This design comes from an exercise in tuning for small area and a short achievable clock period on the open sky130 flow, not from production work.
RTL that was checked went through simulation tests only; none was proved equivalent to the original.
Some runs may be left out. An edit can pass the tests and still lose a function that they never use.
No functional check of the RTL was part of runs 1, 8 to 12 and 18.
Power and IR-drop figures of this design are not reliable: the tool's default activity estimate is inflated in some of its runs.

## flow/design.v in outline (module list and top-level ports)
// module fa: 8 lines
// module fpu_mul: 1032 lines
module fpu_mul( input         CLK,
                input         RESET,
                input         EN,
                input  [31:0] A,
                input  [31:0] B,
                output [31:0] Z );
  // ...
==> flow/flow/run.sh <==
#!/bin/bash
set -euo pipefail
MARGIN=$(cat flow/margin.txt 2>/dev/null || echo 6)
sed -E "s/SETUP_SLACK_MARGIN=[0-9.+-]+/SETUP_SLACK_MARGIN=${MARGIN}/" standard.sh > standard_margin.sh
grep -q "SETUP_SLACK_MARGIN=${MARGIN} " standard_margin.sh
bash standard_margin.sh > standard.log 2>&1
==> flow/flow/margin.txt <==
6.0
==> flow/standard.sh <==
#!/bin/bash
# synth_recipe.tcl (not shown) runs the flow's synth.tcl, then flattens the netlist and writes it again
# the make line also repeats each setting of config.mk as NAME=value (left out here)
make -C /OpenROAD-flow-scripts/flow DESIGN_CONFIG=/design/flow/config.mk WORK_HOME=/design/flow/orfs CLKGATE_MAP_FILE= SYNTH_SCRIPT=/design/flow/synth_recipe.tcl "${@:-finish}"
==> flow/config.mk <==
export PLATFORM = sky130hd
export DESIGN_NAME = fpu_mul
export DESIGN_NICKNAME = fpu_mul
export VERILOG_FILES = /design/flow/design.v
export SDC_FILE = /design/flow/constraint.sdc
export NUM_CORES = 4
export LEC_CHECK = 0
export ABC_AREA = 1
export CAP_MARGIN = 20
export CORE_MARGIN = 2
export CORE_UTILIZATION = 40
export SETUP_SLACK_MARGIN = 5
export SLEW_MARGIN = 20
export SYNTH_HIERARCHICAL = 1
==> flow/constraint.sdc <==
create_clock -name core_clock -period 10.0 [get_ports {CLK}]
set_input_delay 2.0000 -clock core_clock [delete_from_list [all_inputs] [get_ports {CLK}]]
set_output_delay 2.0000 -clock core_clock [all_outputs]
set_load 0.01 [all_outputs]
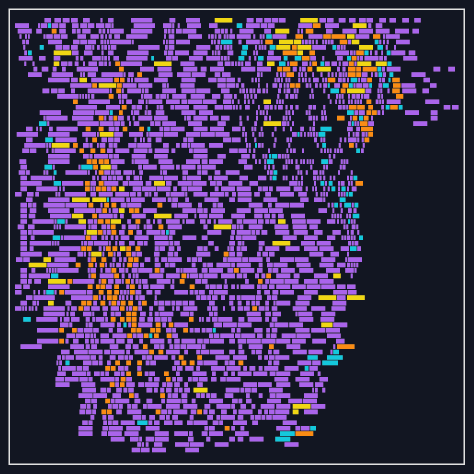
Figure 1: run 1, cell sizes after repair.
(2 px per µm)
[_3 and _4 cells] orange | cells: 212 | share: 9.2%
[_2 cells] cyan | cells: 93 | share: 4.1%
[_0 and _1 cells] purple | cells: 1938 | share: 84%
[_6 and larger] yellow | cells: 53 | share: 2.3%

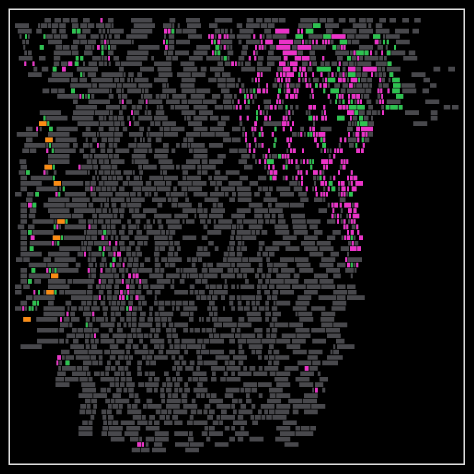
Figure 2: run 1, gate families picked out.
(2 px per µm)
[mux cells] orange | cells: 9 | most used: mux2_2 | where: middle left
[nor cells] green | cells: 134 | most used: nor2_1
[nand cells] magenta | cells: 358 | most used: nand2_1
multi-input combinational area share: 61.5%
Non-Filler Instances: 2961
commonest non-fill, non-tap cell in the layout: xor2_1

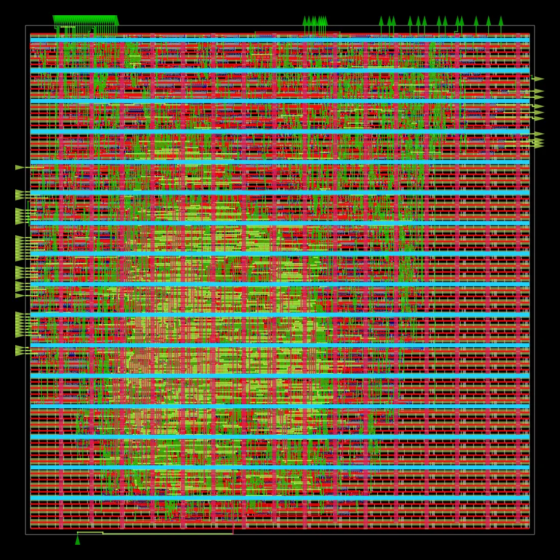
Figure 3: run 1, finished layout with every layer on.
share of the core filled with cells: 48.1%
num rows: 81
die width: 227 µm

==> flow_summary.json, run 1 <==
{
  "status": "finished clean",
  "cts_root_buf": "clkbuf_16",
  "synth_top_cells_by_count": "298 x xor2_1, 260 x fa_1, 257 x o22ai_1",
  "tightest_slew_ps": 903,
  "cts_buffers": 17,
  "fmax_mhz": 237,
  "critPathLaunchType": "flop",
  "wl_met2_um": 28500,
  "clkTransAtPathRegs_ps": 80,
  "setup_violations": 0,
  "placed_area_um2": 21300,
  "grt_pass1_wl_um": 98800,
  "yosysSeqAreaShare_pct": 21.4,
  "min_period_ps": 4220,
  "wl_per_cell_um": 22.0,
  "regArea_um2": 4260,
  "gp_congestion": 0.894,
  "rsz0062_at_grt": "yes",
  "multi_input_area_um2": 14500,
  "grt_max_degree": 70,
  "crit_buf_inv": 3,
  "place_ws_ps": 5020,
  "critPathCaptureType": "flop",
  "buffers": 249,
  "cts_tree": "done",
  "synthTopCellsByArea": "fa_1 26%, xor2_1 13%, dfxtp_1 11%",
  "post-synth-top-area-fraction_pct": 26.2,
  "grt_pass1_vias": 17300,
  "dieArea_um2": 51400,
  "drive_gt1_share_pct": 15.6,
  "clock_latency_ps": 480,
  "reg2regPathDepth": 25,
  "cts_sinks": 179,
  "synth_cell_types": 52,
  "top_usage_layer": "met2",
  "met2_usage_pct": 39.0,
  "viasPerCell": 5.71,
  "path_max_fanout": 6,
  "synth_top_family_by_area": "adder cells",
  "ys_async_sr_fraction_pct": 0,
  "synth_mux_area_share_pct": 0.510,
  "start_util_pct": 40.6,
  "portBuffers": 98,
  "core_area_um2": 49000,
  "setup_tns_ps": 0
}
run 1: cell usage in the layout, fill, tap and decap left out, types with 5 or more instances in the layout:
master,Yosys,layout
dfxtp_1,112,110
nand2_1,256,248
xnor2_1,16,16
nand3_2,8,9
nand2_4,2,7
ha_1,115,113
o22ai_1,257,257
xor2_1,298,296
inv_2,13,9
nand3_1,48,46
a21oi_1,57,49
a21oi_2,2,10
inv_1,209,185
clkbuf_16,0,17
inv_6,0,7
edfxtp_1,67,67
nor4_1,17,17
nand4_1,24,24
nor3_1,12,12
clkinvlp_4,0,40
inv_8,0,5
buf_6,1,5
mux2_2,9,9
nor2_4,16,18
clkdlybuf4s50_1,0,97
nand2_2,12,13
o21ai_0,46,33
fa_1,260,258
buf_12,2,6
o21ai_1,1,11
buf_4,1,135
nor2_1,72,69
nor2_2,14,15
run 1: repair_timing:
item	4_1_cts	5_1_grt
pin swaps	22	12
setup buffers	81	42
setup endpoints to repair	70	74
cloned	23	5
gates resized for setup	100	42
run 1: per-stage QoR:
stage / cells
floorplan: 2123
global placement: 2777
detailed placement: 2777
CTS: 2913
global route: 2960
finish: 2961
Figure 4. IR drop over the die (run 1).
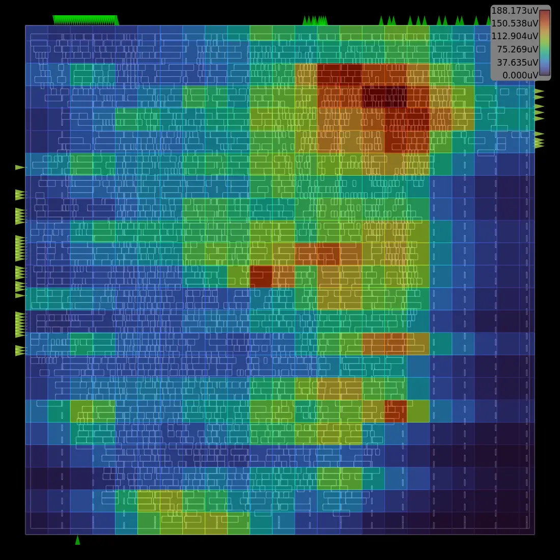

--- run 2 (diff from run 1) ---
--- a/flow/design.v
+++ b/flow/design.v
@@ -1013,8 +1013,8 @@
   e2 <= e1; cl2 <= lowsum[16]; st2 <= sticky1;
   hA <= rowA[47:16]; hB <= rowB[47:16];
 end
-wire [6:0] lowc = {1'b0, hA[21:16]} + {1'b0, hB[21:16]} + {6'd0, cl2};
-wire c22 = lowc[6];    
+wire c22;    
+carry_pfx u_c22 (.a(hA[21:16]), .b(hB[21:16]), .ci(cl2), .co(c22));
 wire x22 = hA[22], y22 = hB[22];
 wire p22 = x22 ^ y22 ^ c22;
 wire c23 = (x22 & y22) | (c22 & (x22 ^ y22));
@@ -1024,17 +1024,290 @@
 wire p23 = S[0] ^ c23;
 wire up = p22 & (p23 | st2);
 wire m = (S[0] & c23) | (up & (S[0] ^ c23));
-wire [23:0] T0 = S[24:1] + C[24:1];
-wire [23:0] T1 = S[24:1] + C[24:1] + 24'd1;
-wire [24:0] r = {m ? T1 : T0, p23 ^ up};
-wire [9:0] en = r[24] ? e2 + 10'd1 : e2;
-wire [22:0] f = r[24] ? r[23:1] : r[22:0];
-wire ret_zero = en[9] | zero2;
-wire ret_inf  = (en[9:8] == 2'b01);
-wire [30:0] ret_val = ret_zero ? 31'd0 : ret_inf ? {8'hFF, 23'd0} : {en[7:0], f};
+wire [23:0] T0, T1;    
+add_cmp24 u_cmp (.a(S[24:1]), .b(C[24:1]), .s0(T0), .s1(T1));
+wire r0 = p23 ^ up;
+wire [22:0] F0 = T0[23] ? T0[22:0] : {T0[21:0], r0};
+wire [22:0] F1 = T1[23] ? T1[22:0] : {T1[21:0], r0};
+wire [22:0] f = m ? F1 : F0;
+wire r24 = m ? T1[23] : T0[23];
+wire [9:0] e2p = e2 + 10'd1;
+wire zero_a = e2[9] | zero2,  inf_a = (e2[9:8] == 2'b01);
+wire zero_b = e2p[9] | zero2, inf_b = (e2p[9:8] == 2'b01);
+wire ret_zero = r24 ? zero_b : zero_a;
+wire ret_inf  = r24 ? inf_b : inf_a;
+wire [7:0] en = r24 ? e2p[7:0] : e2[7:0];
+wire [30:0] ret_val = ret_zero ? 31'd0 : ret_inf ? {8'hFF, 23'd0} : {en, f};
 reg [31:0] z_r;
 always_ff @(posedge CLK)
   if (RESET) z_r <= 32'd0;
   else       z_r <= {sign2, ret_val};
 assign Z = z_r;
 endmodule
+module add_cmp24( input  [23:0] a,
+                  input  [23:0] b,
+                  output [23:0] s0,
+                  output [23:0] s1 );
+wire [23:0] p = a ^ b;
+wire [23:0] g = a & b;
+wire [23:0] G1, P1;
+assign G1[0] = g[0];
+assign P1[0] = p[0];
+assign G1[1] = g[1] | (p[1] & g[0]);
+assign P1[1] = p[1] & p[0];
+assign G1[2] = g[2];
+assign P1[2] = p[2];
+assign G1[3] = g[3] | (p[3] & g[2]);
+assign P1[3] = p[3] & p[2];
+assign G1[4] = g[4];
+assign P1[4] = p[4];
+assign G1[5] = g[5] | (p[5] & g[4]);
+assign P1[5] = p[5] & p[4];
+assign G1[6] = g[6];
+assign P1[6] = p[6];
+assign G1[7] = g[7] | (p[7] & g[6]);
+assign P1[7] = p[7] & p[6];
+assign G1[8] = g[8];
+assign P1[8] = p[8];
+assign G1[9] = g[9] | (p[9] & g[8]);
+assign P1[9] = p[9] & p[8];
+assign G1[10] = g[10];
+assign P1[10] = p[10];
+assign G1[11] = g[11] | (p[11] & g[10]);
+assign P1[11] = p[11] & p[10];
+assign G1[12] = g[12];
+assign P1[12] = p[12];
+assign G1[13] = g[13] | (p[13] & g[12]);
+assign P1[13] = p[13] & p[12];
+assign G1[14] = g[14];
+assign P1[14] = p[14];
+assign G1[15] = g[15] | (p[15] & g[14]);
+assign P1[15] = p[15] & p[14];
+assign G1[16] = g[16];
+assign P1[16] = p[16];
+assign G1[17] = g[17] | (p[17] & g[16]);
+assign P1[17] = p[17] & p[16];
+assign G1[18] = g[18];
+assign P1[18] = p[18];
+assign G1[19] = g[19] | (p[19] & g[18]);
+assign P1[19] = p[19] & p[18];
+assign G1[20] = g[20];
+assign P1[20] = p[20];
+assign G1[21] = g[21] | (p[21] & g[20]);
+assign P1[21] = p[21] & p[20];
+assign G1[22] = g[22];
+assign P1[22] = p[22];
+assign G1[23] = g[23] | (p[23] & g[22]);
+assign P1[23] = p[23] & p[22];
+wire [23:0] G2, P2;
+assign G2[0] = G1[0];
+assign P2[0] = P1[0];
+assign G2[1] = G1[1];
+assign P2[1] = P1[1];
+assign G2[2] = G1[2] | (P1[2] & G1[1]);
+assign P2[2] = P1[2] & P1[1];
+assign G2[3] = G1[3] | (P1[3] & G1[1]);
+assign P2[3] = P1[3] & P1[1];
+assign G2[4] = G1[4];
+assign P2[4] = P1[4];
+assign G2[5] = G1[5];
+assign P2[5] = P1[5];
+assign G2[6] = G1[6] | (P1[6] & G1[5]);
+assign P2[6] = P1[6] & P1[5];
+assign G2[7] = G1[7] | (P1[7] & G1[5]);
+assign P2[7] = P1[7] & P1[5];
+assign G2[8] = G1[8];
+assign P2[8] = P1[8];
+assign G2[9] = G1[9];
+assign P2[9] = P1[9];
+assign G2[10] = G1[10] | (P1[10] & G1[9]);
+assign P2[10] = P1[10] & P1[9];
+assign G2[11] = G1[11] | (P1[11] & G1[9]);
+assign P2[11] = P1[11] & P1[9];
+assign G2[12] = G1[12];
+assign P2[12] = P1[12];
+assign G2[13] = G1[13];
+assign P2[13] = P1[13];
+assign G2[14] = G1[14] | (P1[14] & G1[13]);
+assign P2[14] = P1[14] & P1[13];
+assign G2[15] = G1[15] | (P1[15] & G1[13]);
+assign P2[15] = P1[15] & P1[13];
+assign G2[16] = G1[16];
+assign P2[16] = P1[16];
+assign G2[17] = G1[17];
+assign P2[17] = P1[17];
+assign G2[18] = G1[18] | (P1[18] & G1[17]);
+assign P2[18] = P1[18] & P1[17];
+assign G2[19] = G1[19] | (P1[19] & G1[17]);
+assign P2[19] = P1[19] & P1[17];
+assign G2[20] = G1[20];
+assign P2[20] = P1[20];
+assign G2[21] = G1[21];
+assign P2[21] = P1[21];
+assign G2[22] = G1[22] | (P1[22] & G1[21]);
+assign P2[22] = P1[22] & P1[21];
+assign G2[23] = G1[23] | (P1[23] & G1[21]);
+assign P2[23] = P1[23] & P1[21];
+wire [23:0] G3, P3;
+assign G3[0] = G2[0];
+assign P3[0] = P2[0];
+assign G3[1] = G2[1];
+assign P3[1] = P2[1];
+assign G3[2] = G2[2];
+assign P3[2] = P2[2];
+assign G3[3] = G2[3];
+assign P3[3] = P2[3];
+assign G3[4] = G2[4] | (P2[4] & G2[3]);
+assign P3[4] = P2[4] & P2[3];
+assign G3[5] = G2[5] | (P2[5] & G2[3]);
+assign P3[5] = P2[5] & P2[3];
+assign G3[6] = G2[6] | (P2[6] & G2[3]);
+assign P3[6] = P2[6] & P2[3];
+assign G3[7] = G2[7] | (P2[7] & G2[3]);
+assign P3[7] = P2[7] & P2[3];
+assign G3[8] = G2[8];
+assign P3[8] = P2[8];
+assign G3[9] = G2[9];
+assign P3[9] = P2[9];
+assign G3[10] = G2[10];
+assign P3[10] = P2[10];
+assign G3[11] = G2[11];
+assign P3[11] = P2[11];
+assign G3[12] = G2[12] | (P2[12] & G2[11]);
+assign P3[12] = P2[12] & P2[11];
+assign G3[13] = G2[13] | (P2[13] & G2[11]);
+assign P3[13] = P2[13] & P2[11];
+assign G3[14] = G2[14] | (P2[14] & G2[11]);
+assign P3[14] = P2[14] & P2[11];
+assign G3[15] = G2[15] | (P2[15] & G2[11]);
+assign P3[15] = P2[15] & P2[11];
+assign G3[16] = G2[16];
+assign P3[16] = P2[16];
+assign G3[17] = G2[17];
+assign P3[17] = P2[17];
+assign G3[18] = G2[18];
+assign P3[18] = P2[18];
+assign G3[19] = G2[19];
+assign P3[19] = P2[19];
+assign G3[20] = G2[20] | (P2[20] & G2[19]);
+assign P3[20] = P2[20] & P2[19];
+assign G3[21] = G2[21] | (P2[21] & G2[19]);
+assign P3[21] = P2[21] & P2[19];
+assign G3[22] = G2[22] | (P2[22] & G2[19]);
+assign P3[22] = P2[22] & P2[19];
+assign G3[23] = G2[23] | (P2[23] & G2[19]);
+assign P3[23] = P2[23] & P2[19];
+wire [23:0] G4, P4;
+assign G4[0] = G3[0];
+assign P4[0] = P3[0];
+assign G4[1] = G3[1];
+assign P4[1] = P3[1];
+assign G4[2] = G3[2];
+assign P4[2] = P3[2];
+assign G4[3] = G3[3];
+assign P4[3] = P3[3];
+assign G4[4] = G3[4];
+assign P4[4] = P3[4];
+assign G4[5] = G3[5];
+assign P4[5] = P3[5];
+assign G4[6] = G3[6];
+assign P4[6] = P3[6];
+assign G4[7] = G3[7];
+assign P4[7] = P3[7];
+assign G4[8] = G3[8] | (P3[8] & G3[7]);
+assign P4[8] = P3[8] & P3[7];
+assign G4[9] = G3[9] | (P3[9] & G3[7]);
+assign P4[9] = P3[9] & P3[7];
+assign G4[10] = G3[10] | (P3[10] & G3[7]);
+assign P4[10] = P3[10] & P3[7];
+assign G4[11] = G3[11] | (P3[11] & G3[7]);
+assign P4[11] = P3[11] & P3[7];
+assign G4[12] = G3[12] | (P3[12] & G3[7]);
+assign P4[12] = P3[12] & P3[7];
+assign G4[13] = G3[13] | (P3[13] & G3[7]);
+assign P4[13] = P3[13] & P3[7];
+assign G4[14] = G3[14] | (P3[14] & G3[7]);
+assign P4[14] = P3[14] & P3[7];
+assign G4[15] = G3[15] | (P3[15] & G3[7]);
+assign P4[15] = P3[15] & P3[7];
+assign G4[16] = G3[16];
+assign P4[16] = P3[16];
+assign G4[17] = G3[17];
+assign P4[17] = P3[17];
+assign G4[18] = G3[18];
+assign P4[18] = P3[18];
+assign G4[19] = G3[19];
+assign P4[19] = P3[19];
+assign G4[20] = G3[20];
+assign P4[20] = P3[20];
+assign G4[21] = G3[21];
+assign P4[21] = P3[21];
+assign G4[22] = G3[22];
+assign P4[22] = P3[22];
+assign G4[23] = G3[23];
+assign P4[23] = P3[23];
+wire [23:0] G5, P5;
+assign G5[0] = G4[0];
+assign P5[0] = P4[0];
+assign G5[1] = G4[1];
+assign P5[1] = P4[1];
+assign G5[2] = G4[2];
+assign P5[2] = P4[2];
+assign G5[3] = G4[3];
+assign P5[3] = P4[3];
+assign G5[4] = G4[4];
+assign P5[4] = P4[4];
+assign G5[5] = G4[5];
+assign P5[5] = P4[5];
+assign G5[6] = G4[6];
+assign P5[6] = P4[6];
+assign G5[7] = G4[7];
+assign P5[7] = P4[7];
+assign G5[8] = G4[8];
+assign P5[8] = P4[8];
+assign G5[9] = G4[9];
+assign P5[9] = P4[9];
+assign G5[10] = G4[10];
+assign P5[10] = P4[10];
+assign G5[11] = G4[11];
+assign P5[11] = P4[11];
+assign G5[12] = G4[12];
+assign P5[12] = P4[12];
+assign G5[13] = G4[13];
+assign P5[13] = P4[13];
+assign G5[14] = G4[14];
+assign P5[14] = P4[14];
+assign G5[15] = G4[15];
+assign P5[15] = P4[15];
+assign G5[16] = G4[16] | (P4[16] & G4[15]);
+assign P5[16] = P4[16] & P4[15];
+assign G5[17] = G4[17] | (P4[17] & G4[15]);
+assign P5[17] = P4[17] & P4[15];
+assign G5[18] = G4[18] | (P4[18] & G4[15]);
+assign P5[18] = P4[18] & P4[15];
+assign G5[19] = G4[19] | (P4[19] & G4[15]);
+assign P5[19] = P4[19] & P4[15];
+assign G5[20] = G4[20] | (P4[20] & G4[15]);
+assign P5[20] = P4[20] & P4[15];
+assign G5[21] = G4[21] | (P4[21] & G4[15]);
+assign P5[21] = P4[21] & P4[15];
+assign G5[22] = G4[22] | (P4[22] & G4[15]);
+assign P5[22] = P4[22] & P4[15];
+assign G5[23] = G4[23] | (P4[23] & G4[15]);
+assign P5[23] = P4[23] & P4[15];
+assign s0 = p ^ {G5[22:0], 1'b0};
+assign s1 = p ^ {G5[22:0] | P5[22:0], 1'b1};
+endmodule
+module carry_pfx
+                 ( input  [5:0] a,
+                   input  [5:0] b,
+                   input          ci,
+                   output         co );
+wire [6:0] c;
+assign c[0] = ci;
+genvar i;
+generate for (i = 0; i < 6; i = i + 1) begin : cc
+  assign c[i+1] = (a[i] & b[i]) | ((a[i] | b[i]) & c[i]);
+end endgenerate
+assign co = c[6];
+endmodule
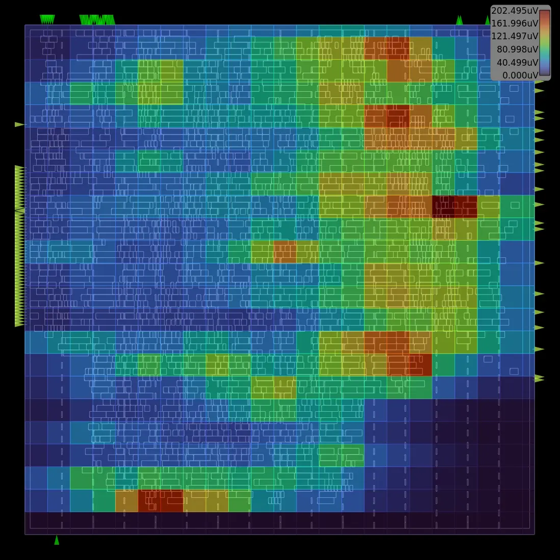
Figure 5: run 2, IR drop over the die.

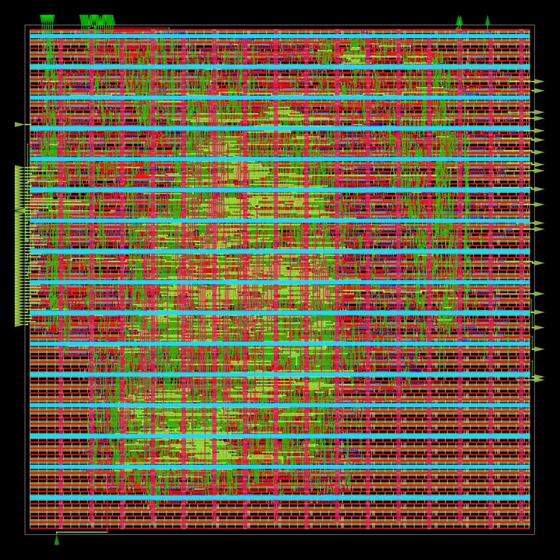
Figure 6: run 2, finished layout with every layer on.
Final Instance Area: 22900 µm²
share of the core filled with cells: 47.1%

==> flow_summary.json, run 2 <==
{
  "yosysSeqAreaShare_pct": 21.7,
  "placed_area_um2": 21000,
  "crit_buf_inv": 2,
  "grt_max_degree": 70,
  "drive_gt1_share_pct": 13.3,
  "gp_congestion": 0.930,
  "synth_top_family_by_area": "adder cells",
  "start_util_pct": 40.2,
  "postCtsSetupRepairBufs": 32,
  "cts_sinks": 179,
  "viasPerCell": 5.75,
  "clock_latency_ps": 500,
  "critPathLaunchType": "flop",
  "portBuffers": 98,
  "synthTopCellsByArea": "fa_1 27%, xor2_1 13%, dfxtp_1 11%",
  "wl_per_cell_um": 22.2,
  "grt_pass1_wl_um": 94600,
  "top_usage_layer": "met2",
  "layout_common_cells": "294 x xor2_1, 260 x fa_1, 250 x o22ai_1",
  "rows": 81,
  "status": "finished clean",
  "synth_top_cells_by_count": "295 x xor2_1, 264 x fa_1, 252 x o22ai_1",
  "cts_buffers": 17,
  "reg2regPathDepth": 9,
  "place_ws_ps": 5130,
  "path_max_fanout": 11,
  "dieArea_um2": 50700,
  "tightest_slew_ps": 1210,
  "min_period_ps": 3960,
  "cts_root_buf": "clkbuf_16",
  "setup_violations": 0,
  "post-synth-top-area-fraction_pct": 27.0,
  "setup_tns_ps": 0,
  "final_common_cell": "xor2_1"
}
## run 2: changes by cell type in the layout (fill, tap and decap cells not counted), moves of 12 or more
cell / previous run / this run
inv_1: 185 / 155
nor2_4: 18 / 6
a21oi_1: 49 / 76
buf_4: 135 / 105
a32o_1: 0 / 22
nand3_1: 46 / 30
## run 2: logic make-up after synthesis
logic type | after synthesis
multiplexers | 8
buffers and inverters | 330
adder cells (fa/ha/maj) | 373
AND/OR/NAND/NOR | 458
XOR/XNOR | 313
flip-flops | 179
AO/OA/AOI/OAI | 394
## run 2: cell type report
| cell class | count | area [µm²] |
|---|---|---|
| inverters | 187 | 846 |
| repair buffers | 223 | 2110 |
| flip-flops and latches | 179 | 4250 |
| clock inverters | 13 | 158 |
| clock buffers | 19 | 464 |
| fillers | 4547 | 25700 |
| repair inverters | 16 | 113 |
| multi-input cells | 1549 | 14200 |
| well taps | 622 | 778 |
Figure 7. Layout detail (run 2).
Window x 88 to 138, y 133 to 183 µm. Cells in gray, sequential cells in the stronger gray; small squares are vias.
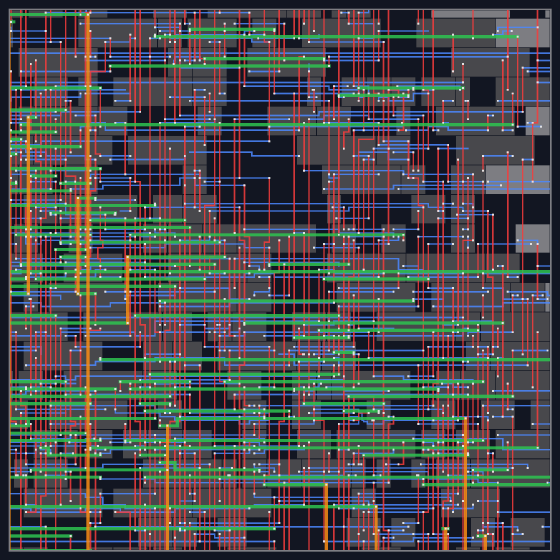

--- run 3 (diff from run 2) ---
==> flow/flow/margin.txt (replaced) <==
6.5
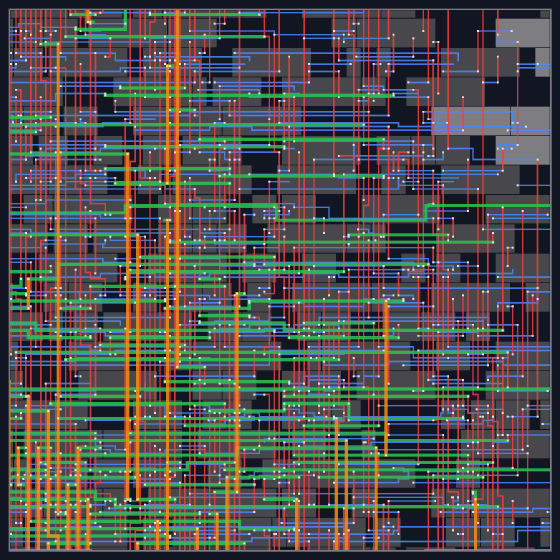
Figure 8: run 3, layout detail.
Window x 88 to 138, y 133 to 183 µm. Cells in gray, sequential cells in the stronger gray; small squares are vias.
[metal 3] green
[metal 4] orange
[metal 2] red
[metal 1] blue
most frequent: o22ai_1 (36), xor2_1 (35), fa_1 (31)
sequential cells in the window: 3
cells with their middle in the window: 152

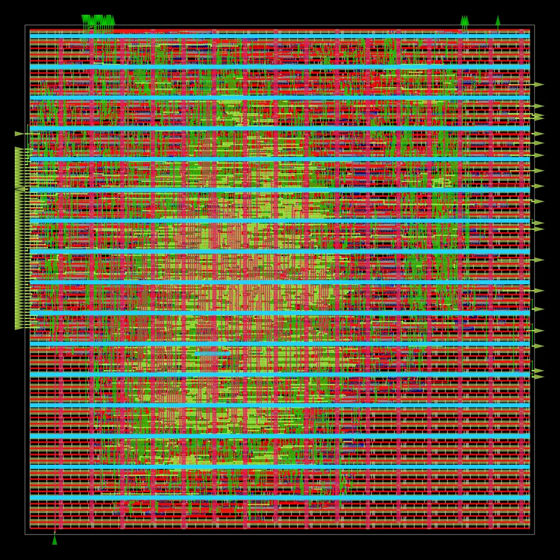
Figure 9: run 3, finished layout with every layer on.
Final Instance Area: 25100 µm²
Boundary Pins: 99
drt total wl: 70000 µm

==> flow_summary.json, run 3 <==
{
  "cts_tree": "done",
  "post-synth-top-area-fraction_pct": 27.0,
  "core_area_um2": 48600,
  "synth_mux_area_share_pct": 0.460,
  "rows": 81,
  "regArea_um2": 4260,
  "ys_async_sr_fraction_pct": 0,
  "viasPerCell": 5.90,
  "cts_resized": 254,
  "clkTransAtPathRegs_ps": 80,
  "antenna_left": 0,
  "cts_buffers": 17,
  "critPathLaunchType": "flop",
  "critPathCaptureType": "flop",
  "nFillCells": 4285,
  "ctsHtreeMaxLevel": 4,
  "path_max_fanout": 7,
  "dieArea_um2": 50700,
  "drtPass1Iterations": 7,
  "portBuffers": 98,
  "setup_violations": 0,
  "fmax_mhz": 260,
  "cts_sinks": 179,
  "setup_tns_ps": 0,
  "postCtsSetupRepairBufs": 136,
  "tightest_slew_ps": 1040,
  "crit_top_cell": "fa_2",
  "cts_root_buf": "clkbuf_16",
  "drive_gt1_share_pct": 25.2,
  "synth_top_cells_by_count": "295 x xor2_1, 264 x fa_1, 252 x o22ai_1",
  "crit_buf_inv": 2,
  "post-route-period-util_pct": 38.5,
  "grt_pass1_vias": 17300,
  "layout_common_cells": "277 x xor2_1, 245 x nand2_1, 202 x o22ai_1",
  "gp_congestion": 0.908,
  "status": "finished clean",
  "rsz0062_at_grt": "yes",
  "vias": 17100,
  "start_util_pct": 40.2,
  "path_cells": "clkinvlp_4 -> buf_6 -> o22ai_2 -> xor2_1 -> fa_1 -> fa_1 -> fa_2 -> fa_2 -> fa_2",
  "wl_per_cell_um": 24.1,
  "yosys.area.top_type": "fa_1",
  "yosysSeqAreaShare_pct": 21.7,
  "die_w_um": 225,
  "clock_latency_ps": 510,
  "synth_cell_types": 48,
  "grt_max_degree": 70,
  "final_common_cell": "xor2_1",
  "reg2regPathDepth": 9,
  "multi_input_area_um2": 15200
}
## run 3: changes by cell type in the layout (fill, tap and decap cells not counted), sizes merged
cell,change
clkdlybuf4s50,-3
dlymetal6s2s,+3
buf,+75
clkinvlp,-4
bufbuf,+5
clkinv,+4
bufinv,+2
diode,+1
inv,+11
nand2,+1
clkbuf,-1
## run 3: per-layer routing
layer,up-vias,global-route usage [%],routed length [µm]
li1,7318,-,-
met1,8161,33.9,25800
met2,1257,41.4,29700
met3,390,8.74,8750
met4,2,18.4,5700
met5,-,0,13
## run 3: final cells by class
cell class,instances,area share [%]
sequential,179,16.9
tap,622,3.10
timing repair inverter,27,0.782
multi-input combinational,1550,60.3
clock inverter,15,0.752
clock buffer,17,1.69
antenna,1,0.00996
timing repair buffer,304,12.6
inverter,187,3.76
## run 3: through the flow
step | worst slack, ps | instance area, µm² | util [%] | std cells
detailed placement | 5200 | 21000 | 43.2 | 2660
global route | 6110 | 25100 | 51.6 | 2901
global placement | 5310 | 21000 | 43.2 | 2660
finish | 6150 | 25100 | 51.6 | 2902
CTS | 6330 | 24000 | 49.4 | 2865
floorplan | 6490 | 19800 | - | 2055
Figure 10. Cell sizes after repair (run 3).
(2 px per µm)
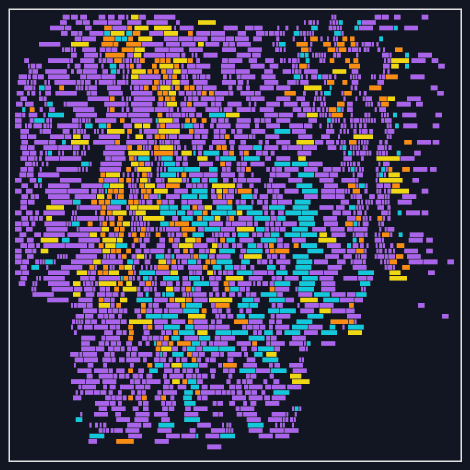

--- run 4 (diff from run 3) ---
==> flow/flow/margin.txt (replaced) <==
5.5
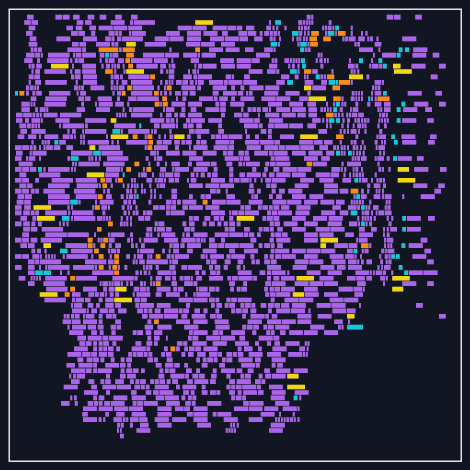
Figure 11: run 4, cell sizes after repair.
(2 px per µm)
[_3 and _4 cells] orange | cells: 65 | share: 3.1%
[_6 and larger] yellow | cells: 33 | share: 1.6%
[_2 cells] cyan | cells: 64 | share: 3.1%
[_0 and _1 cells] purple | cells: 1924 | share: 92%

==> flow_summary.json, run 4 <==
{
  "nonClkBufAreaFrac_pct": 6.07,
  "gp_congestion": 0.930,
  "setup_violations": 0,
  "grt_pass1_vias": 16000,
  "tapCellCount": 622,
  "ctsHtreeMaxLevel": 4,
  "critPathCaptureType": "flop",
  "final_common_cell": "xor2_1",
  "viasPerCell": 5.69,
  "status": "finished clean",
  "diodes": 0,
  "met2_usage_pct": 35.2,
  "placed_area_um2": 21000,
  "die_w_um": 225,
  "rows": 81,
  "cts_sinks": 179,
  "yosys.area.top_type": "fa_1",
  "cts_root_buf": "clkbuf_16",
  "clockBufferCount": 19,
  "path_max_fanout": 24,
  "synth_cell_types": 48,
  "post-synth-top-area-fraction_pct": 27.0,
  "start_util_pct": 40.2,
  "fmax_mhz": 230,
  "core_area_um2": 48600,
  "inverters": 187,
  "routed.top_layer": "met5",
  "synthTopCellsByArea": "fa_1 27%, xor2_1 13%, dfxtp_1 11%",
  "wl_met3_um": 5500,
  "use_met1_pct": 30.3,
  "antenna_left": 0,
  "seq_share_pct": 19.5,
  "fin_cells": 2708,
  "multi_input_area_share_pct": 64.7,
  "ys_async_sr_fraction_pct": 0,
  "reg2regPathDepth": 8,
  "setup_tns_ps": 0
}
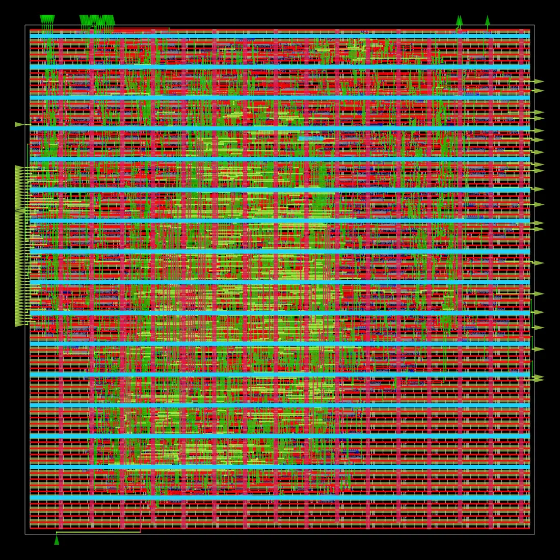
Figure 12: run 4, finished layout with every layer on.
share of the core filled with cells: 44.8%
die area: 50700 µm²

==> run 4: cell types whose count changed in the layout (fill, tap and decap cells not counted), moves of 28 or more <==
cell / before / now
fa_2: 87 / 1
o22ai_2: 41 / 0
fa_1: 177 / 263
o22ai_1: 202 / 252
buf_4: 139 / 40
inv_1: 144 / 172
==> run 4: logic make-up (layout without fill, tap and decap cells) <==
kind of cell,after synthesis,after routing,synth area share [%]
compound gates,394,394,12.6
simple gates,458,459,10.8
flops,179,179,21.7
mux,8,8,0.460
fa+ha+maj,373,373,34.0
xor+xnor,313,313,14.0
buf+inv,330,360,6.44
==> run 4: timing repair <==
item,CTS,global route
pin swaps,0,1
setup endpoints to repair,31,55
resized for setup,2,7
gates cloned,0,1
buffers inserted,0,7
==> run 4: critical path: stages (launching register included) <==
cell and delay (ps):
edfxtp_1 470, inv_1 830, o21ai_0 270, xor2_1 230, fa_1 470, fa_1 530
fa_1 490, fa_1 520, fa_1 400
Figure 13. Layout detail (run 4).
Window x 88 to 138, y 133 to 183 µm. Cells in gray, sequential cells in the stronger gray; small squares are vias.
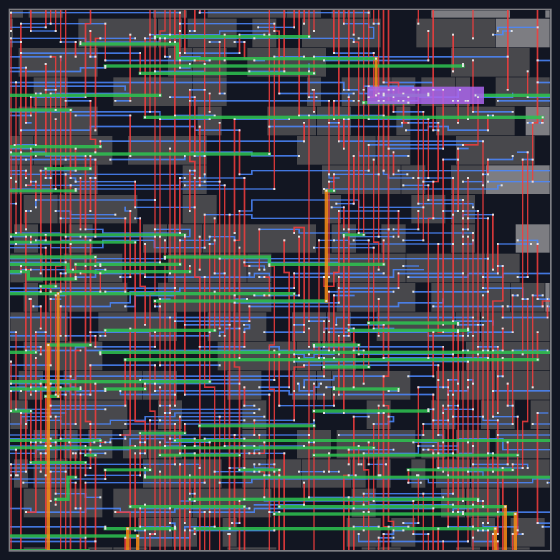

--- run 5 (diff from run 4) ---
==> flow/flow/run.sh (replaced) <==
#!/bin/bash
# Layout flow: the standard flow (standard.sh, the ORFS make targets) with
#  - the port buffers that ORFS inserts on every input and output made with
#    sky130_fd_sc_hd__buf_1 (BUFFER_PORTS_ARGS) instead of the default choice.
# Synthesis, floorplan, placement, CTS and routing are otherwise unchanged.
# Each ORFS step writes its full log under orfs/logs/; make's own output goes
# to standard.log here.
set -euo pipefail
MARGIN=$(cat flow/margin.txt 2>/dev/null || echo 6)
BUF=$(cat flow/portbuf.txt 2>/dev/null || echo sky130_fd_sc_hd__buf_1)
sed -E "s/SETUP_SLACK_MARGIN=[0-9.+-]+/SETUP_SLACK_MARGIN=${MARGIN} 'BUFFER_PORTS_ARGS=-buffer_cell ${BUF}'/" standard.sh > standard_margin.sh
grep -q "SETUP_SLACK_MARGIN=${MARGIN} " standard_margin.sh
bash standard_margin.sh > standard.log 2>&1
==> flow/flow/margin.txt (replaced) <==
6.0
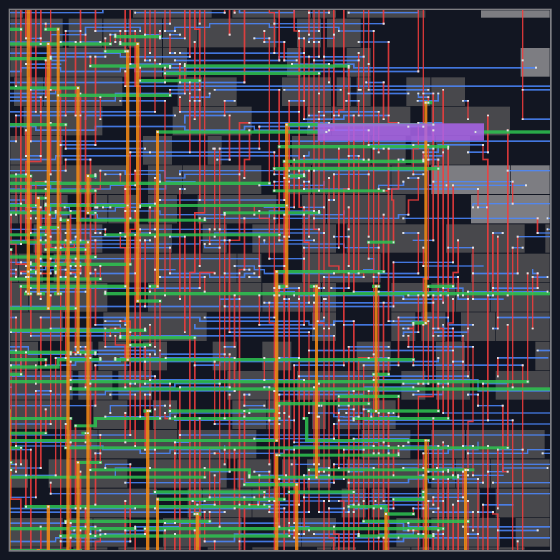
Figure 14: run 5, layout detail.
Window x 88 to 138, y 133 to 183 µm. Cells in gray, sequential cells in the stronger gray; small squares are vias.
[metal 1] blue
[metal 3] green
[metal 4] orange
[metal 5] purple
[metal 2] red
cells with their middle in the window: 142
sequential cells in the window: 2
most frequent: o22ai_1 (41), fa_1 (41), xor2_1 (34)

==> flow_summary.json, run 5 <==
{
  "status": "finished clean",
  "synthTopCellsByArea": "fa_1 27%, xor2_1 13%, dfxtp_1 11%",
  "use_met3_pct": 6.43,
  "postCtsSetupRepairBufs": 48,
  "place_ws_ps": 5140,
  "wl_met3_um": 6910,
  "worstSetupPathDepth": 9,
  "met2_usage_pct": 38.7,
  "synth_cell_types": 48,
  "critPathTopFamily": "adder cells",
  "grt_max_degree": 70,
  "gp_congestion": 0.938,
  "setup_violations": 0,
  "cts_resized": 41,
  "rsz0062_at_grt": "yes",
  "fin_area_um2": 22400,
  "dieArea_um2": 50700,
  "core_area_um2": 48600,
  "wl_per_cell_um": 23.0,
  "yosys.area.top_type": "fa_1",
  "yosysSeqAreaShare_pct": 21.7,
  "min_period_ps": 3980,
  "critPathCaptureType": "flop",
  "ios": 99,
  "wl_um": 64600,
  "post-synth-top-area-fraction_pct": 27.0,
  "setup_tns_ps": 0,
  "diodes": 0,
  "post-route-period-util_pct": 39.8,
  "clock_latency_ps": 500,
  "placed_area_um2": 20400,
  "grt_pass1_vias": 16400,
  "cts_root_buf": "clkbuf_16",
  "drive_gt1_share_pct": 14.1,
  "path_cells": "clkinvlp_4 -> buf_4 -> o22ai_1 -> xor2_1 -> fa_1 -> fa_1 -> fa_1 -> fa_1 -> fa_1",
  "routed.top_layer": "met5",
  "path_max_fanout": 9,
  "portBuffers": 98,
  "use_met1_pct": 32.9,
  "cts_sinks": 179,
  "crit_top_cell": "fa_1"
}
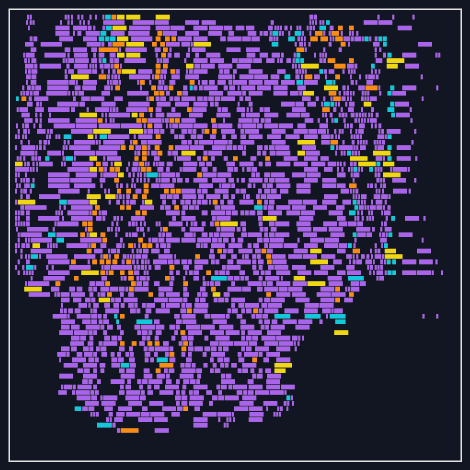
Figure 15: run 5, cell sizes after repair.
(2 px per µm)
[_3 and _4 cells] orange | cells: 167 | share: 7.6%
[_2 cells] cyan | cells: 83 | share: 3.8%
[_6 and larger] yellow | cells: 58 | share: 2.6%
[_0 and _1 cells] purple | cells: 1883 | share: 86%

-- run 5: cell counts after synthesis --
No cell type changed its count.
-- run 5: through the flow --
stage,hold slack [ps],cells
6_report,419,2813
5_1_grt,453,2813
4_1_cts,418,2765
3_5_place_dp,401,2666
3_3_place_gp,403,2666
2_1_floorplan,388,2055
-- run 5: cells by family after synthesis --
family	after synthesis	synth area share, %
AO/OA/AOI/OAI	394	12.6
adder cells (fa/ha/maj)	373	34.0
flip-flops	179	21.7
AND/OR/NAND/NOR	458	10.8
buffers and inverters	330	6.44
XOR/XNOR	313	14.0
multiplexers	8	0.460
-- run 5: cell type report --
cell class                 count  area (µm²)
multi-input combinational   1550       14300
timing repair buffer         226        1530
inverter                     187         811
clock inverter                15         211
fill                        4611       26300
sequential                   179        4260
clock buffer                  17         425
timing repair inverter        17         120
tap                          622         778
Figure 16. Gate families picked out (run 5).
(2 px per µm)
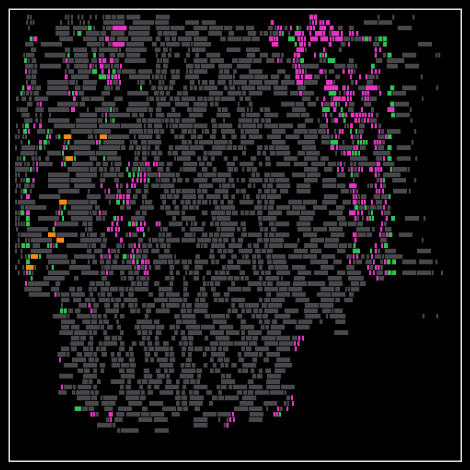

--- run 6 (diff from run 5) ---
--- a/flow/config.mk
+++ b/flow/config.mk
@@ -8,7 +8,7 @@
 export ABC_AREA = 1
 export CAP_MARGIN = 20
 export CORE_MARGIN = 2
-export CORE_UTILIZATION = 40
+export CORE_UTILIZATION = 60
 export SETUP_SLACK_MARGIN = 5
 export SLEW_MARGIN = 20
 export SYNTH_HIERARCHICAL = 1
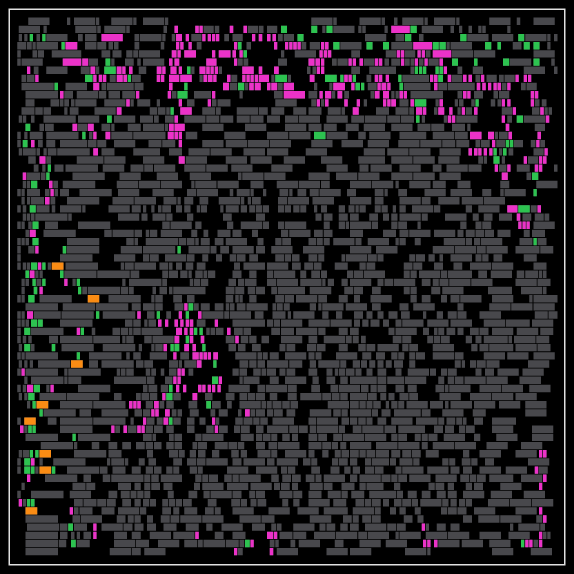
Figure 17: run 6, gate families picked out.
(3 px per µm)
[nand cells] magenta | cells: 326 | most used: nand2_1 | where: spread over the die
[mux cells] orange | cells: 8 | most used: mux2_2
[nor cells] green | cells: 128 | most used: nor2_1 | where: spread over the die

==> flow_summary.json, run 6 <==
{
  "status": "finished clean",
  "gp_congestion": 0.951,
  "clkTransAtPathRegs_ps": 70,
  "grt_pass1_vias": 16600,
  "holdWs_ps": 407,
  "post-place-cells": 2486,
  "critPathTopFamily": "adder cells",
  "final_common_cell": "xor2_1",
  "diodes": 0,
  "grt_max_degree": 70,
  "rows": 66,
  "cts_buffers": 17,
  "place_ws_ps": 5670,
  "drive_gt1_share_pct": 13.4,
  "ctsHtreeMaxLevel": 4,
  "grt_pass1_wl_um": 92100,
  "critPathCaptureType": "flop",
  "rsz0062_at_grt": "yes",
  "yosys.area.top_type": "fa_1",
  "dieArea_um2": 34100,
  "cpPeakStageDelay_ps": 570,
  "min_period_ps": 4020,
  "wl_per_cell_um": 23.1,
  "fin_area_um2": 22000,
  "core_area_um2": 32400,
  "viasPerCell": 6.29,
  "die_w_um": 185,
  "path_max_fanout": 6,
  "post-synth-top-area-fraction_pct": 27.0,
  "path_cells": "clkinvlp_4 -> buf_6 -> buf_12 -> o22ai_1 -> xor2_1 -> fa_1 -> fa_1 -> fa_1 -> fa_1 -> fa_1",
  "cts_sinks": 179,
  "wl_um": 60400,
  "crit_top_cell": "fa_1",
  "antenna_left": 0,
  "drtPass1Iterations": 6,
  "synth_top_cells_by_count": "295 x xor2_1, 264 x fa_1, 252 x o22ai_1",
  "ios": 99
}
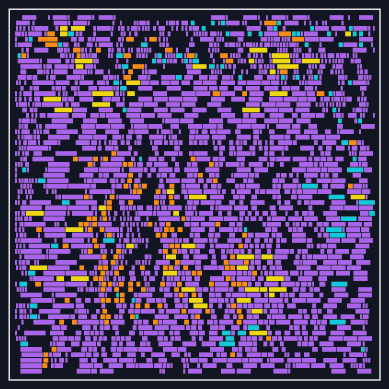
Figure 18: run 6, cell sizes after repair.
(2 px per µm)
[_3 and _4 cells] orange | cells: 160 | share: 7.3%
[_6 and larger] yellow | cells: 50 | share: 2.3%
[_0 and _1 cells] purple | cells: 1886 | share: 87%
[_2 cells] cyan | cells: 81 | share: 3.7%

run 6: metal layers:
metal	vias to the layer above	track usage, %	part of all wire, %
li1	7130	-	-
met4	2	16.7	4.6
met2	1129	55.3	44
met1	7956	47.0	39
met5	-	0	0.022
met3	266	12.1	13
run 6: final cells by class:
class                           count  area, µm²
Clock inverter                     15        195
Tap cell                          442        553
Clock buffer                       17        425
Sequential cell                   179       4250
Inverter                          187        808
Multi-Input combinational cell   1549      14200
Fill cell                        2620      10400
Timing Repair inverter             19        133
Timing Repair Buffer              211       1400
run 6: cell families after synthesis:
family	after synthesis	synth area share, %
adder cells (fa/ha/maj)	373	34.0
flip-flops	179	21.7
XOR/XNOR	313	14.0
AO/OA/AOI/OAI	394	12.6
multiplexers	8	0.460
AND/OR/NAND/NOR	458	10.8
buffers and inverters	330	6.44
run 6: timing repair:
action                     4_1_cts  5_1_grt
pin swaps                        2       15
setup endpoints to repair       62       63
cloned                          19        5
setup buffers                   32       45
gates resized for setup         41       53
Figure 19. Layout detail (run 6).
Window x 67 to 117, y 104 to 154 µm. Cells in gray, sequential cells in the stronger gray; small squares are vias.
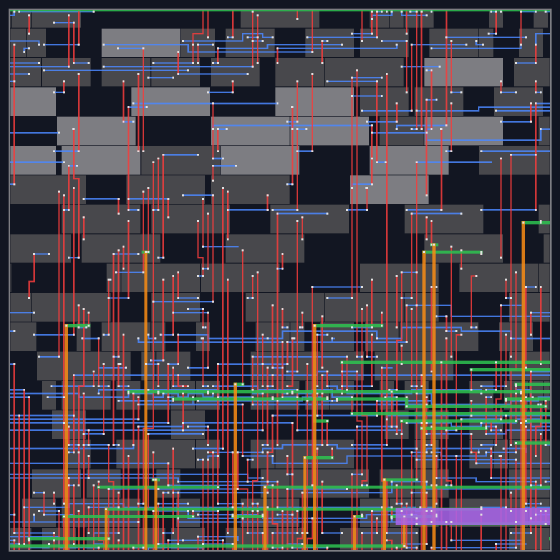

--- run 7 (diff from run 6) ---
--- a/flow/config.mk
+++ b/flow/config.mk
@@ -8,7 +8,8 @@
 export ABC_AREA = 1
 export CAP_MARGIN = 20
 export CORE_MARGIN = 2
-export CORE_UTILIZATION = 60
+export CORE_UTILIZATION = 40
 export SETUP_SLACK_MARGIN = 5
 export SLEW_MARGIN = 20
 export SYNTH_HIERARCHICAL = 1
+export TNS_END_PERCENT = 10
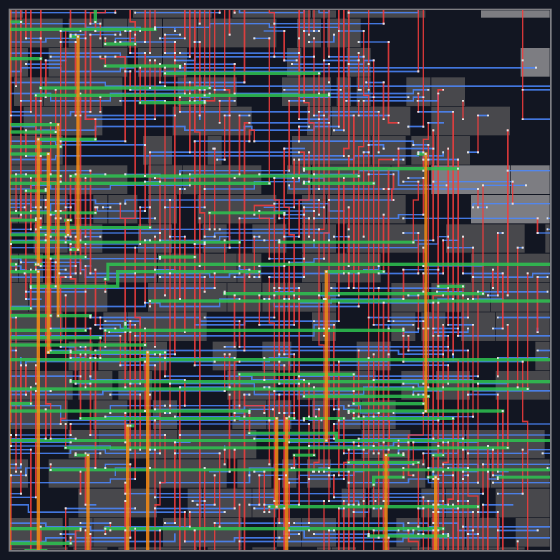
Figure 20: run 7, layout detail.
Window x 88 to 138, y 133 to 183 µm. Cells in gray, sequential cells in the stronger gray; small squares are vias.
[metal 1] blue
[metal 3] green
[metal 2] red
[metal 4] orange
cells with their middle in the window: 141
sequential cells in the window: 2
most frequent: o22ai_1 (41), fa_1 (41), xor2_1 (34)

==> flow_summary.json, run 7 <==
{
  "synthTopCellsByArea": "fa_1 27%, xor2_1 13%, dfxtp_1 11%",
  "portBuffers": 98,
  "clk_share_pct": 2.88,
  "rows": 81,
  "drive_gt1_share_pct": 12.9,
  "grt_max_degree": 70,
  "rsz0062_at_grt": "yes",
  "use_met3_pct": 6.48,
  "yosys.area.top_type": "fa_1",
  "ctsHtreeMaxLevel": 4,
  "wl_met3_um": 6800,
  "synth_cell_types": 48,
  "core_area_um2": 48600,
  "placed_area_um2": 20400,
  "crit_top_cell": "fa_1",
  "routed.top_layer": "met4",
  "reg2regPathDepth": 9,
  "buffers": 208,
  "cts_buffers": 17,
  "cts_sinks": 179,
  "tapCellCount": 622,
  "final_common_cell": "xor2_1",
  "viasPerCell": 5.81,
  "met2_usage_pct": 37.6,
  "gp_congestion": 0.938,
  "crit_buf_inv": 2,
  "tightest_slew_ps": 1150,
  "yosysSeqAreaShare_pct": 21.7,
  "inverters": 204,
  "seq_share_pct": 19.2,
  "post-synth-top-area-fraction_pct": 27.0,
  "post-place-cells": 2666,
  "status": "finished clean",
  "fmax_mhz": 250,
  "nMultiInputCombCells": 1549,
  "start_util_pct": 40.2,
  "top_usage_layer": "met2",
  "ys_async_sr_fraction_pct": 0,
  "cts_tree": "done",
  "regArea_um2": 4250,
  "min_period_ps": 4000,
  "cpPeakStageDelay_ps": 710,
  "ios": 99,
  "cts_root_buf": "clkbuf_16",
  "nonClkBufAreaFrac_pct": 6.08,
  "multi_input_area_share_pct": 64.1,
  "nFillCells": 4630
}
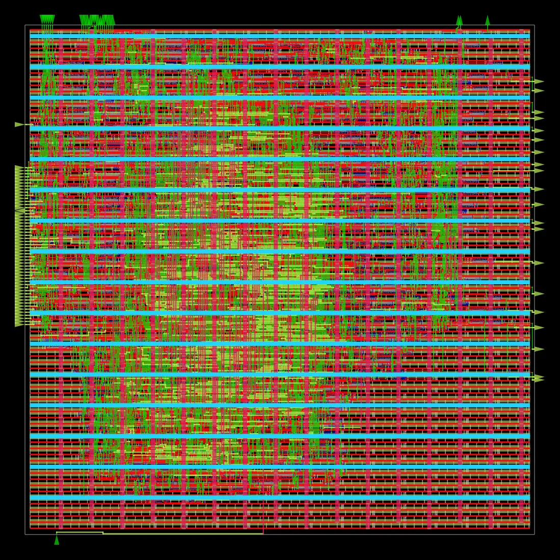
Figure 21: run 7, finished layout with every layer on.
Non-Filler Instances: 2794
Final Instance Area: 22100 µm²
die width: 225 µm
die height: 225 µm
drt total wl: 63800 µm

[run 7: cell types whose count changed in the layout (fill, tap and decap cells not counted), sizes merged]
cell      change
inv           +6
clkinvlp      -4
buf           -3
bufinv        -2
clkinv        -2
nand2         +1
nand3         -1
[run 7: cell families after synthesis]
logic type | after synthesis | synth area share, %
simple gates | 458 | 10.8
mux | 8 | 0.460
flops | 179 | 21.7
compound gates | 394 | 12.6
buf+inv | 330 | 6.44
xor+xnor | 313 | 14.0
fa+ha+maj | 373 | 34.0
[run 7: per-stage QoR]
| stage | hold slack (ps) | utilization, % | setup slack (ps) |
|---|---|---|---|
| floorplan | 388 | - | 6190 |
| global placement | 403 | 42.0 | 5300 |
| detailed placement | 401 | 42.0 | 5140 |
| CTS | 418 | 44.4 | 5970 |
| global route | 453 | 45.5 | 5930 |
| finish | 418 | 45.5 | 6000 |
[run 7: worst reg2reg max path, stage by stage (launching register included)]
cell and delay (ps):
edfxtp_1 710, clkinvlp_4 200, buf_4 230, o22ai_1 200, xor2_1 230, fa_1 470, fa_1 410, fa_1 500
fa_1 520, fa_1 400
Figure 22. IR drop over the die (run 7).
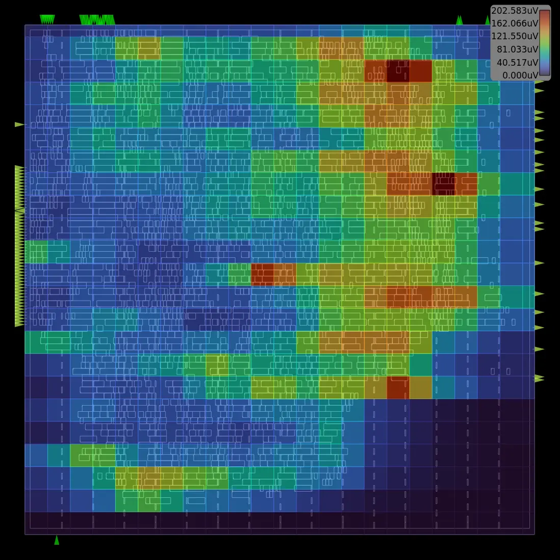

--- run 8 (diff from run 7) ---
--- a/flow/design.v
+++ b/flow/design.v
@@ -1037,12 +1037,22 @@
 wire ret_zero = r24 ? zero_b : zero_a;
 wire ret_inf  = r24 ? inf_b : inf_a;
 wire [7:0] en = r24 ? e2p[7:0] : e2[7:0];
-wire [30:0] ret_val = ret_zero ? 31'd0 : ret_inf ? {8'hFF, 23'd0} : {en, f};
-reg [31:0] z_r;
+reg        zs_r;        
+reg        kz_r;        
+reg        fi_r;        
+reg        km_r;        
+reg  [7:0] ze_r;
+reg [22:0] zm_r;
 always_ff @(posedge CLK)
-  if (RESET) z_r <= 32'd0;
-  else       z_r <= {sign2, ret_val};
-assign Z = z_r;
+  if (RESET) begin
+    zs_r <= 1'b0; kz_r <= 1'b0; fi_r <= 1'b0; km_r <= 1'b0;
+  end else begin
+    zs_r <= sign2; kz_r <= ~ret_zero; fi_r <= ret_inf & ~ret_zero; km_r <= ~(ret_zero | ret_inf);
+  end
+always_ff @(posedge CLK) begin
+  ze_r <= en; zm_r <= f;
+end
+assign Z = {zs_r, {8{fi_r}} | ({8{kz_r}} & ze_r), {23{km_r}} & zm_r};
 endmodule
 module add_cmp24( input  [23:0] a,
                   input  [23:0] b,
--- a/flow/config.mk
+++ b/flow/config.mk
@@ -12,4 +12,3 @@
 export SETUP_SLACK_MARGIN = 5
 export SLEW_MARGIN = 20
 export SYNTH_HIERARCHICAL = 1
-export TNS_END_PERCENT = 10
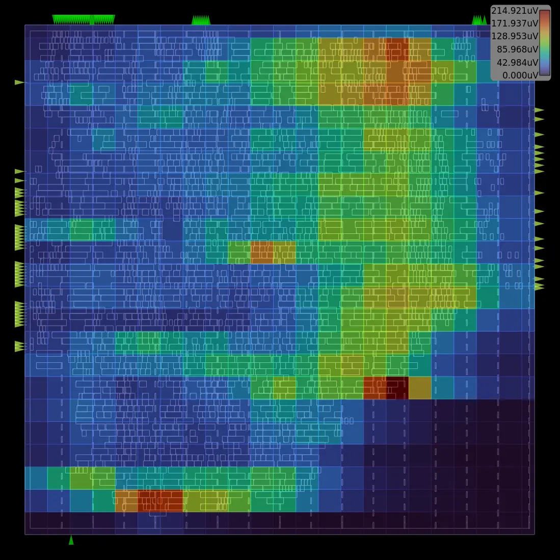
Figure 23: run 8, IR drop over the die.

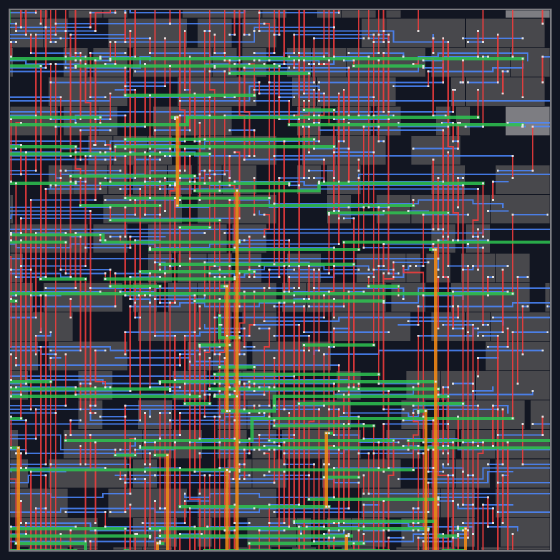
Figure 24: run 8, layout detail.
Window x 88 to 138, y 133 to 183 µm. Cells in gray, sequential cells in the stronger gray; small squares are vias.
[metal 1] blue
[metal 2] red
[metal 4] orange
[metal 3] green
sequential cells in the window: 1
most frequent: fa_1 (47), o22ai_1 (43), xor2_1 (37)
cells with their middle in the window: 149

==> flow_summary.json, run 8 <==
{
  "grt_max_degree": 70,
  "nMultiInputCombCells": 1549,
  "post-synth-top-area-fraction_pct": 26.9,
  "synth_cell_types": 43,
  "seq_share_pct": 19.4,
  "multi_input_area_um2": 14000,
  "post-route-period-util_pct": 39.6,
  "wl_um": 61500,
  "setup_tns_ps": 0,
  "use_met1_pct": 31.4,
  "die_w_um": 226,
  "min_period_ps": 3960,
  "core_area_um2": 48700,
  "slowest_stage": "fa_1",
  "met2_usage_pct": 36.0,
  "cts_root_buf": "clkbuf_16",
  "dieArea_um2": 50900,
  "layout_common_cells": "297 x xor2_1, 273 x o22ai_1, 263 x fa_1",
  "vias": 16100,
  "buffers": 221,
  "yosys.area.top_type": "fa_1",
  "synth_top_cells_by_count": "299 x xor2_1, 274 x o22ai_1, 264 x fa_1",
  "regArea_um2": 4310,
  "tapCellCount": 664,
  "ios": 99,
  "critPathCaptureType": "flop",
  "multi_input_area_share_pct": 63.1,
  "rsz0062_at_grt": "yes",
  "worstSetupPathDepth": 10,
  "rows": 81,
  "placed_area_um2": 20500,
  "top_usage_layer": "met2",
  "wl_per_cell_um": 21.3,
  "holdWs_ps": 430,
  "path_max_fanout": 10,
  "start_util_pct": 40.3,
  "reg2regPathDepth": 10,
  "status": "finished clean",
  "grt_pass1_vias": 15900,
  "nonClkBufAreaFrac_pct": 6.20,
  "cpPeakStageDelay_ps": 590,
  "clkTransAtPathRegs_ps": 80,
  "critPathLaunchType": "flop",
  "place_ws_ps": 5540,
  "die_h_um": 226,
  "tightest_slew_ps": 983,
  "critPathTopFamily": "adder cells",
  "grt_pass1_wl_um": 91600,
  "drtPass1Iterations": 7,
  "clockBufferCount": 17
}
run 8: cell count changes in the layout (fill, tap and decap cells not counted), sizes merged, moves of 9 or more:
cell      delta
nor2        +24
inv         +26
a21oi       -29
nand2       -34
o22ai       +22
buf         +15
a32o        -22
o21ai       +48
clkinvlp     +9
run 8: cells by family after synthesis:
family | count (synthesis) | share of synthesized area [%]
AND/OR/NAND/NOR | 444 | 10.3
AO/OA/AOI/OAI | 408 | 12.4
adder cells (fa/ha/maj) | 373 | 33.8
buffers and inverters | 358 | 7.01
XOR/XNOR | 313 | 13.9
flip-flops | 182 | 21.9
multiplexers | 10 | 0.573
run 8: what timing repair did:
| action | 4_1_cts | 5_1_grt |
|---|---|---|
| endpoints found under the hold margin | 0 | 0 |
| setup buffers | 19 | 78 |
| endpoints found under the setup margin | 38 | 51 |
| resized for setup | 34 | 39 |
| pin swaps | 0 | 4 |
| cloned | 11 | 11 |
run 8: layer usage:
metal  routed length, µm  part of all wire, %  up-vias
met3                6610                   11      195
met1               25200                   41     7746
met5                   0                    0        -
li1                    -                    -     7192
met2               26600                   43      995
met4                3060                  5.0        0
Figure 25. Finished layout with every layer on (run 8).
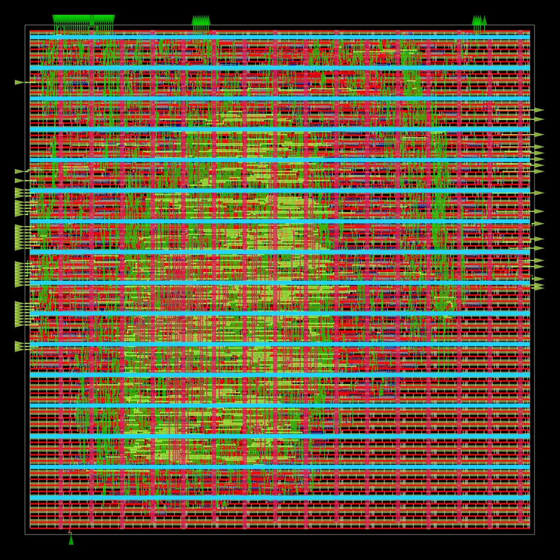

--- run 9 (diff from run 8) ---
--- a/flow/design.v
+++ b/flow/design.v
@@ -33,11 +33,14 @@
   end else if (EN) begin
     zero_r <= zero_in; sign_r <= A[31] ^ B[31];
   end
-always_ff @(posedge CLK)
-  if (EN) begin
-    ma <= A[22:0]; esum_r <= esum_in;
-    one <= one_in; two <= two_in; neg <= neg_in;
+always_ff @(posedge CLK) begin
+  if (EN) esum_r <= esum_in;
+  if (RESET) begin
+    ma <= 23'd0; one <= 12'd0; two <= 12'd0; neg <= 12'd0;
+  end else if (EN) begin
+    ma <= A[22:0]; one <= one_in; two <= two_in; neg <= neg_in;
   end
+end
 wire [24:0] t0;
 wire [24:0] t1;
 wire [24:0] t2;
--- a/flow/config.mk
+++ b/flow/config.mk
@@ -12,3 +12,4 @@
 export SETUP_SLACK_MARGIN = 5
 export SLEW_MARGIN = 20
 export SYNTH_HIERARCHICAL = 1
+export TNS_END_PERCENT = 10
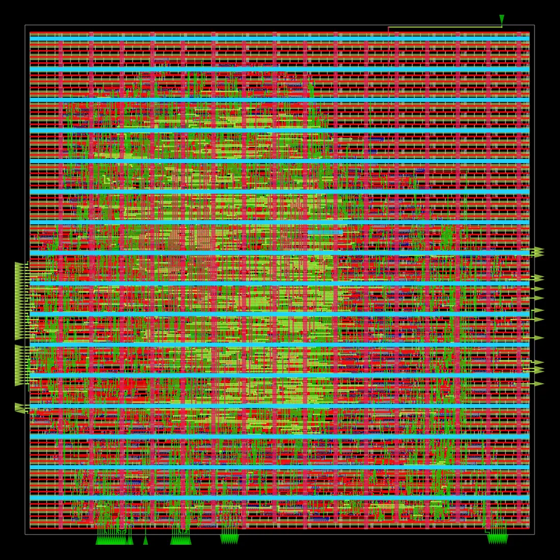
Figure 26: run 9, finished layout with every layer on.
Non-Filler Instances: 2980
die height: 226 µm

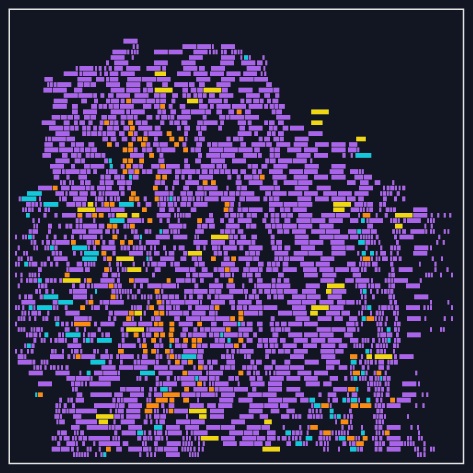
Figure 27: run 9, cell sizes after repair.
(2 px per µm)
[_3 and _4 cells] orange | cells: 143 | share: 6.2%
[_6 and larger] yellow | cells: 35 | share: 1.5%
[_2 cells] cyan | cells: 77 | share: 3.3%
[_0 and _1 cells] purple | cells: 2061 | share: 89%

==> flow_summary.json, run 9 <==
{
  "status": "finished clean",
  "synth_cell_types": 44,
  "viasPerCell": 5.72,
  "path_max_fanout": 17,
  "ios": 99,
  "cts_resized": 31,
  "clock_latency_ps": 500,
  "crit_top_cell": "fa_1",
  "portBuffers": 98,
  "path_cells": "inv_1 -> buf_4 -> o22ai_1 -> xor2_1 -> fa_1 -> fa_1 -> fa_1 -> fa_1 -> fa_1",
  "grt_max_degree": 84,
  "post-place-cells": 2869,
  "rsz0062_at_grt": "yes",
  "setup_violations": 0,
  "critPathCaptureType": "flop",
  "yosys.area.top_type": "fa_1",
  "synthTopCellsByArea": "fa_1 27%, dfxtp_1 18%, xor2_1 13%",
  "synth_top_cells_by_count": "299 x xor2_1, 274 x o22ai_1, 264 x fa_1",
  "min_period_ps": 4010,
  "drive_gt1_share_pct": 11.0,
  "post-route-period-util_pct": 40.1,
  "drtPass1Iterations": 8,
  "final_common_cell": "xor2_1",
  "holdWs_ps": 425,
  "cts_tree": "done",
  "fmax_mhz": 249,
  "wl_um": 64700
}
==> run 9: changes by cell type after synthesis, moves of 22 or more <==
| cell | previous run | this run |
|---|---|---|
| clkbuf_1 | 96 | 127 |
| edfxtp_1 | 67 | 9 |
| a21oi_1 | 47 | 98 |
| nand2_1 | 218 | 240 |
| o21ai_0 | 72 | 108 |
| dfxtp_1 | 115 | 173 |
==> run 9: kinds of logic after synthesis <==
group / Yosys count / share of synthesized area (%)
compound gates: 511 / 15.2
xor+xnor: 313 / 13.9
fa+ha+maj: 373 / 33.6
buf+inv: 390 / 7.52
flops: 182 / 18.9
mux: 1 / 0.0569
simple gates: 473 / 10.9
==> run 9: routing by layer <==
metal / track usage (%) / up-vias / wire, µm
met5: 0 / - / 13
met4: 13.5 / 2 / 3600
met3: 6.49 / 223 / 6850
met2: 37.4 / 1023 / 28000
met1: 33.9 / 8209 / 26200
li1: - / 7594 / -
==> run 9: area by class of cell <==
class	count	area, µm²
multi-input combinational	1672	14600
timing repair inverter	20	133
tap	664	831
inverter	226	953
timing repair buffer	184	1050
clock inverter	14	170
fill	4857	26900
sequential	182	3760
clock buffer	18	439
Figure 28. IR drop over the die (run 9).
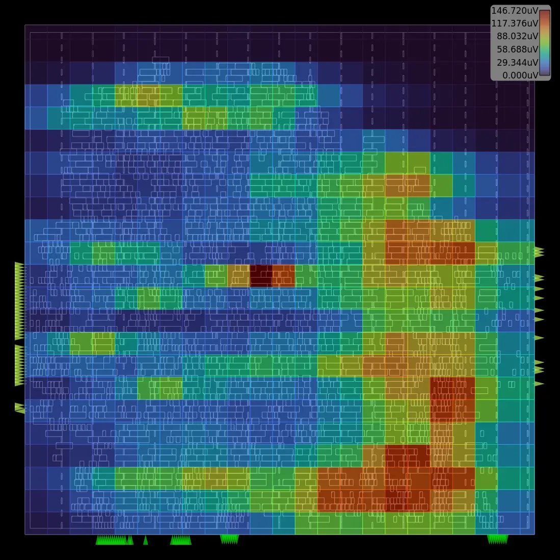

--- run 10 (diff from run 9) ---
==> flow/flow/margin.txt (replaced) <==
6.4
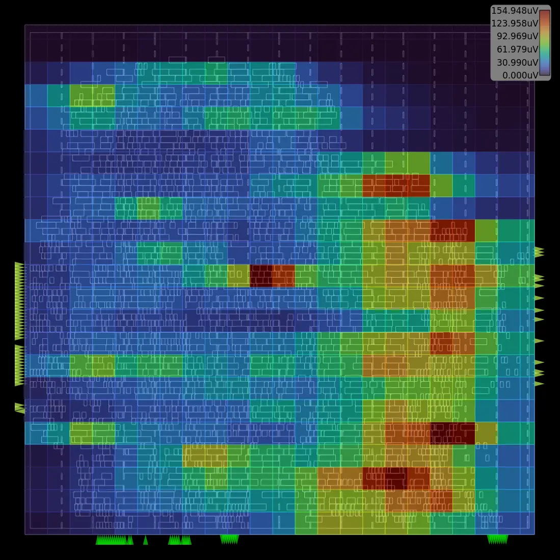
Figure 29: run 10, IR drop over the die.

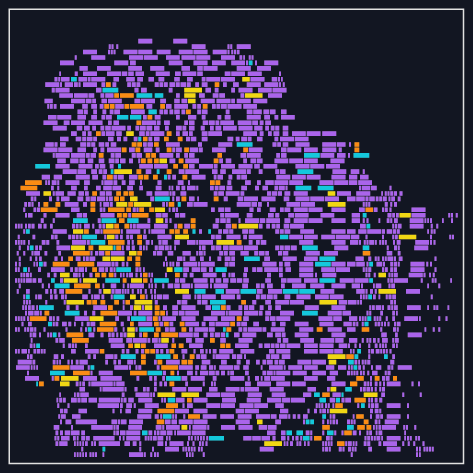
Figure 30: run 10, cell sizes after repair.
(2 px per µm)
[_3 and _4 cells] orange | cells: 193 | share: 8.2%
[_2 cells] cyan | cells: 106 | share: 4.5%
[_0 and _1 cells] purple | cells: 1999 | share: 85%
[_6 and larger] yellow | cells: 61 | share: 2.6%
P&R area growth vs syn: 14.7%
Final Instance Area: 22700 µm²
final worst slack: 6150 ps
Non-CTS buffers: 221

==> flow_summary.json, run 10 <==
{
  "status": "finished clean",
  "yosys.area.top_type": "fa_1",
  "drtPass1Iterations": 5,
  "post-synth-top-area-fraction_pct": 26.7,
  "slowest_stage": "fa_1",
  "grt_max_degree": 84,
  "path_max_fanout": 8,
  "wl_um": 67500,
  "drive_gt1_share_pct": 15.3,
  "fmax_mhz": 259,
  "nFillCells": 4718,
  "min_period_ps": 3850,
  "cts_sinks": 182,
  "cts_root_buf": "clkbuf_16",
  "diodes": 0,
  "worstSetupPathDepth": 10,
  "synthTopCellsByArea": "fa_1 27%, dfxtp_1 18%, xor2_1 13%",
  "post-place-cells": 2865,
  "setup_tns_ps": 0,
  "grt_pass1_vias": 17400,
  "tightest_slew_ps": 1070,
  "ctsHtreeMaxLevel": 4,
  "core_area_um2": 48800,
  "synth_cell_types": 44,
  "setup_violations": 0,
  "ios": 99,
  "post-route-period-util_pct": 38.5,
  "rows": 81,
  "utilization_pct": 46.5,
  "antenna_left": 0,
  "portBuffers": 98,
  "viasPerCell": 5.75,
  "cts_resized": 159,
  "cts_buffers": 17,
  "layout_common_cells": "293 x xor2_1, 266 x o22ai_1, 246 x fa_1",
  "multi_input_area_um2": 14700
}
-- run 10: cell counts after synthesis --
No cell type changed its count.
-- run 10: logic make-up after synthesis --
group                      Yosys count  share of synthesized area (%)
muxes                                1                         0.0569
buffers and inverters              390                           7.52
and+or+nand+nor                    473                           10.9
adders and majority gates          373                           33.6
xor gates and xnor gates           313                           13.9
DFF                                182                           18.9
AOI/OAI and AO/OA                  511                           15.2
-- run 10: cell type report --
type	instances	area share [%]
tap	664	3.66
timing repair inverter	26	0.761
timing repair buffer	221	6.54
sequential	182	17.0
clock buffer	19	2.00
clock inverter	13	0.656
multi-input combinational	1672	64.9
inverter	226	4.47
-- run 10: routing by layer --
metal	GRT usage (%)	share of wire (%)
met1	34.8	40
met2	39.0	42
met3	9.07	12
met4	15.2	6.0
met5	0	0
-- run 10: through the flow --
step | area [µm²] | setup WS [ps]
2_1_floorplan | 19800 | 6370
3_3_place_gp | 20500 | 5520
3_5_place_dp | 20500 | 5460
4_1_cts | 22400 | 6180
5_1_grt | 22700 | 6070
6_report | 22700 | 6150
Figure 31. Finished layout with every layer on (run 10).
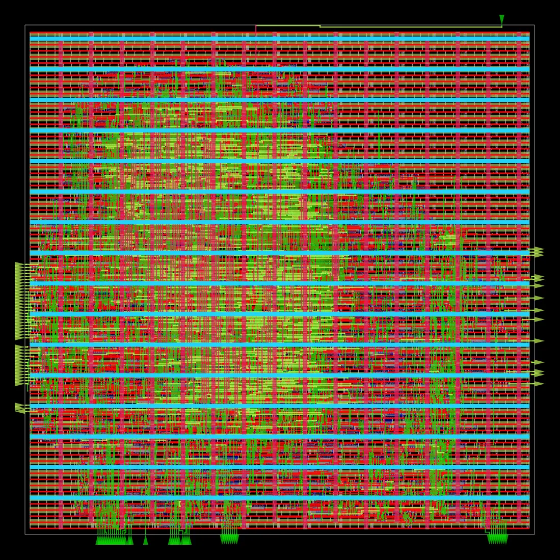

--- run 11 (diff from run 10) ---
==> flow/flow/margin.txt (replaced) <==
6.2
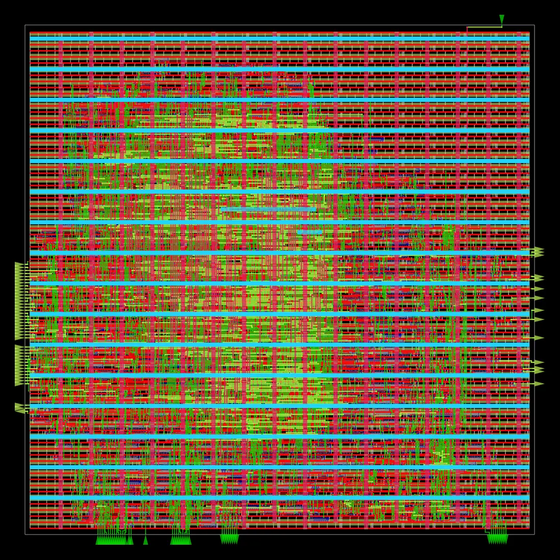
Figure 32: run 11, finished layout with every layer on.
drt total wl: 65300 µm
share of the core filled with cells: 45.9%
die area: 51200 µm²
die width: 226 µm

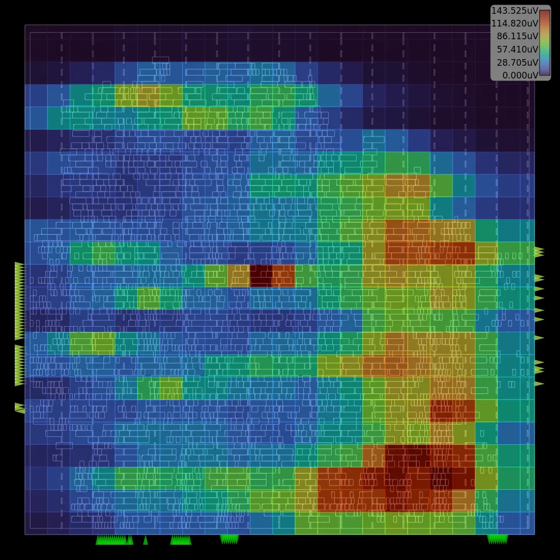
Figure 33: run 11, IR drop over the die.

==> flow_summary.json, run 11 <==
{
  "status": "finished clean",
  "gp_congestion": 0.927,
  "fin_cells": 2993,
  "cts_sinks": 182,
  "synth_cell_types": 44,
  "viasPerCell": 5.74,
  "ys_async_sr_fraction_pct": 0,
  "yosys.area_share.simple_pct": 10.9,
  "layout_setup_ws_ps": 6190,
  "portBuffers": 98,
  "vias": 17200,
  "setup_tns_ps": 0,
  "grt_pass1_wl_um": 100000,
  "reg2regPathDepth": 9,
  "start_util_pct": 40.5,
  "synthXorXnorAreaFrac_pct": 13.9,
  "min_period_ps": 3810,
  "post-route-period-util_pct": 38.1,
  "ctsHtreeMaxLevel": 4,
  "synth_fa_ha_area_share_pct": 33.6,
  "synth_top_cells_by_count": "299 x xor2_1, 274 x o22ai_1, 264 x fa_1",
  "setup_violations": 0,
  "post-synth-top-area-fraction_pct": 26.7,
  "holdWs_ps": 427,
  "layout_common_cells": "291 x xor2_1, 265 x o22ai_1, 259 x fa_1",
  "grt_max_degree": 84,
  "cts_tree": "done",
  "rsz0062_at_grt": "yes",
  "wl_per_cell_um": 21.8
}
==> run 11: metal layers <==
metal	vias to the layer above	share of wire, %	global-route usage (%)
met5	-	0.075	0
met4	4	6.2	15.0
met3	267	11	7.23
met2	1112	42	38.3
met1	8167	40	33.9
li1	7626	-	-
==> run 11: area by class of cell <==
| type | count | area (µm²) |
|---|---|---|
| clock buffers | 18 | 439 |
| clock inverters | 14 | 170 |
| fillers | 4809 | 26400 |
| inverters | 226 | 1010 |
| multi-input cells | 1672 | 14700 |
| flip-flops and latches | 182 | 3830 |
| well taps | 664 | 831 |
| repair buffers | 198 | 1280 |
| repair inverters | 19 | 133 |
==> run 11: worst max-delay path, cell delays in order, from the launching register on <==
cell and delay (ps):
dfxtp_4 430, clkinvlp_4 190, buf_4 220, o21ai_0 210
xor2_1 240, fa_1 490, fa_1 500, fa_1 470
fa_1 520, fa_1 420
==> run 11: timing repair <==
action,CTS,global route
endpoints found under the setup margin,89,61
gates resized for setup,86,87
pin swaps,3,6
gates cloned,20,2
setup buffers,46,24
Figure 34. Cell sizes after repair (run 11).
(2 px per µm)
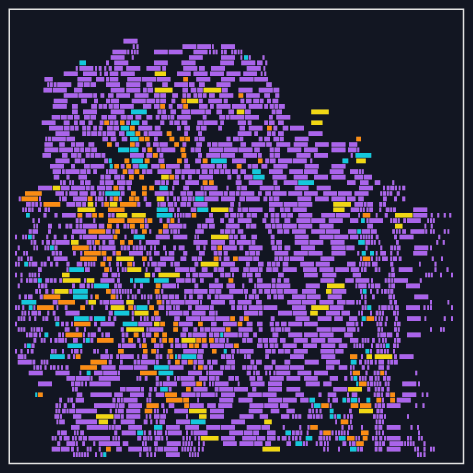

--- run 12 (diff from run 11) ---
==> flow/flow/margin.txt (replaced) <==
6.3
--- a/flow/config.mk
+++ b/flow/config.mk
@@ -8,7 +8,7 @@
 export ABC_AREA = 1
 export CAP_MARGIN = 20
 export CORE_MARGIN = 2
-export CORE_UTILIZATION = 40
+export CORE_UTILIZATION = 55
 export SETUP_SLACK_MARGIN = 5
 export SLEW_MARGIN = 20
 export SYNTH_HIERARCHICAL = 1
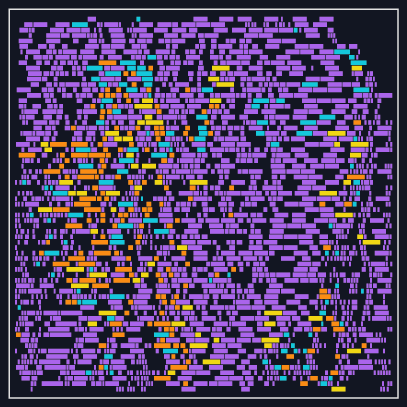
Figure 35: run 12, cell sizes after repair.
(2 px per µm)
[_6 and larger] yellow | cells: 60 | share: 2.6%
[_3 and _4 cells] orange | cells: 179 | share: 7.7%
[_0 and _1 cells] purple | cells: 1985 | share: 85%
[_2 cells] cyan | cells: 112 | share: 4.8%
Final Instance Area: 22400 µm²
P&R area growth vs syn: 13.3%
Non-CTS buffers: 202
final worst slack: 6260 ps

==> flow_summary.json, run 12 <==
{
  "status": "finished clean",
  "nonClkBufAreaFrac_pct": 6.03,
  "critPathTopFamily": "adder cells",
  "rows": 69,
  "clkTransAtPathRegs_ps": 80,
  "synthTopCellsByArea": "fa_1 27%, dfxtp_1 18%, xor2_1 13%",
  "final_common_cell": "xor2_1",
  "core_area_um2": 35500,
  "cts_buffers": 17,
  "critPathLaunchType": "flop",
  "tightest_slew_ps": 1020,
  "slowest_stage": "fa_1",
  "wl_um": 64000,
  "crit_buf_inv": 2,
  "layout_common_cells": "288 x xor2_1, 257 x o22ai_1, 250 x fa_1",
  "portBuffers": 98,
  "synth_cell_types": 44,
  "nFillCells": 3052,
  "synth_mux_area_share_pct": 0.0569,
  "clk_share_pct": 2.71,
  "drive_gt1_share_pct": 15.0,
  "vias": 17300,
  "synthXorXnorAreaFrac_pct": 13.9,
  "inverters": 249,
  "ios": 99,
  "grt_pass1_wl_um": 98200,
  "die_w_um": 194
}
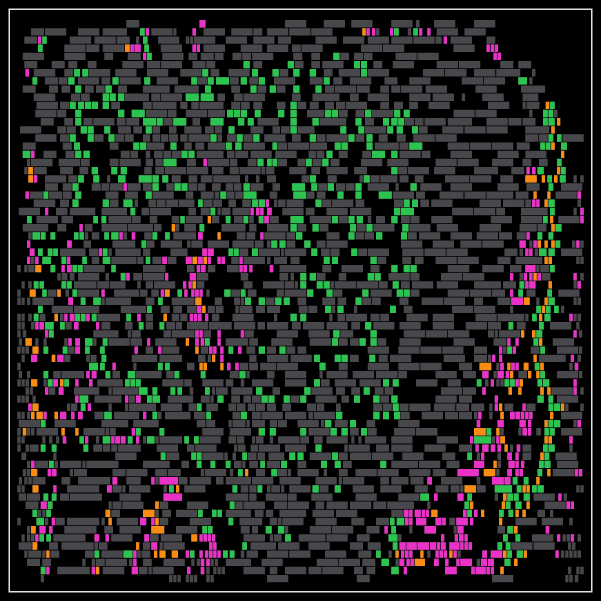
Figure 36: run 12, gate families picked out.
(3 px per µm)
[nand cells] magenta | cells: 325 | most used: nand2_1
[aoi and oai cells] green | cells: 510 | most used: o22ai_1 | where: spread over the die
[nor cells] orange | cells: 133 | most used: nor2_1 | where: spread over the die

## run 12: what timing repair did
action | CTS | global route
gates cloned | 19 | 5
pin swaps | 3 | 19
endpoints found under the hold margin | 0 | 0
buffers inserted | 50 | 23
setup endpoints to repair | 67 | 88
resized for setup | 103 | 127
## run 12: metal layers
metal | share of wire, % | vias to the layer above | routed length (µm) | track usage, %
met5 | 0.020 | - | 13 | 0
met4 | 6.3 | 2 | 4060 | 17.3
met3 | 12 | 256 | 7630 | 8.51
met2 | 42 | 1138 | 26700 | 50.0
met1 | 40 | 8225 | 25600 | 46.1
li1 | - | 7636 | - | -
## run 12: per-stage QoR
step                      std cells  area (µm²)  setup WS, ps
after global routing           2797       22400          6120
after floorplan                2243       19800          6310
after detailed placement       2668       20300          5540
after global placement         2668       20300          5650
after CTS                      2769       21700          6200
final                          2798       22400          6260
Figure 37. Routed clock nets over the placement (run 12).
(2 px per µm)
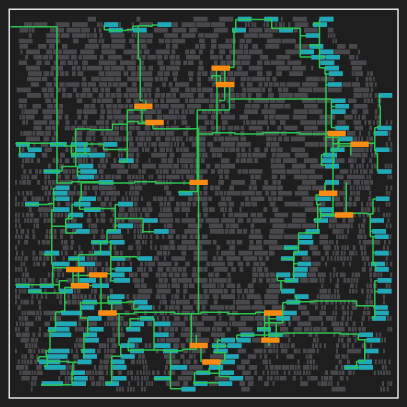

--- run 13 (diff from run 12) ---
--- a/flow/design.v
+++ b/flow/design.v
@@ -988,7 +988,6 @@
 wire [47:0] rowA = {fc262, fc261, fc260, fc259, fc258, fc257, fc256, fc255, fc254, fc253, fc252, fc251, fc250, fc249, fc248, fc247, fc246, fc245, fc244, fc243, fc242, fc241, fc240, fc239, fc238, fc237, fc236, fc235, fc234, fc233, fc232, fc231, fc230, fc229, fc228, fc227, fc226, fc225, fc224, fc223, fc222, fc221, fc220, hc31, hc30, hs30, t0[1], neg[0]};
 wire [47:0] rowB = {hs32, fs262, fs261, fs260, fs259, fs258, fs257, fs256, fs255, fs254, fs253, fs252, fs251, fs250, fs249, fs248, fs247, fs246, fs245, fs244, fs243, fs242, fs241, fs240, fs239, fs238, fs237, fs236, fs235, fs234, fs233, fs232, fs231, fs230, fs229, fs228, fs227, fs226, fs225, fs224, fs223, fs222, fs221, fs220, hs31, t1[0], 1'b0, t0[0]};
 wire [16:0] lowsum = {1'b0, rowA[15:0]} + {1'b0, rowB[15:0]};
-wire [9:0] e1 = {1'b0, esum_r} - 10'd127;
 wire [22:0] za, zb;
 assign za[0] = 1'b1;
 assign zb[0] = 1'b1;
@@ -1005,7 +1004,7 @@
 end endgenerate
 wire sticky1 = ~(|zpair);
 reg        zero2, sign2, cl2, st2;
-reg  [9:0] e2;
+reg  [8:0] es2;    
 reg [47:16] hA, hB;
 always_ff @(posedge CLK) begin
   if (RESET) begin
@@ -1013,7 +1012,7 @@
   end else begin
     zero2 <= zero_r; sign2 <= sign_r;
   end
-  e2 <= e1; cl2 <= lowsum[16]; st2 <= sticky1;
+  es2 <= esum_r; cl2 <= lowsum[16]; st2 <= sticky1;
   hA <= rowA[47:16]; hB <= rowB[47:16];
 end
 wire c22;    
@@ -1034,7 +1033,8 @@
 wire [22:0] F1 = T1[23] ? T1[22:0] : {T1[21:0], r0};
 wire [22:0] f = m ? F1 : F0;
 wire r24 = m ? T1[23] : T0[23];
-wire [9:0] e2p = e2 + 10'd1;
+wire [9:0] e2 = {1'b0, es2} - 10'd127;
+wire [9:0] e2p = {1'b0, es2} - 10'd126;
 wire zero_a = e2[9] | zero2,  inf_a = (e2[9:8] == 2'b01);
 wire zero_b = e2p[9] | zero2, inf_b = (e2p[9:8] == 2'b01);
 wire ret_zero = r24 ? zero_b : zero_a;
==> flow/flow/margin.txt (replaced) <==
6.2
--- a/flow/config.mk
+++ b/flow/config.mk
@@ -8,7 +8,7 @@
 export ABC_AREA = 1
 export CAP_MARGIN = 20
 export CORE_MARGIN = 2
-export CORE_UTILIZATION = 55
+export CORE_UTILIZATION = 40
 export SETUP_SLACK_MARGIN = 5
 export SLEW_MARGIN = 20
 export SYNTH_HIERARCHICAL = 1
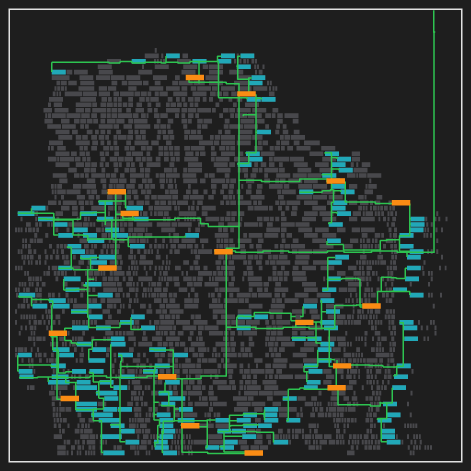
Figure 38: run 13, routed clock nets over the placement.
(2 px per µm)
[clock drivers] orange | count: 17
[flip-flops] cyan | count: 181
[clock wires] green | length: 2860 µm
routed clock nets: 18

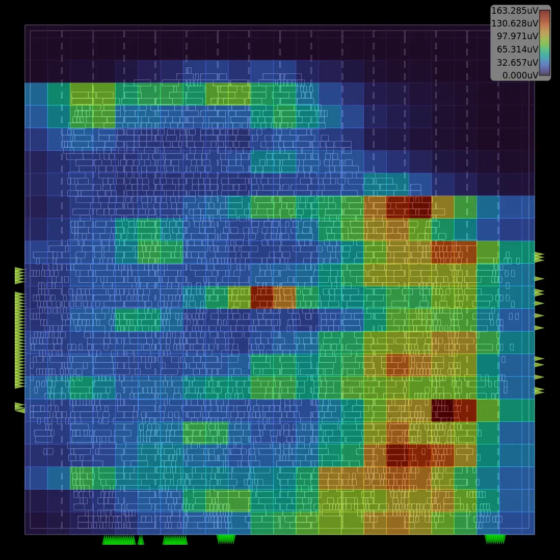
Figure 39: run 13, IR drop over the die.

==> flow_summary.json, run 13 <==
{
  "status": "finished clean",
  "yosys.area.top_type": "fa_1",
  "antenna_left": 0,
  "tightest_slew_ps": 985,
  "start_util_pct": 40.4,
  "critPathTopFamily": "adder cells",
  "cts_tree": "done",
  "crit_buf_inv": 2,
  "synth_cell_types": 45,
  "grt_pass1_vias": 17300,
  "setup_tns_ps": 0,
  "postCtsSetupRepairBufs": 45,
  "layout_common_cells": "284 x xor2_1, 262 x o22ai_1, 256 x fa_1",
  "drive_gt1_share_pct": 14.8,
  "crit_top_cell": "fa_1",
  "dieArea_um2": 50900,
  "reg2regPathDepth": 8,
  "post-route-period-util_pct": 38.1,
  "cts_resized": 92,
  "grt_pass1_wl_um": 99900,
  "cts_buffers": 17,
  "clkTransAtPathRegs_ps": 80,
  "critPathCaptureType": "flop",
  "setup_violations": 0
}
## run 13: cell families (layout without fill, tap and decap cells)
family	after synthesis	after routing	synth area share (%)
buffers and inverters	384	495	7.52
flip-flops	181	181	18.9
AO/OA/AOI/OAI	509	509	15.2
AND/OR/NAND/NOR	473	474	10.9
XOR/XNOR	305	305	13.6
adder cells (fa/ha/maj)	373	373	33.9
## run 13: final cells by class
class	count	area (µm²)
inverter	221	981
tap	622	778
multi-input combinational	1661	14700
timing repair inverter	21	143
clock buffer	18	429
clock inverter	14	135
fill	4654	26200
timing repair buffer	221	1460
sequential	181	3820
## run 13: per-stage QoR
stage	cells	setup slack (ps)	hold slack (ps)	area [µm²]
detailed placement	2814	5540	328	20400
global placement	2814	5550	324	20400
floorplan	2225	6230	323	19600
CTS	2912	6080	347	21600
finish	2959	6190	338	22400
global route	2959	6110	354	22400
## run 13: layer usage
layer	part of all wire, %	GRT usage, %	wire length [µm]
met3	12	6.99	7850
met2	42	38.5	28100
met1	40	34.4	26600
met5	0.082	0	55
met4	6.3	15.7	4240
Figure 40. Layout detail (run 13).
Window x 88 to 138, y 133 to 183 µm. Cells in gray, sequential cells in the stronger gray; small squares are vias.
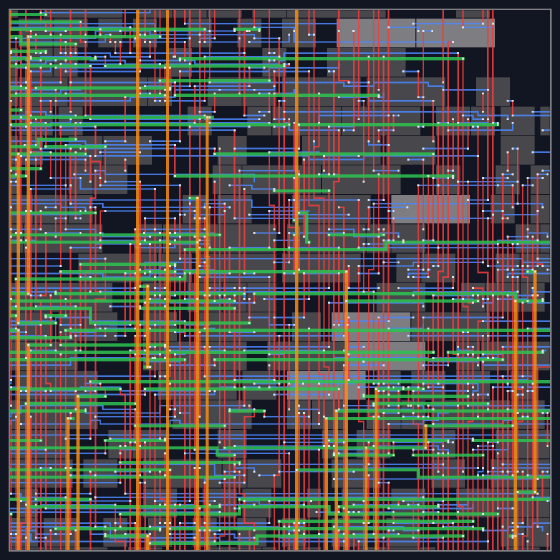

--- run 14 (diff from run 13) ---
==> flow/flow/margin.txt (replaced) <==
6.3
--- a/flow/config.mk
+++ b/flow/config.mk
@@ -8,7 +8,8 @@
 export ABC_AREA = 1
 export CAP_MARGIN = 20
 export CORE_MARGIN = 2
-export CORE_UTILIZATION = 40
+export CORE_UTILIZATION = 55
+export CTS_BUF_LIST = sky130_fd_sc_hd__clkbuf_8
 export SETUP_SLACK_MARGIN = 5
 export SLEW_MARGIN = 20
 export SYNTH_HIERARCHICAL = 1
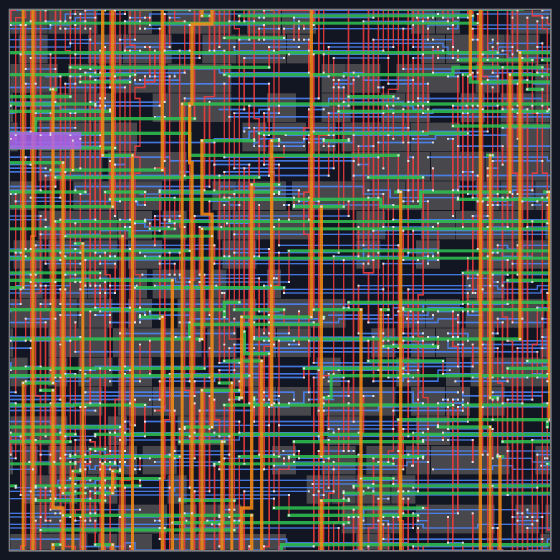
Figure 41: run 14, layout detail.
Window x 71 to 121, y 110 to 160 µm. Cells in gray, sequential cells in the stronger gray; small squares are vias.
[metal 1] blue
[metal 5] purple
[metal 2] red
[metal 4] orange
[metal 3] green
cells with their middle in the window: 165
sequential cells in the window: 0
most frequent: o22ai_1 (46), xor2_1 (41), fa_1 (21)

==> flow_summary.json, run 14 <==
{
  "status": "finished clean",
  "viasPerCell": 6.13,
  "post-synth-top-area-fraction_pct": 26.9,
  "synthTopCellsByArea": "fa_1 27%, dfxtp_1 18%, xor2_1 13%",
  "yosys.area.top_type": "fa_1",
  "top_usage_layer": "met2",
  "regArea_um2": 3840,
  "grt_max_degree": 82,
  "cts_tree": "done",
  "gp_congestion": 0.923,
  "start_util_pct": 55.5,
  "post-route-period-util_pct": 37.7,
  "setup_violations": 0,
  "rsz0062_at_grt": "yes",
  "multi_input_area_um2": 14700,
  "yosysSeqAreaShare_pct": 18.9,
  "wl_met2_um": 26700,
  "core_area_um2": 35400,
  "use_met3_pct": 7.60,
  "synth_cell_types": 45,
  "final_common_cell": "xor2_1",
  "met2_usage_pct": 50.1,
  "ios": 99,
  "antenna_left": 0,
  "wl_per_cell_um": 23.0,
  "grt_pass1_vias": 16400
}
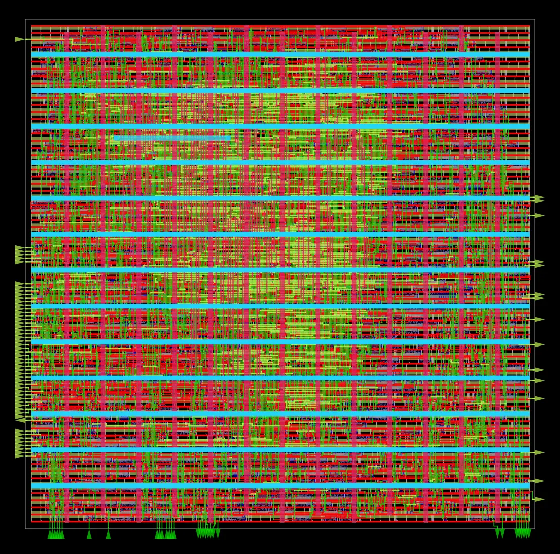
Figure 42: run 14, finished layout with every layer on.
die width: 193 µm
num rows: 69
die height: 193 µm
share of the core filled with cells: 62.4%

[run 14: cell counts after synthesis]
No cell type changed its count.
[run 14: critical path, stage by stage (launching register included)]
cell and delay (ps):
dfxtp_4 390, clkinvlp_4 130, buf_4 170, o22ai_1 170, xor2_1 260, fa_1 480, fa_1 400, fa_1 500
fa_1 430, ha_1 310, nand4_1 140, inv_1 50, a21oi_1 140, nand2_1 70
[run 14: cell families after synthesis]
family	synth area share, %
AOI/OAI and AO/OA	15.2
DFF	18.9
xor gates and xnor gates	13.6
and+or+nand+nor	10.9
buffers and inverters	7.52
adders and majority gates	33.9
[run 14: timing repair]
item,CTS,global route
endpoints found under the setup margin,81,51
gates cloned,19,5
endpoints found under the hold margin,0,0
pin swaps,3,21
setup buffers,49,33
gates resized for setup,108,119
[run 14: area by class of cell]
class,count,share of cell area (%)
repair buffers,211,6.17
inverters,221,4.50
multi-input cells,1661,66.7
well taps,461,2.61
clock inverters,13,0.816
flip-flops and latches,181,17.4
clock buffers,19,1.18
repair inverters,23,0.680
[run 14: per-stage QoR]
stage                     worst slack [ps]  instances
after detailed placement              5450       2652
after floorplan                       6300       2225
after global placement                5580       2652
final                                 6230       2790
after global routing                  6150       2790
after CTS                             6090       2752
Figure 43. Gate families picked out (run 14).
(3 px per µm)
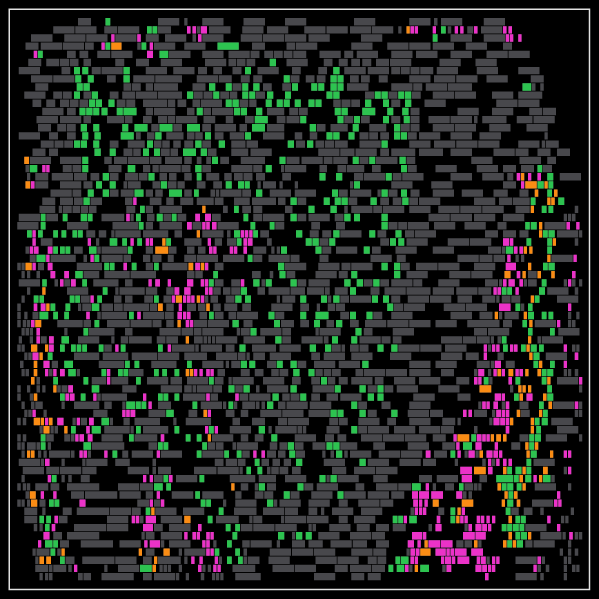

--- run 15 (diff from run 14) ---
--- a/flow/config.mk
+++ b/flow/config.mk
@@ -9,7 +9,7 @@
 export CAP_MARGIN = 20
 export CORE_MARGIN = 2
 export CORE_UTILIZATION = 55
-export CTS_BUF_LIST = sky130_fd_sc_hd__clkbuf_8
+export PLACE_DENSITY = 0.88
 export SETUP_SLACK_MARGIN = 5
 export SLEW_MARGIN = 20
 export SYNTH_HIERARCHICAL = 1
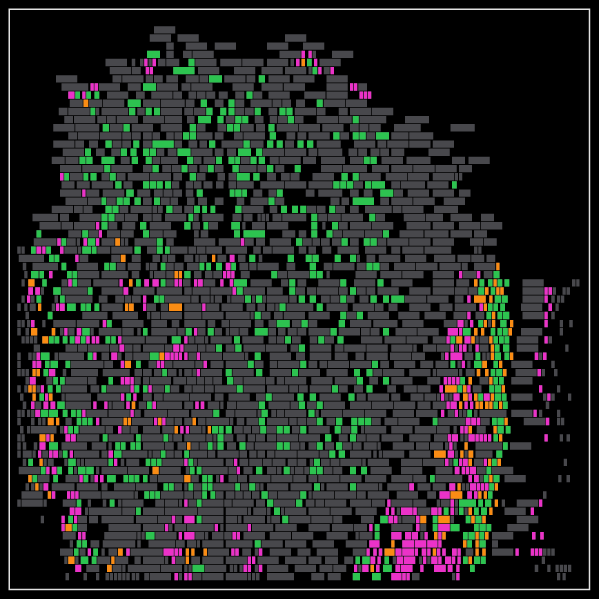
Figure 44: run 15, gate families picked out.
(3 px per µm)
[aoi and oai cells] green | cells: 508 | most used: o22ai_1 | where: spread over the die
[nor cells] orange | cells: 129 | most used: nor2_1
[nand cells] magenta | cells: 326 | most used: nand2_1
multi-input combinational area share: 65.5%
Non-Filler Instances: 2815

==> flow_summary.json, run 15 <==
{
  "tightest_slew_ps": 1080,
  "viasPerCell": 6.62,
  "status": "finished clean",
  "clkTransAtPathRegs_ps": 80,
  "core_area_um2": 35400,
  "die_h_um": 193,
  "synth_cell_types": 45,
  "use_met1_pct": 44.0,
  "holdWs_ps": 346,
  "grt_pass1_vias": 18500,
  "rsz0062_at_grt": "yes",
  "path_max_fanout": 8,
  "final_common_cell": "xor2_1",
  "portBuffers": 98,
  "synth_fa_ha_area_share_pct": 33.9,
  "postCtsSetupRepairBufs": 63,
  "drt-met1-wl_um": 23400,
  "slowest_stage": "fa_1",
  "critPathCaptureType": "flop",
  "cts_root_buf": "clkbuf_16",
  "use_met3_pct": 14.9,
  "ctsHtreeMaxLevel": 4,
  "top_usage_layer": "met2",
  "routed.top_layer": "met5",
  "crit_buf_inv": 3,
  "synth_top_cells_by_count": "289 x xor2_1, 272 x o22ai_1, 264 x fa_1",
  "post-route-period-util_pct": 39.0,
  "crit_top_cell": "fa_1",
  "cts_resized": 155
}
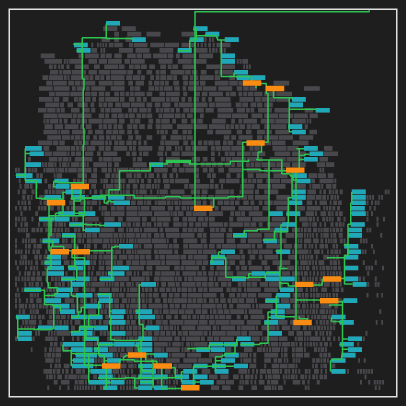
Figure 45: run 15, routed clock nets over the placement.
(2 px per µm)
[flip-flops] cyan | count: 181
[clock wires] green | length: 2430 µm
[clock drivers] orange | count: 17
flops lie: spread over the die
Layout Skew: 25.0 ps

[run 15: cell counts after synthesis]
Identical to the previous run, type by type.
[run 15: final cells by class]
| class | instances | area [µm²] | area share [%] |
|---|---|---|---|
| antenna | 1 | 2.50 | 0.0111 |
| clock buffer | 17 | 425 | 1.88 |
| clock inverter | 15 | 200 | 0.885 |
| inverter | 221 | 985 | 4.35 |
| multi-input combinational | 1661 | 14800 | 65.5 |
| sequential | 181 | 3830 | 16.9 |
| tap | 461 | 577 | 2.55 |
| timing repair buffer | 235 | 1650 | 7.28 |
| timing repair inverter | 23 | 150 | 0.663 |
[run 15: stage by stage]
| stage | area (µm²) | std cells |
|---|---|---|
| floorplan | 19600 | 2225 |
| global placement | 20100 | 2647 |
| detailed placement | 20100 | 2647 |
| CTS | 21800 | 2766 |
| global route | 22600 | 2815 |
| finish | 22600 | 2815 |
[run 15: cell families after synthesis]
| family | count (synthesis) |
|---|---|
| buffers and inverters | 384 |
| AND/OR/NAND/NOR | 473 |
| flip-flops | 181 |
| XOR/XNOR | 305 |
| adder cells (fa/ha/maj) | 373 |
| AO/OA/AOI/OAI | 509 |
Figure 46. Finished layout with every layer on (run 15).
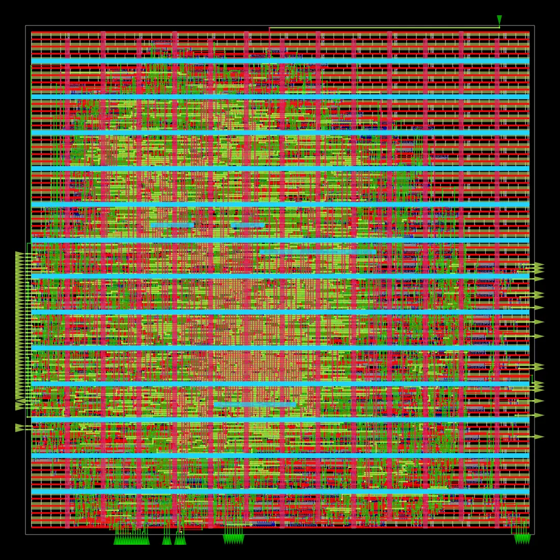

--- run 16 (diff from run 15) ---
--- a/flow/config.mk
+++ b/flow/config.mk
@@ -9,7 +9,6 @@
 export CAP_MARGIN = 20
 export CORE_MARGIN = 2
 export CORE_UTILIZATION = 55
-export PLACE_DENSITY = 0.88
 export SETUP_SLACK_MARGIN = 5
 export SLEW_MARGIN = 20
 export SYNTH_HIERARCHICAL = 1
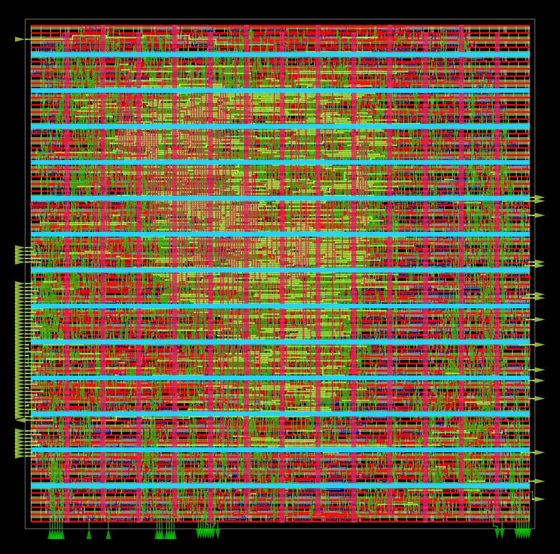
Figure 47: run 16, finished layout with every layer on.
die area: 37200 µm²
Non-Filler Instances: 2799
drt total wl: 64400 µm

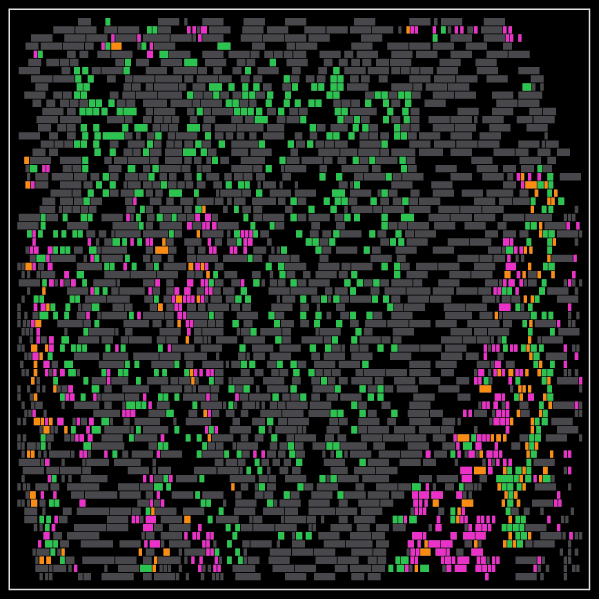
Figure 48: run 16, gate families picked out.
(3 px per µm)
[nand cells] magenta | cells: 326 | most used: nand2_1
[aoi and oai cells] green | cells: 508 | most used: o22ai_1 | where: spread over the die
[nor cells] orange | cells: 129 | most used: nor2_1
multi-input combinational area share: 65.9%

==> flow_summary.json, run 16 <==
{
  "status": "finished clean",
  "die_w_um": 193,
  "inverters": 244,
  "fin_area_um2": 22300,
  "start_util_pct": 55.5,
  "setup_tns_ps": 0,
  "synthToLayoutAreaGrowth_pct": 13.5,
  "drtPass1Iterations": 7,
  "path_max_fanout": 25,
  "gp_congestion": 0.923,
  "place_ws_ps": 5450,
  "holdWs_ps": 340,
  "viasPerCell": 6.12,
  "clk_share_pct": 2.84,
  "nonClkBufAreaFrac_pct": 6.34,
  "fmax_mhz": 267,
  "antenna_left": 0,
  "rows": 69,
  "synthTopCellsByArea": "fa_1 27%, dfxtp_1 18%, xor2_1 13%",
  "buffers": 219,
  "ys_async_sr_fraction_pct": 0,
  "diodes": 1,
  "layout_common_cells": "280 x xor2_1, 260 x o22ai_1, 253 x fa_1"
}
## run 16: cell counts after synthesis
Identical to the previous run, type by type.
## run 16: worst max-delay path: stages, from the launching register on
cell and delay, ps:
dfxtp_1 310, buf_4 430, inv_1 270, xor2_2 450, fa_1 500, fa_2 560
fa_1 420, ha_1 300, nand4_1 120, inv_1 50, a21oi_1 140, nand2_1 70
## run 16: layer usage
layer	vias to the layer above	wire, µm	GRT usage [%]
met1	8116	26200	47.7
li1	7603	-	-
met3	286	7240	7.73
met4	0	4170	19.3
met2	1125	26800	50.8
met5	-	0	0
## run 16: kinds of logic (layout without fill, tap and decap cells)
kind of cell,count (synthesis),count (layout),share of synthesized area [%]
flip-flops,181,181,18.9
other,0,1,0
buffers and inverters,384,495,7.52
adder cells (fa/ha/maj),373,373,33.9
XOR/XNOR,305,305,13.6
AND/OR/NAND/NOR,473,474,10.9
AO/OA/AOI/OAI,509,509,15.2
## run 16: repair_timing
item,CTS,global route
hold buffers,0,0
endpoints found under the setup margin,81,48
cloned,21,3
pin swaps,3,18
buffers inserted,48,42
resized for setup,111,107
endpoints found under the hold margin,0,0
Figure 49. Routed clock nets over the placement (run 16).
(2 px per µm)
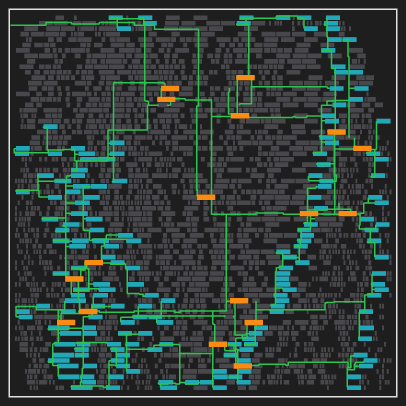

--- run 17 (diff from run 16) ---
--- a/flow/config.mk
+++ b/flow/config.mk
@@ -9,6 +9,7 @@
 export CAP_MARGIN = 20
 export CORE_MARGIN = 2
 export CORE_UTILIZATION = 55
+export PLACE_DENSITY = 0.75
 export SETUP_SLACK_MARGIN = 5
 export SLEW_MARGIN = 20
 export SYNTH_HIERARCHICAL = 1
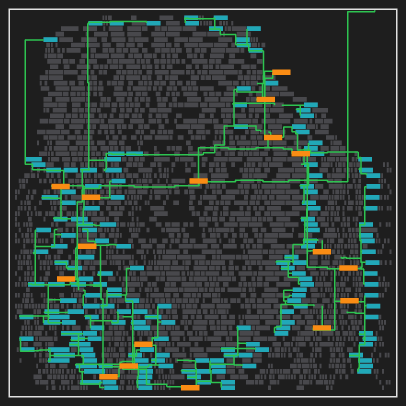
Figure 50: run 17, routed clock nets over the placement.
(2 px per µm)
[clock drivers] orange | count: 17
[flip-flops] cyan | count: 181
[clock wires] green | length: 2480 µm
routed clock nets: 18
flops lie: spread over the die

==> flow_summary.json, run 17 <==
{
  "fmax_mhz": 263,
  "synthXorXnorAreaFrac_pct": 13.6,
  "fin_cells": 2789,
  "placed_area_um2": 20200,
  "path_cells": "buf_6 -> inv_1 -> xor2_1 -> fa_1 -> fa_1 -> fa_1 -> fa_1 -> fa_1",
  "grt_pass1_wl_um": 99300,
  "post-place-cells": 2651,
  "status": "finished clean",
  "cts_tree": "done",
  "buffers": 212,
  "synth_fa_ha_area_share_pct": 33.9,
  "tightest_slew_ps": 1100,
  "ios": 99,
  "nFillCells": 2969,
  "synthTopCellsByArea": "fa_1 27%, dfxtp_1 18%, xor2_1 13%",
  "reg2regPathDepth": 8,
  "layout_setup_ws_ps": 6200,
  "critPathLaunchType": "flop",
  "seq_share_pct": 17.2,
  "clk_share_pct": 2.67,
  "synth_top_cells_by_count": "289 x xor2_1, 272 x o22ai_1, 264 x fa_1",
  "min_period_ps": 3800,
  "viasPerCell": 6.35,
  "slowest_stage": "fa_1",
  "nonClkBufAreaFrac_pct": 6.64,
  "diodes": 0,
  "cts_buffers": 17,
  "clkTransAtPathRegs_ps": 80,
  "crit_top_cell": "fa_1",
  "drtPass1Iterations": 8,
  "rows": 69,
  "ctsHtreeMaxLevel": 4,
  "dieArea_um2": 37200,
  "synth_top_family_by_area": "adder cells",
  "multi_input_area_share_pct": 65.9,
  "layout_common_cells": "287 x xor2_1, 262 x o22ai_1, 250 x fa_1",
  "gp_congestion": 0.977,
  "place_ws_ps": 5570,
  "nMultiInputCombCells": 1661,
  "largest_cell_class": "multi-input combinational cells",
  "use_met1_pct": 44.5,
  "drive_gt1_share_pct": 14.8,
  "die_w_um": 193,
  "post-synth-top-area-fraction_pct": 26.9,
  "grt_max_degree": 84,
  "core_area_um2": 35400,
  "inverters": 242,
  "yosysSeqAreaShare_pct": 18.9,
  "path_max_fanout": 25,
  "die_h_um": 193,
  "ys_async_sr_fraction_pct": 0,
  "wl_per_cell_um": 23.3,
  "multi_input_area_um2": 14700,
  "met2_usage_pct": 53.1,
  "start_util_pct": 55.5,
  "grt_pass1_vias": 17700,
  "regArea_um2": 3820
}
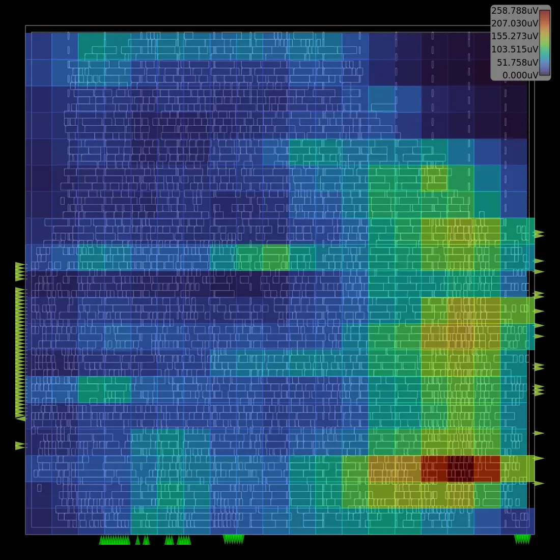
Figure 51: run 17, IR drop over the die.

==> run 17: layer usage <==
| metal | vias up | part of all wire [%] |
|---|---|---|
| met2 | 1381 | 43 |
| met1 | 8343 | 37 |
| li1 | 7602 | - |
| met3 | 374 | 13 |
| met5 | - | 0 |
| met4 | 0 | 7.2 |
==> run 17: cell families after synthesis <==
kind of cell	Yosys count
DFF	181
adders and majority gates	373
and+or+nand+nor	473
xor gates and xnor gates	305
AOI/OAI and AO/OA	509
buffers and inverters	384
==> run 17: critical path, delay by kind of cell (launching register included) <==
family / cells / cell delay (ps)
xor+xnor: 1 / 450
buf+inv: 2 / 540
flops: 1 / 330
fa+ha+maj: 5 / 2340
==> run 17: what timing repair did <==
item | 4_1_cts | 5_1_grt
pin swaps | 2 | 22
gates cloned | 20 | 4
buffers inserted | 53 | 29
hold buffers | 0 | 0
gates resized for setup | 121 | 92
setup endpoints to repair | 56 | 83
Figure 52. Cell sizes after repair (run 17).
(2 px per µm)
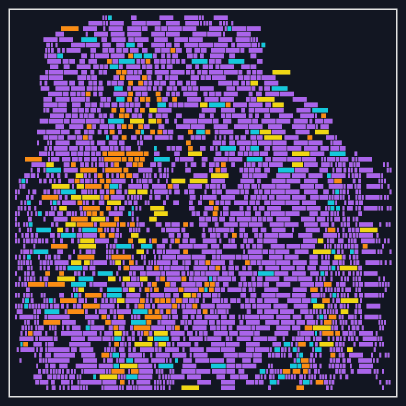

--- run 18 (diff from run 17) ---
--- a/flow/design.v
+++ b/flow/design.v
@@ -987,7 +987,7 @@
 assign hc32 = hc29;
 wire [47:0] rowA = {fc262, fc261, fc260, fc259, fc258, fc257, fc256, fc255, fc254, fc253, fc252, fc251, fc250, fc249, fc248, fc247, fc246, fc245, fc244, fc243, fc242, fc241, fc240, fc239, fc238, fc237, fc236, fc235, fc234, fc233, fc232, fc231, fc230, fc229, fc228, fc227, fc226, fc225, fc224, fc223, fc222, fc221, fc220, hc31, hc30, hs30, t0[1], neg[0]};
 wire [47:0] rowB = {hs32, fs262, fs261, fs260, fs259, fs258, fs257, fs256, fs255, fs254, fs253, fs252, fs251, fs250, fs249, fs248, fs247, fs246, fs245, fs244, fs243, fs242, fs241, fs240, fs239, fs238, fs237, fs236, fs235, fs234, fs233, fs232, fs231, fs230, fs229, fs228, fs227, fs226, fs225, fs224, fs223, fs222, fs221, fs220, hs31, t1[0], 1'b0, t0[0]};
-wire [16:0] lowsum = {1'b0, rowA[15:0]} + {1'b0, rowB[15:0]};
+wire [14:0] lowsum = {1'b0, rowA[13:0]} + {1'b0, rowB[13:0]};
 wire [22:0] za, zb;
 assign za[0] = 1'b1;
 assign zb[0] = 1'b1;
@@ -1005,18 +1005,18 @@
 wire sticky1 = ~(|zpair);
 reg        zero2, sign2, cl2, st2;
 reg  [8:0] es2;    
-reg [47:16] hA, hB;
+reg [47:14] hA, hB;
 always_ff @(posedge CLK) begin
   if (RESET) begin
     zero2 <= 1'b1; sign2 <= 1'b0;
   end else begin
     zero2 <= zero_r; sign2 <= sign_r;
   end
-  es2 <= esum_r; cl2 <= lowsum[16]; st2 <= sticky1;
-  hA <= rowA[47:16]; hB <= rowB[47:16];
+  es2 <= esum_r; cl2 <= lowsum[14]; st2 <= sticky1;
+  hA <= rowA[47:14]; hB <= rowB[47:14];
 end
 wire c22;    
-carry_pfx u_c22 (.a(hA[21:16]), .b(hB[21:16]), .ci(cl2), .co(c22));
+carry_pfx u_c22 (.a(hA[21:14]), .b(hB[21:14]), .ci(cl2), .co(c22));
 wire x22 = hA[22], y22 = hB[22];
 wire p22 = x22 ^ y22 ^ c22;
 wire c23 = (x22 & y22) | (c22 & (x22 ^ y22));
@@ -1312,15 +1312,15 @@
 assign s1 = p ^ {G5[22:0] | P5[22:0], 1'b1};
 endmodule
 module carry_pfx
-                 ( input  [5:0] a,
-                   input  [5:0] b,
+                 ( input  [7:0] a,
+                   input  [7:0] b,
                    input          ci,
                    output         co );
-wire [6:0] c;
+wire [8:0] c;
 assign c[0] = ci;
 genvar i;
-generate for (i = 0; i < 6; i = i + 1) begin : cc
+generate for (i = 0; i < 8; i = i + 1) begin : cc
   assign c[i+1] = (a[i] & b[i]) | ((a[i] | b[i]) & c[i]);
 end endgenerate
-assign co = c[6];
+assign co = c[8];
 endmodule
--- a/flow/config.mk
+++ b/flow/config.mk
@@ -9,7 +9,6 @@
 export CAP_MARGIN = 20
 export CORE_MARGIN = 2
 export CORE_UTILIZATION = 55
-export PLACE_DENSITY = 0.75
 export SETUP_SLACK_MARGIN = 5
 export SLEW_MARGIN = 20
 export SYNTH_HIERARCHICAL = 1
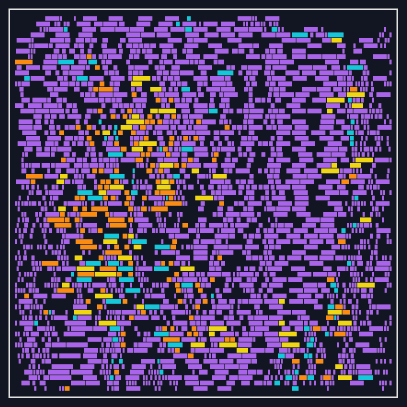
Figure 53: run 18, cell sizes after repair.
(2 px per µm)
[_2 cells] cyan | cells: 84 | share: 3.6%
[_3 and _4 cells] orange | cells: 162 | share: 7.0%
[_0 and _1 cells] purple | cells: 2009 | share: 87%
[_6 and larger] yellow | cells: 59 | share: 2.5%

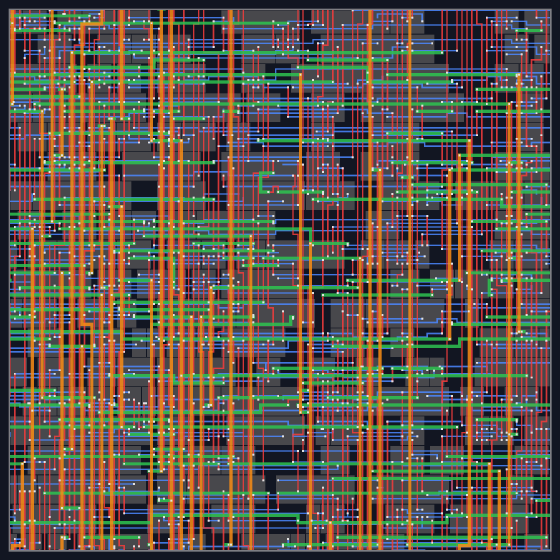
Figure 54: run 18, layout detail.
Window x 72 to 122, y 110 to 160 µm. Cells in gray, sequential cells in the stronger gray; small squares are vias.
[metal 3] green
[metal 2] red
[metal 4] orange
[metal 1] blue
sequential cells in the window: 0
most frequent: o22ai_1 (54), xor2_1 (52), fa_1 (29)
cells with their middle in the window: 187

==> flow_summary.json, run 18 <==
{
  "worstSetupPathDepth": 8,
  "layout_common_cells": "287 x xor2_1, 269 x o22ai_1, 259 x fa_1",
  "grt_pass1_vias": 17100,
  "synthToLayoutAreaGrowth_pct": 12.1,
  "seq_cell_count": 185,
  "post-synth-top-area-fraction_pct": 26.8,
  "setup_tns_ps": 0,
  "final.setup_skew_ps": 17.3,
  "die_w_um": 193,
  "diodes": 1,
  "viasPerCell": 6.15,
  "reg2regPathDepth": 8,
  "path_cells": "buf_4 -> inv_1 -> xor2_1 -> fa_1 -> fa_1 -> fa_1 -> fa_1 -> fa_1",
  "clockBufferCount": 17,
  "nMultiInputCombCells": 1656,
  "ctsHtreeMaxLevel": 4,
  "rsz0062_at_grt": "yes",
  "status": "finished clean",
  "portBuffers": 98,
  "grt_pass1_wl_um": 99000,
  "crit_top_cell": "fa_1",
  "slowest_stage": "fa_1",
  "rows": 69,
  "start_util_pct": 55.7
}
## run 18: kinds of logic (layout without fill, tap and decap cells)
| kind of cell | Yosys count | in the layout | synth area share (%) |
|---|---|---|---|
| AOI/OAI and AO/OA | 515 | 515 | 15.4 |
| xor gates and xnor gates | 307 | 307 | 13.6 |
| adders and majority gates | 371 | 371 | 33.6 |
| buffers and inverters | 383 | 473 | 7.59 |
| DFF | 185 | 185 | 19.2 |
| other | 0 | 1 | 0 |
| and+or+nand+nor | 463 | 463 | 10.5 |
## run 18: metrics by stage
stage	util [%]	cell area [µm²]	setup slack, ps
finish	62.4	22100	6230
global route	62.4	22100	6160
CTS	61.2	21700	6240
detailed placement	57.2	20200	5520
global placement	57.2	20200	5570
floorplan	-	19700	6390
## run 18: routing by layer
metal,vias up,share of wire (%),track usage [%]
met2,1060,43,51.0
li1,7572,-,-
met5,-,0,0
met4,0,6.3,20.6
met3,255,10,7.55
met1,8192,41,46.2

[afterwards: timing with drivers on the ports]
Ports are ideal in the flow. The routed layouts listed here were re-timed in OpenROAD.
Step 1 assumes that a clkbuf_16 drives the clock port and a buf_2 every other input.
Step 2 moves the port delays by t, midway between the first and last clock arrival at a register: inputs arrive t later, outputs are due t later. That takes back most of the time a late clock gives input paths.
a / b / c = ideal ports / drivers / drivers and shift; a / b = the first two.
run	t (ns)	setup WS [ns]	worst setup path after step 2	slew at the worst register clock pin (ns)
run 1	0.530	5.781 / 5.781 / 5.781	register to register	0.08 / 0.08
run 2	0.549	6.041 / 6.041 / 5.788	input to register	0.09 / 0.09
run 3	0.556	6.149 / 6.149 / 6.134	input to register	0.09 / 0.09
run 4	0.555	5.643 / 5.643 / 5.643	register to register	0.09 / 0.09
run 5	0.548	6.022 / 6.022 / 6.022	register to register	0.09 / 0.09
run 6	0.520	5.977 / 5.977 / 5.977	register to register	0.10 / 0.10
run 7	0.540	6.005 / 6.005 / 6.005	register to register	0.09 / 0.09
run 8	0.537	6.040 / 6.040 / 6.040	register to register	0.08 / 0.08
run 9	0.547	5.991 / 5.991 / 5.991	register to register	0.09 / 0.09
run 10	0.547	6.146 / 6.146 / 5.882	input to register	0.08 / 0.08
run 11	0.541	6.185 / 6.185 / 6.162	input to register	0.09 / 0.09
run 12	0.516	6.256 / 6.227 / 6.083	input to register	0.09 / 0.09
run 13	0.552	6.189 / 6.189 / 6.026	input to register	0.08 / 0.08
run 14	0.560	6.233 / 6.233 / 6.233	register to register	0.12 / 0.12
run 15	0.520	6.104 / 6.104 / 5.804	input to register	0.10 / 0.10
run 16	0.512	6.251 / 6.251 / 6.251	register to register	0.09 / 0.09
run 17	0.522	6.200 / 6.200 / 6.082	input to register	0.09 / 0.09
run 18	0.521	6.230 / 6.230 / 6.214	input to register	0.08 / 0.08
After both steps every run listed still meets setup and hold. For run 15, which loses most, drivers alone change the setup slack by 0.000 ns; drivers and shift together by -0.300 ns.
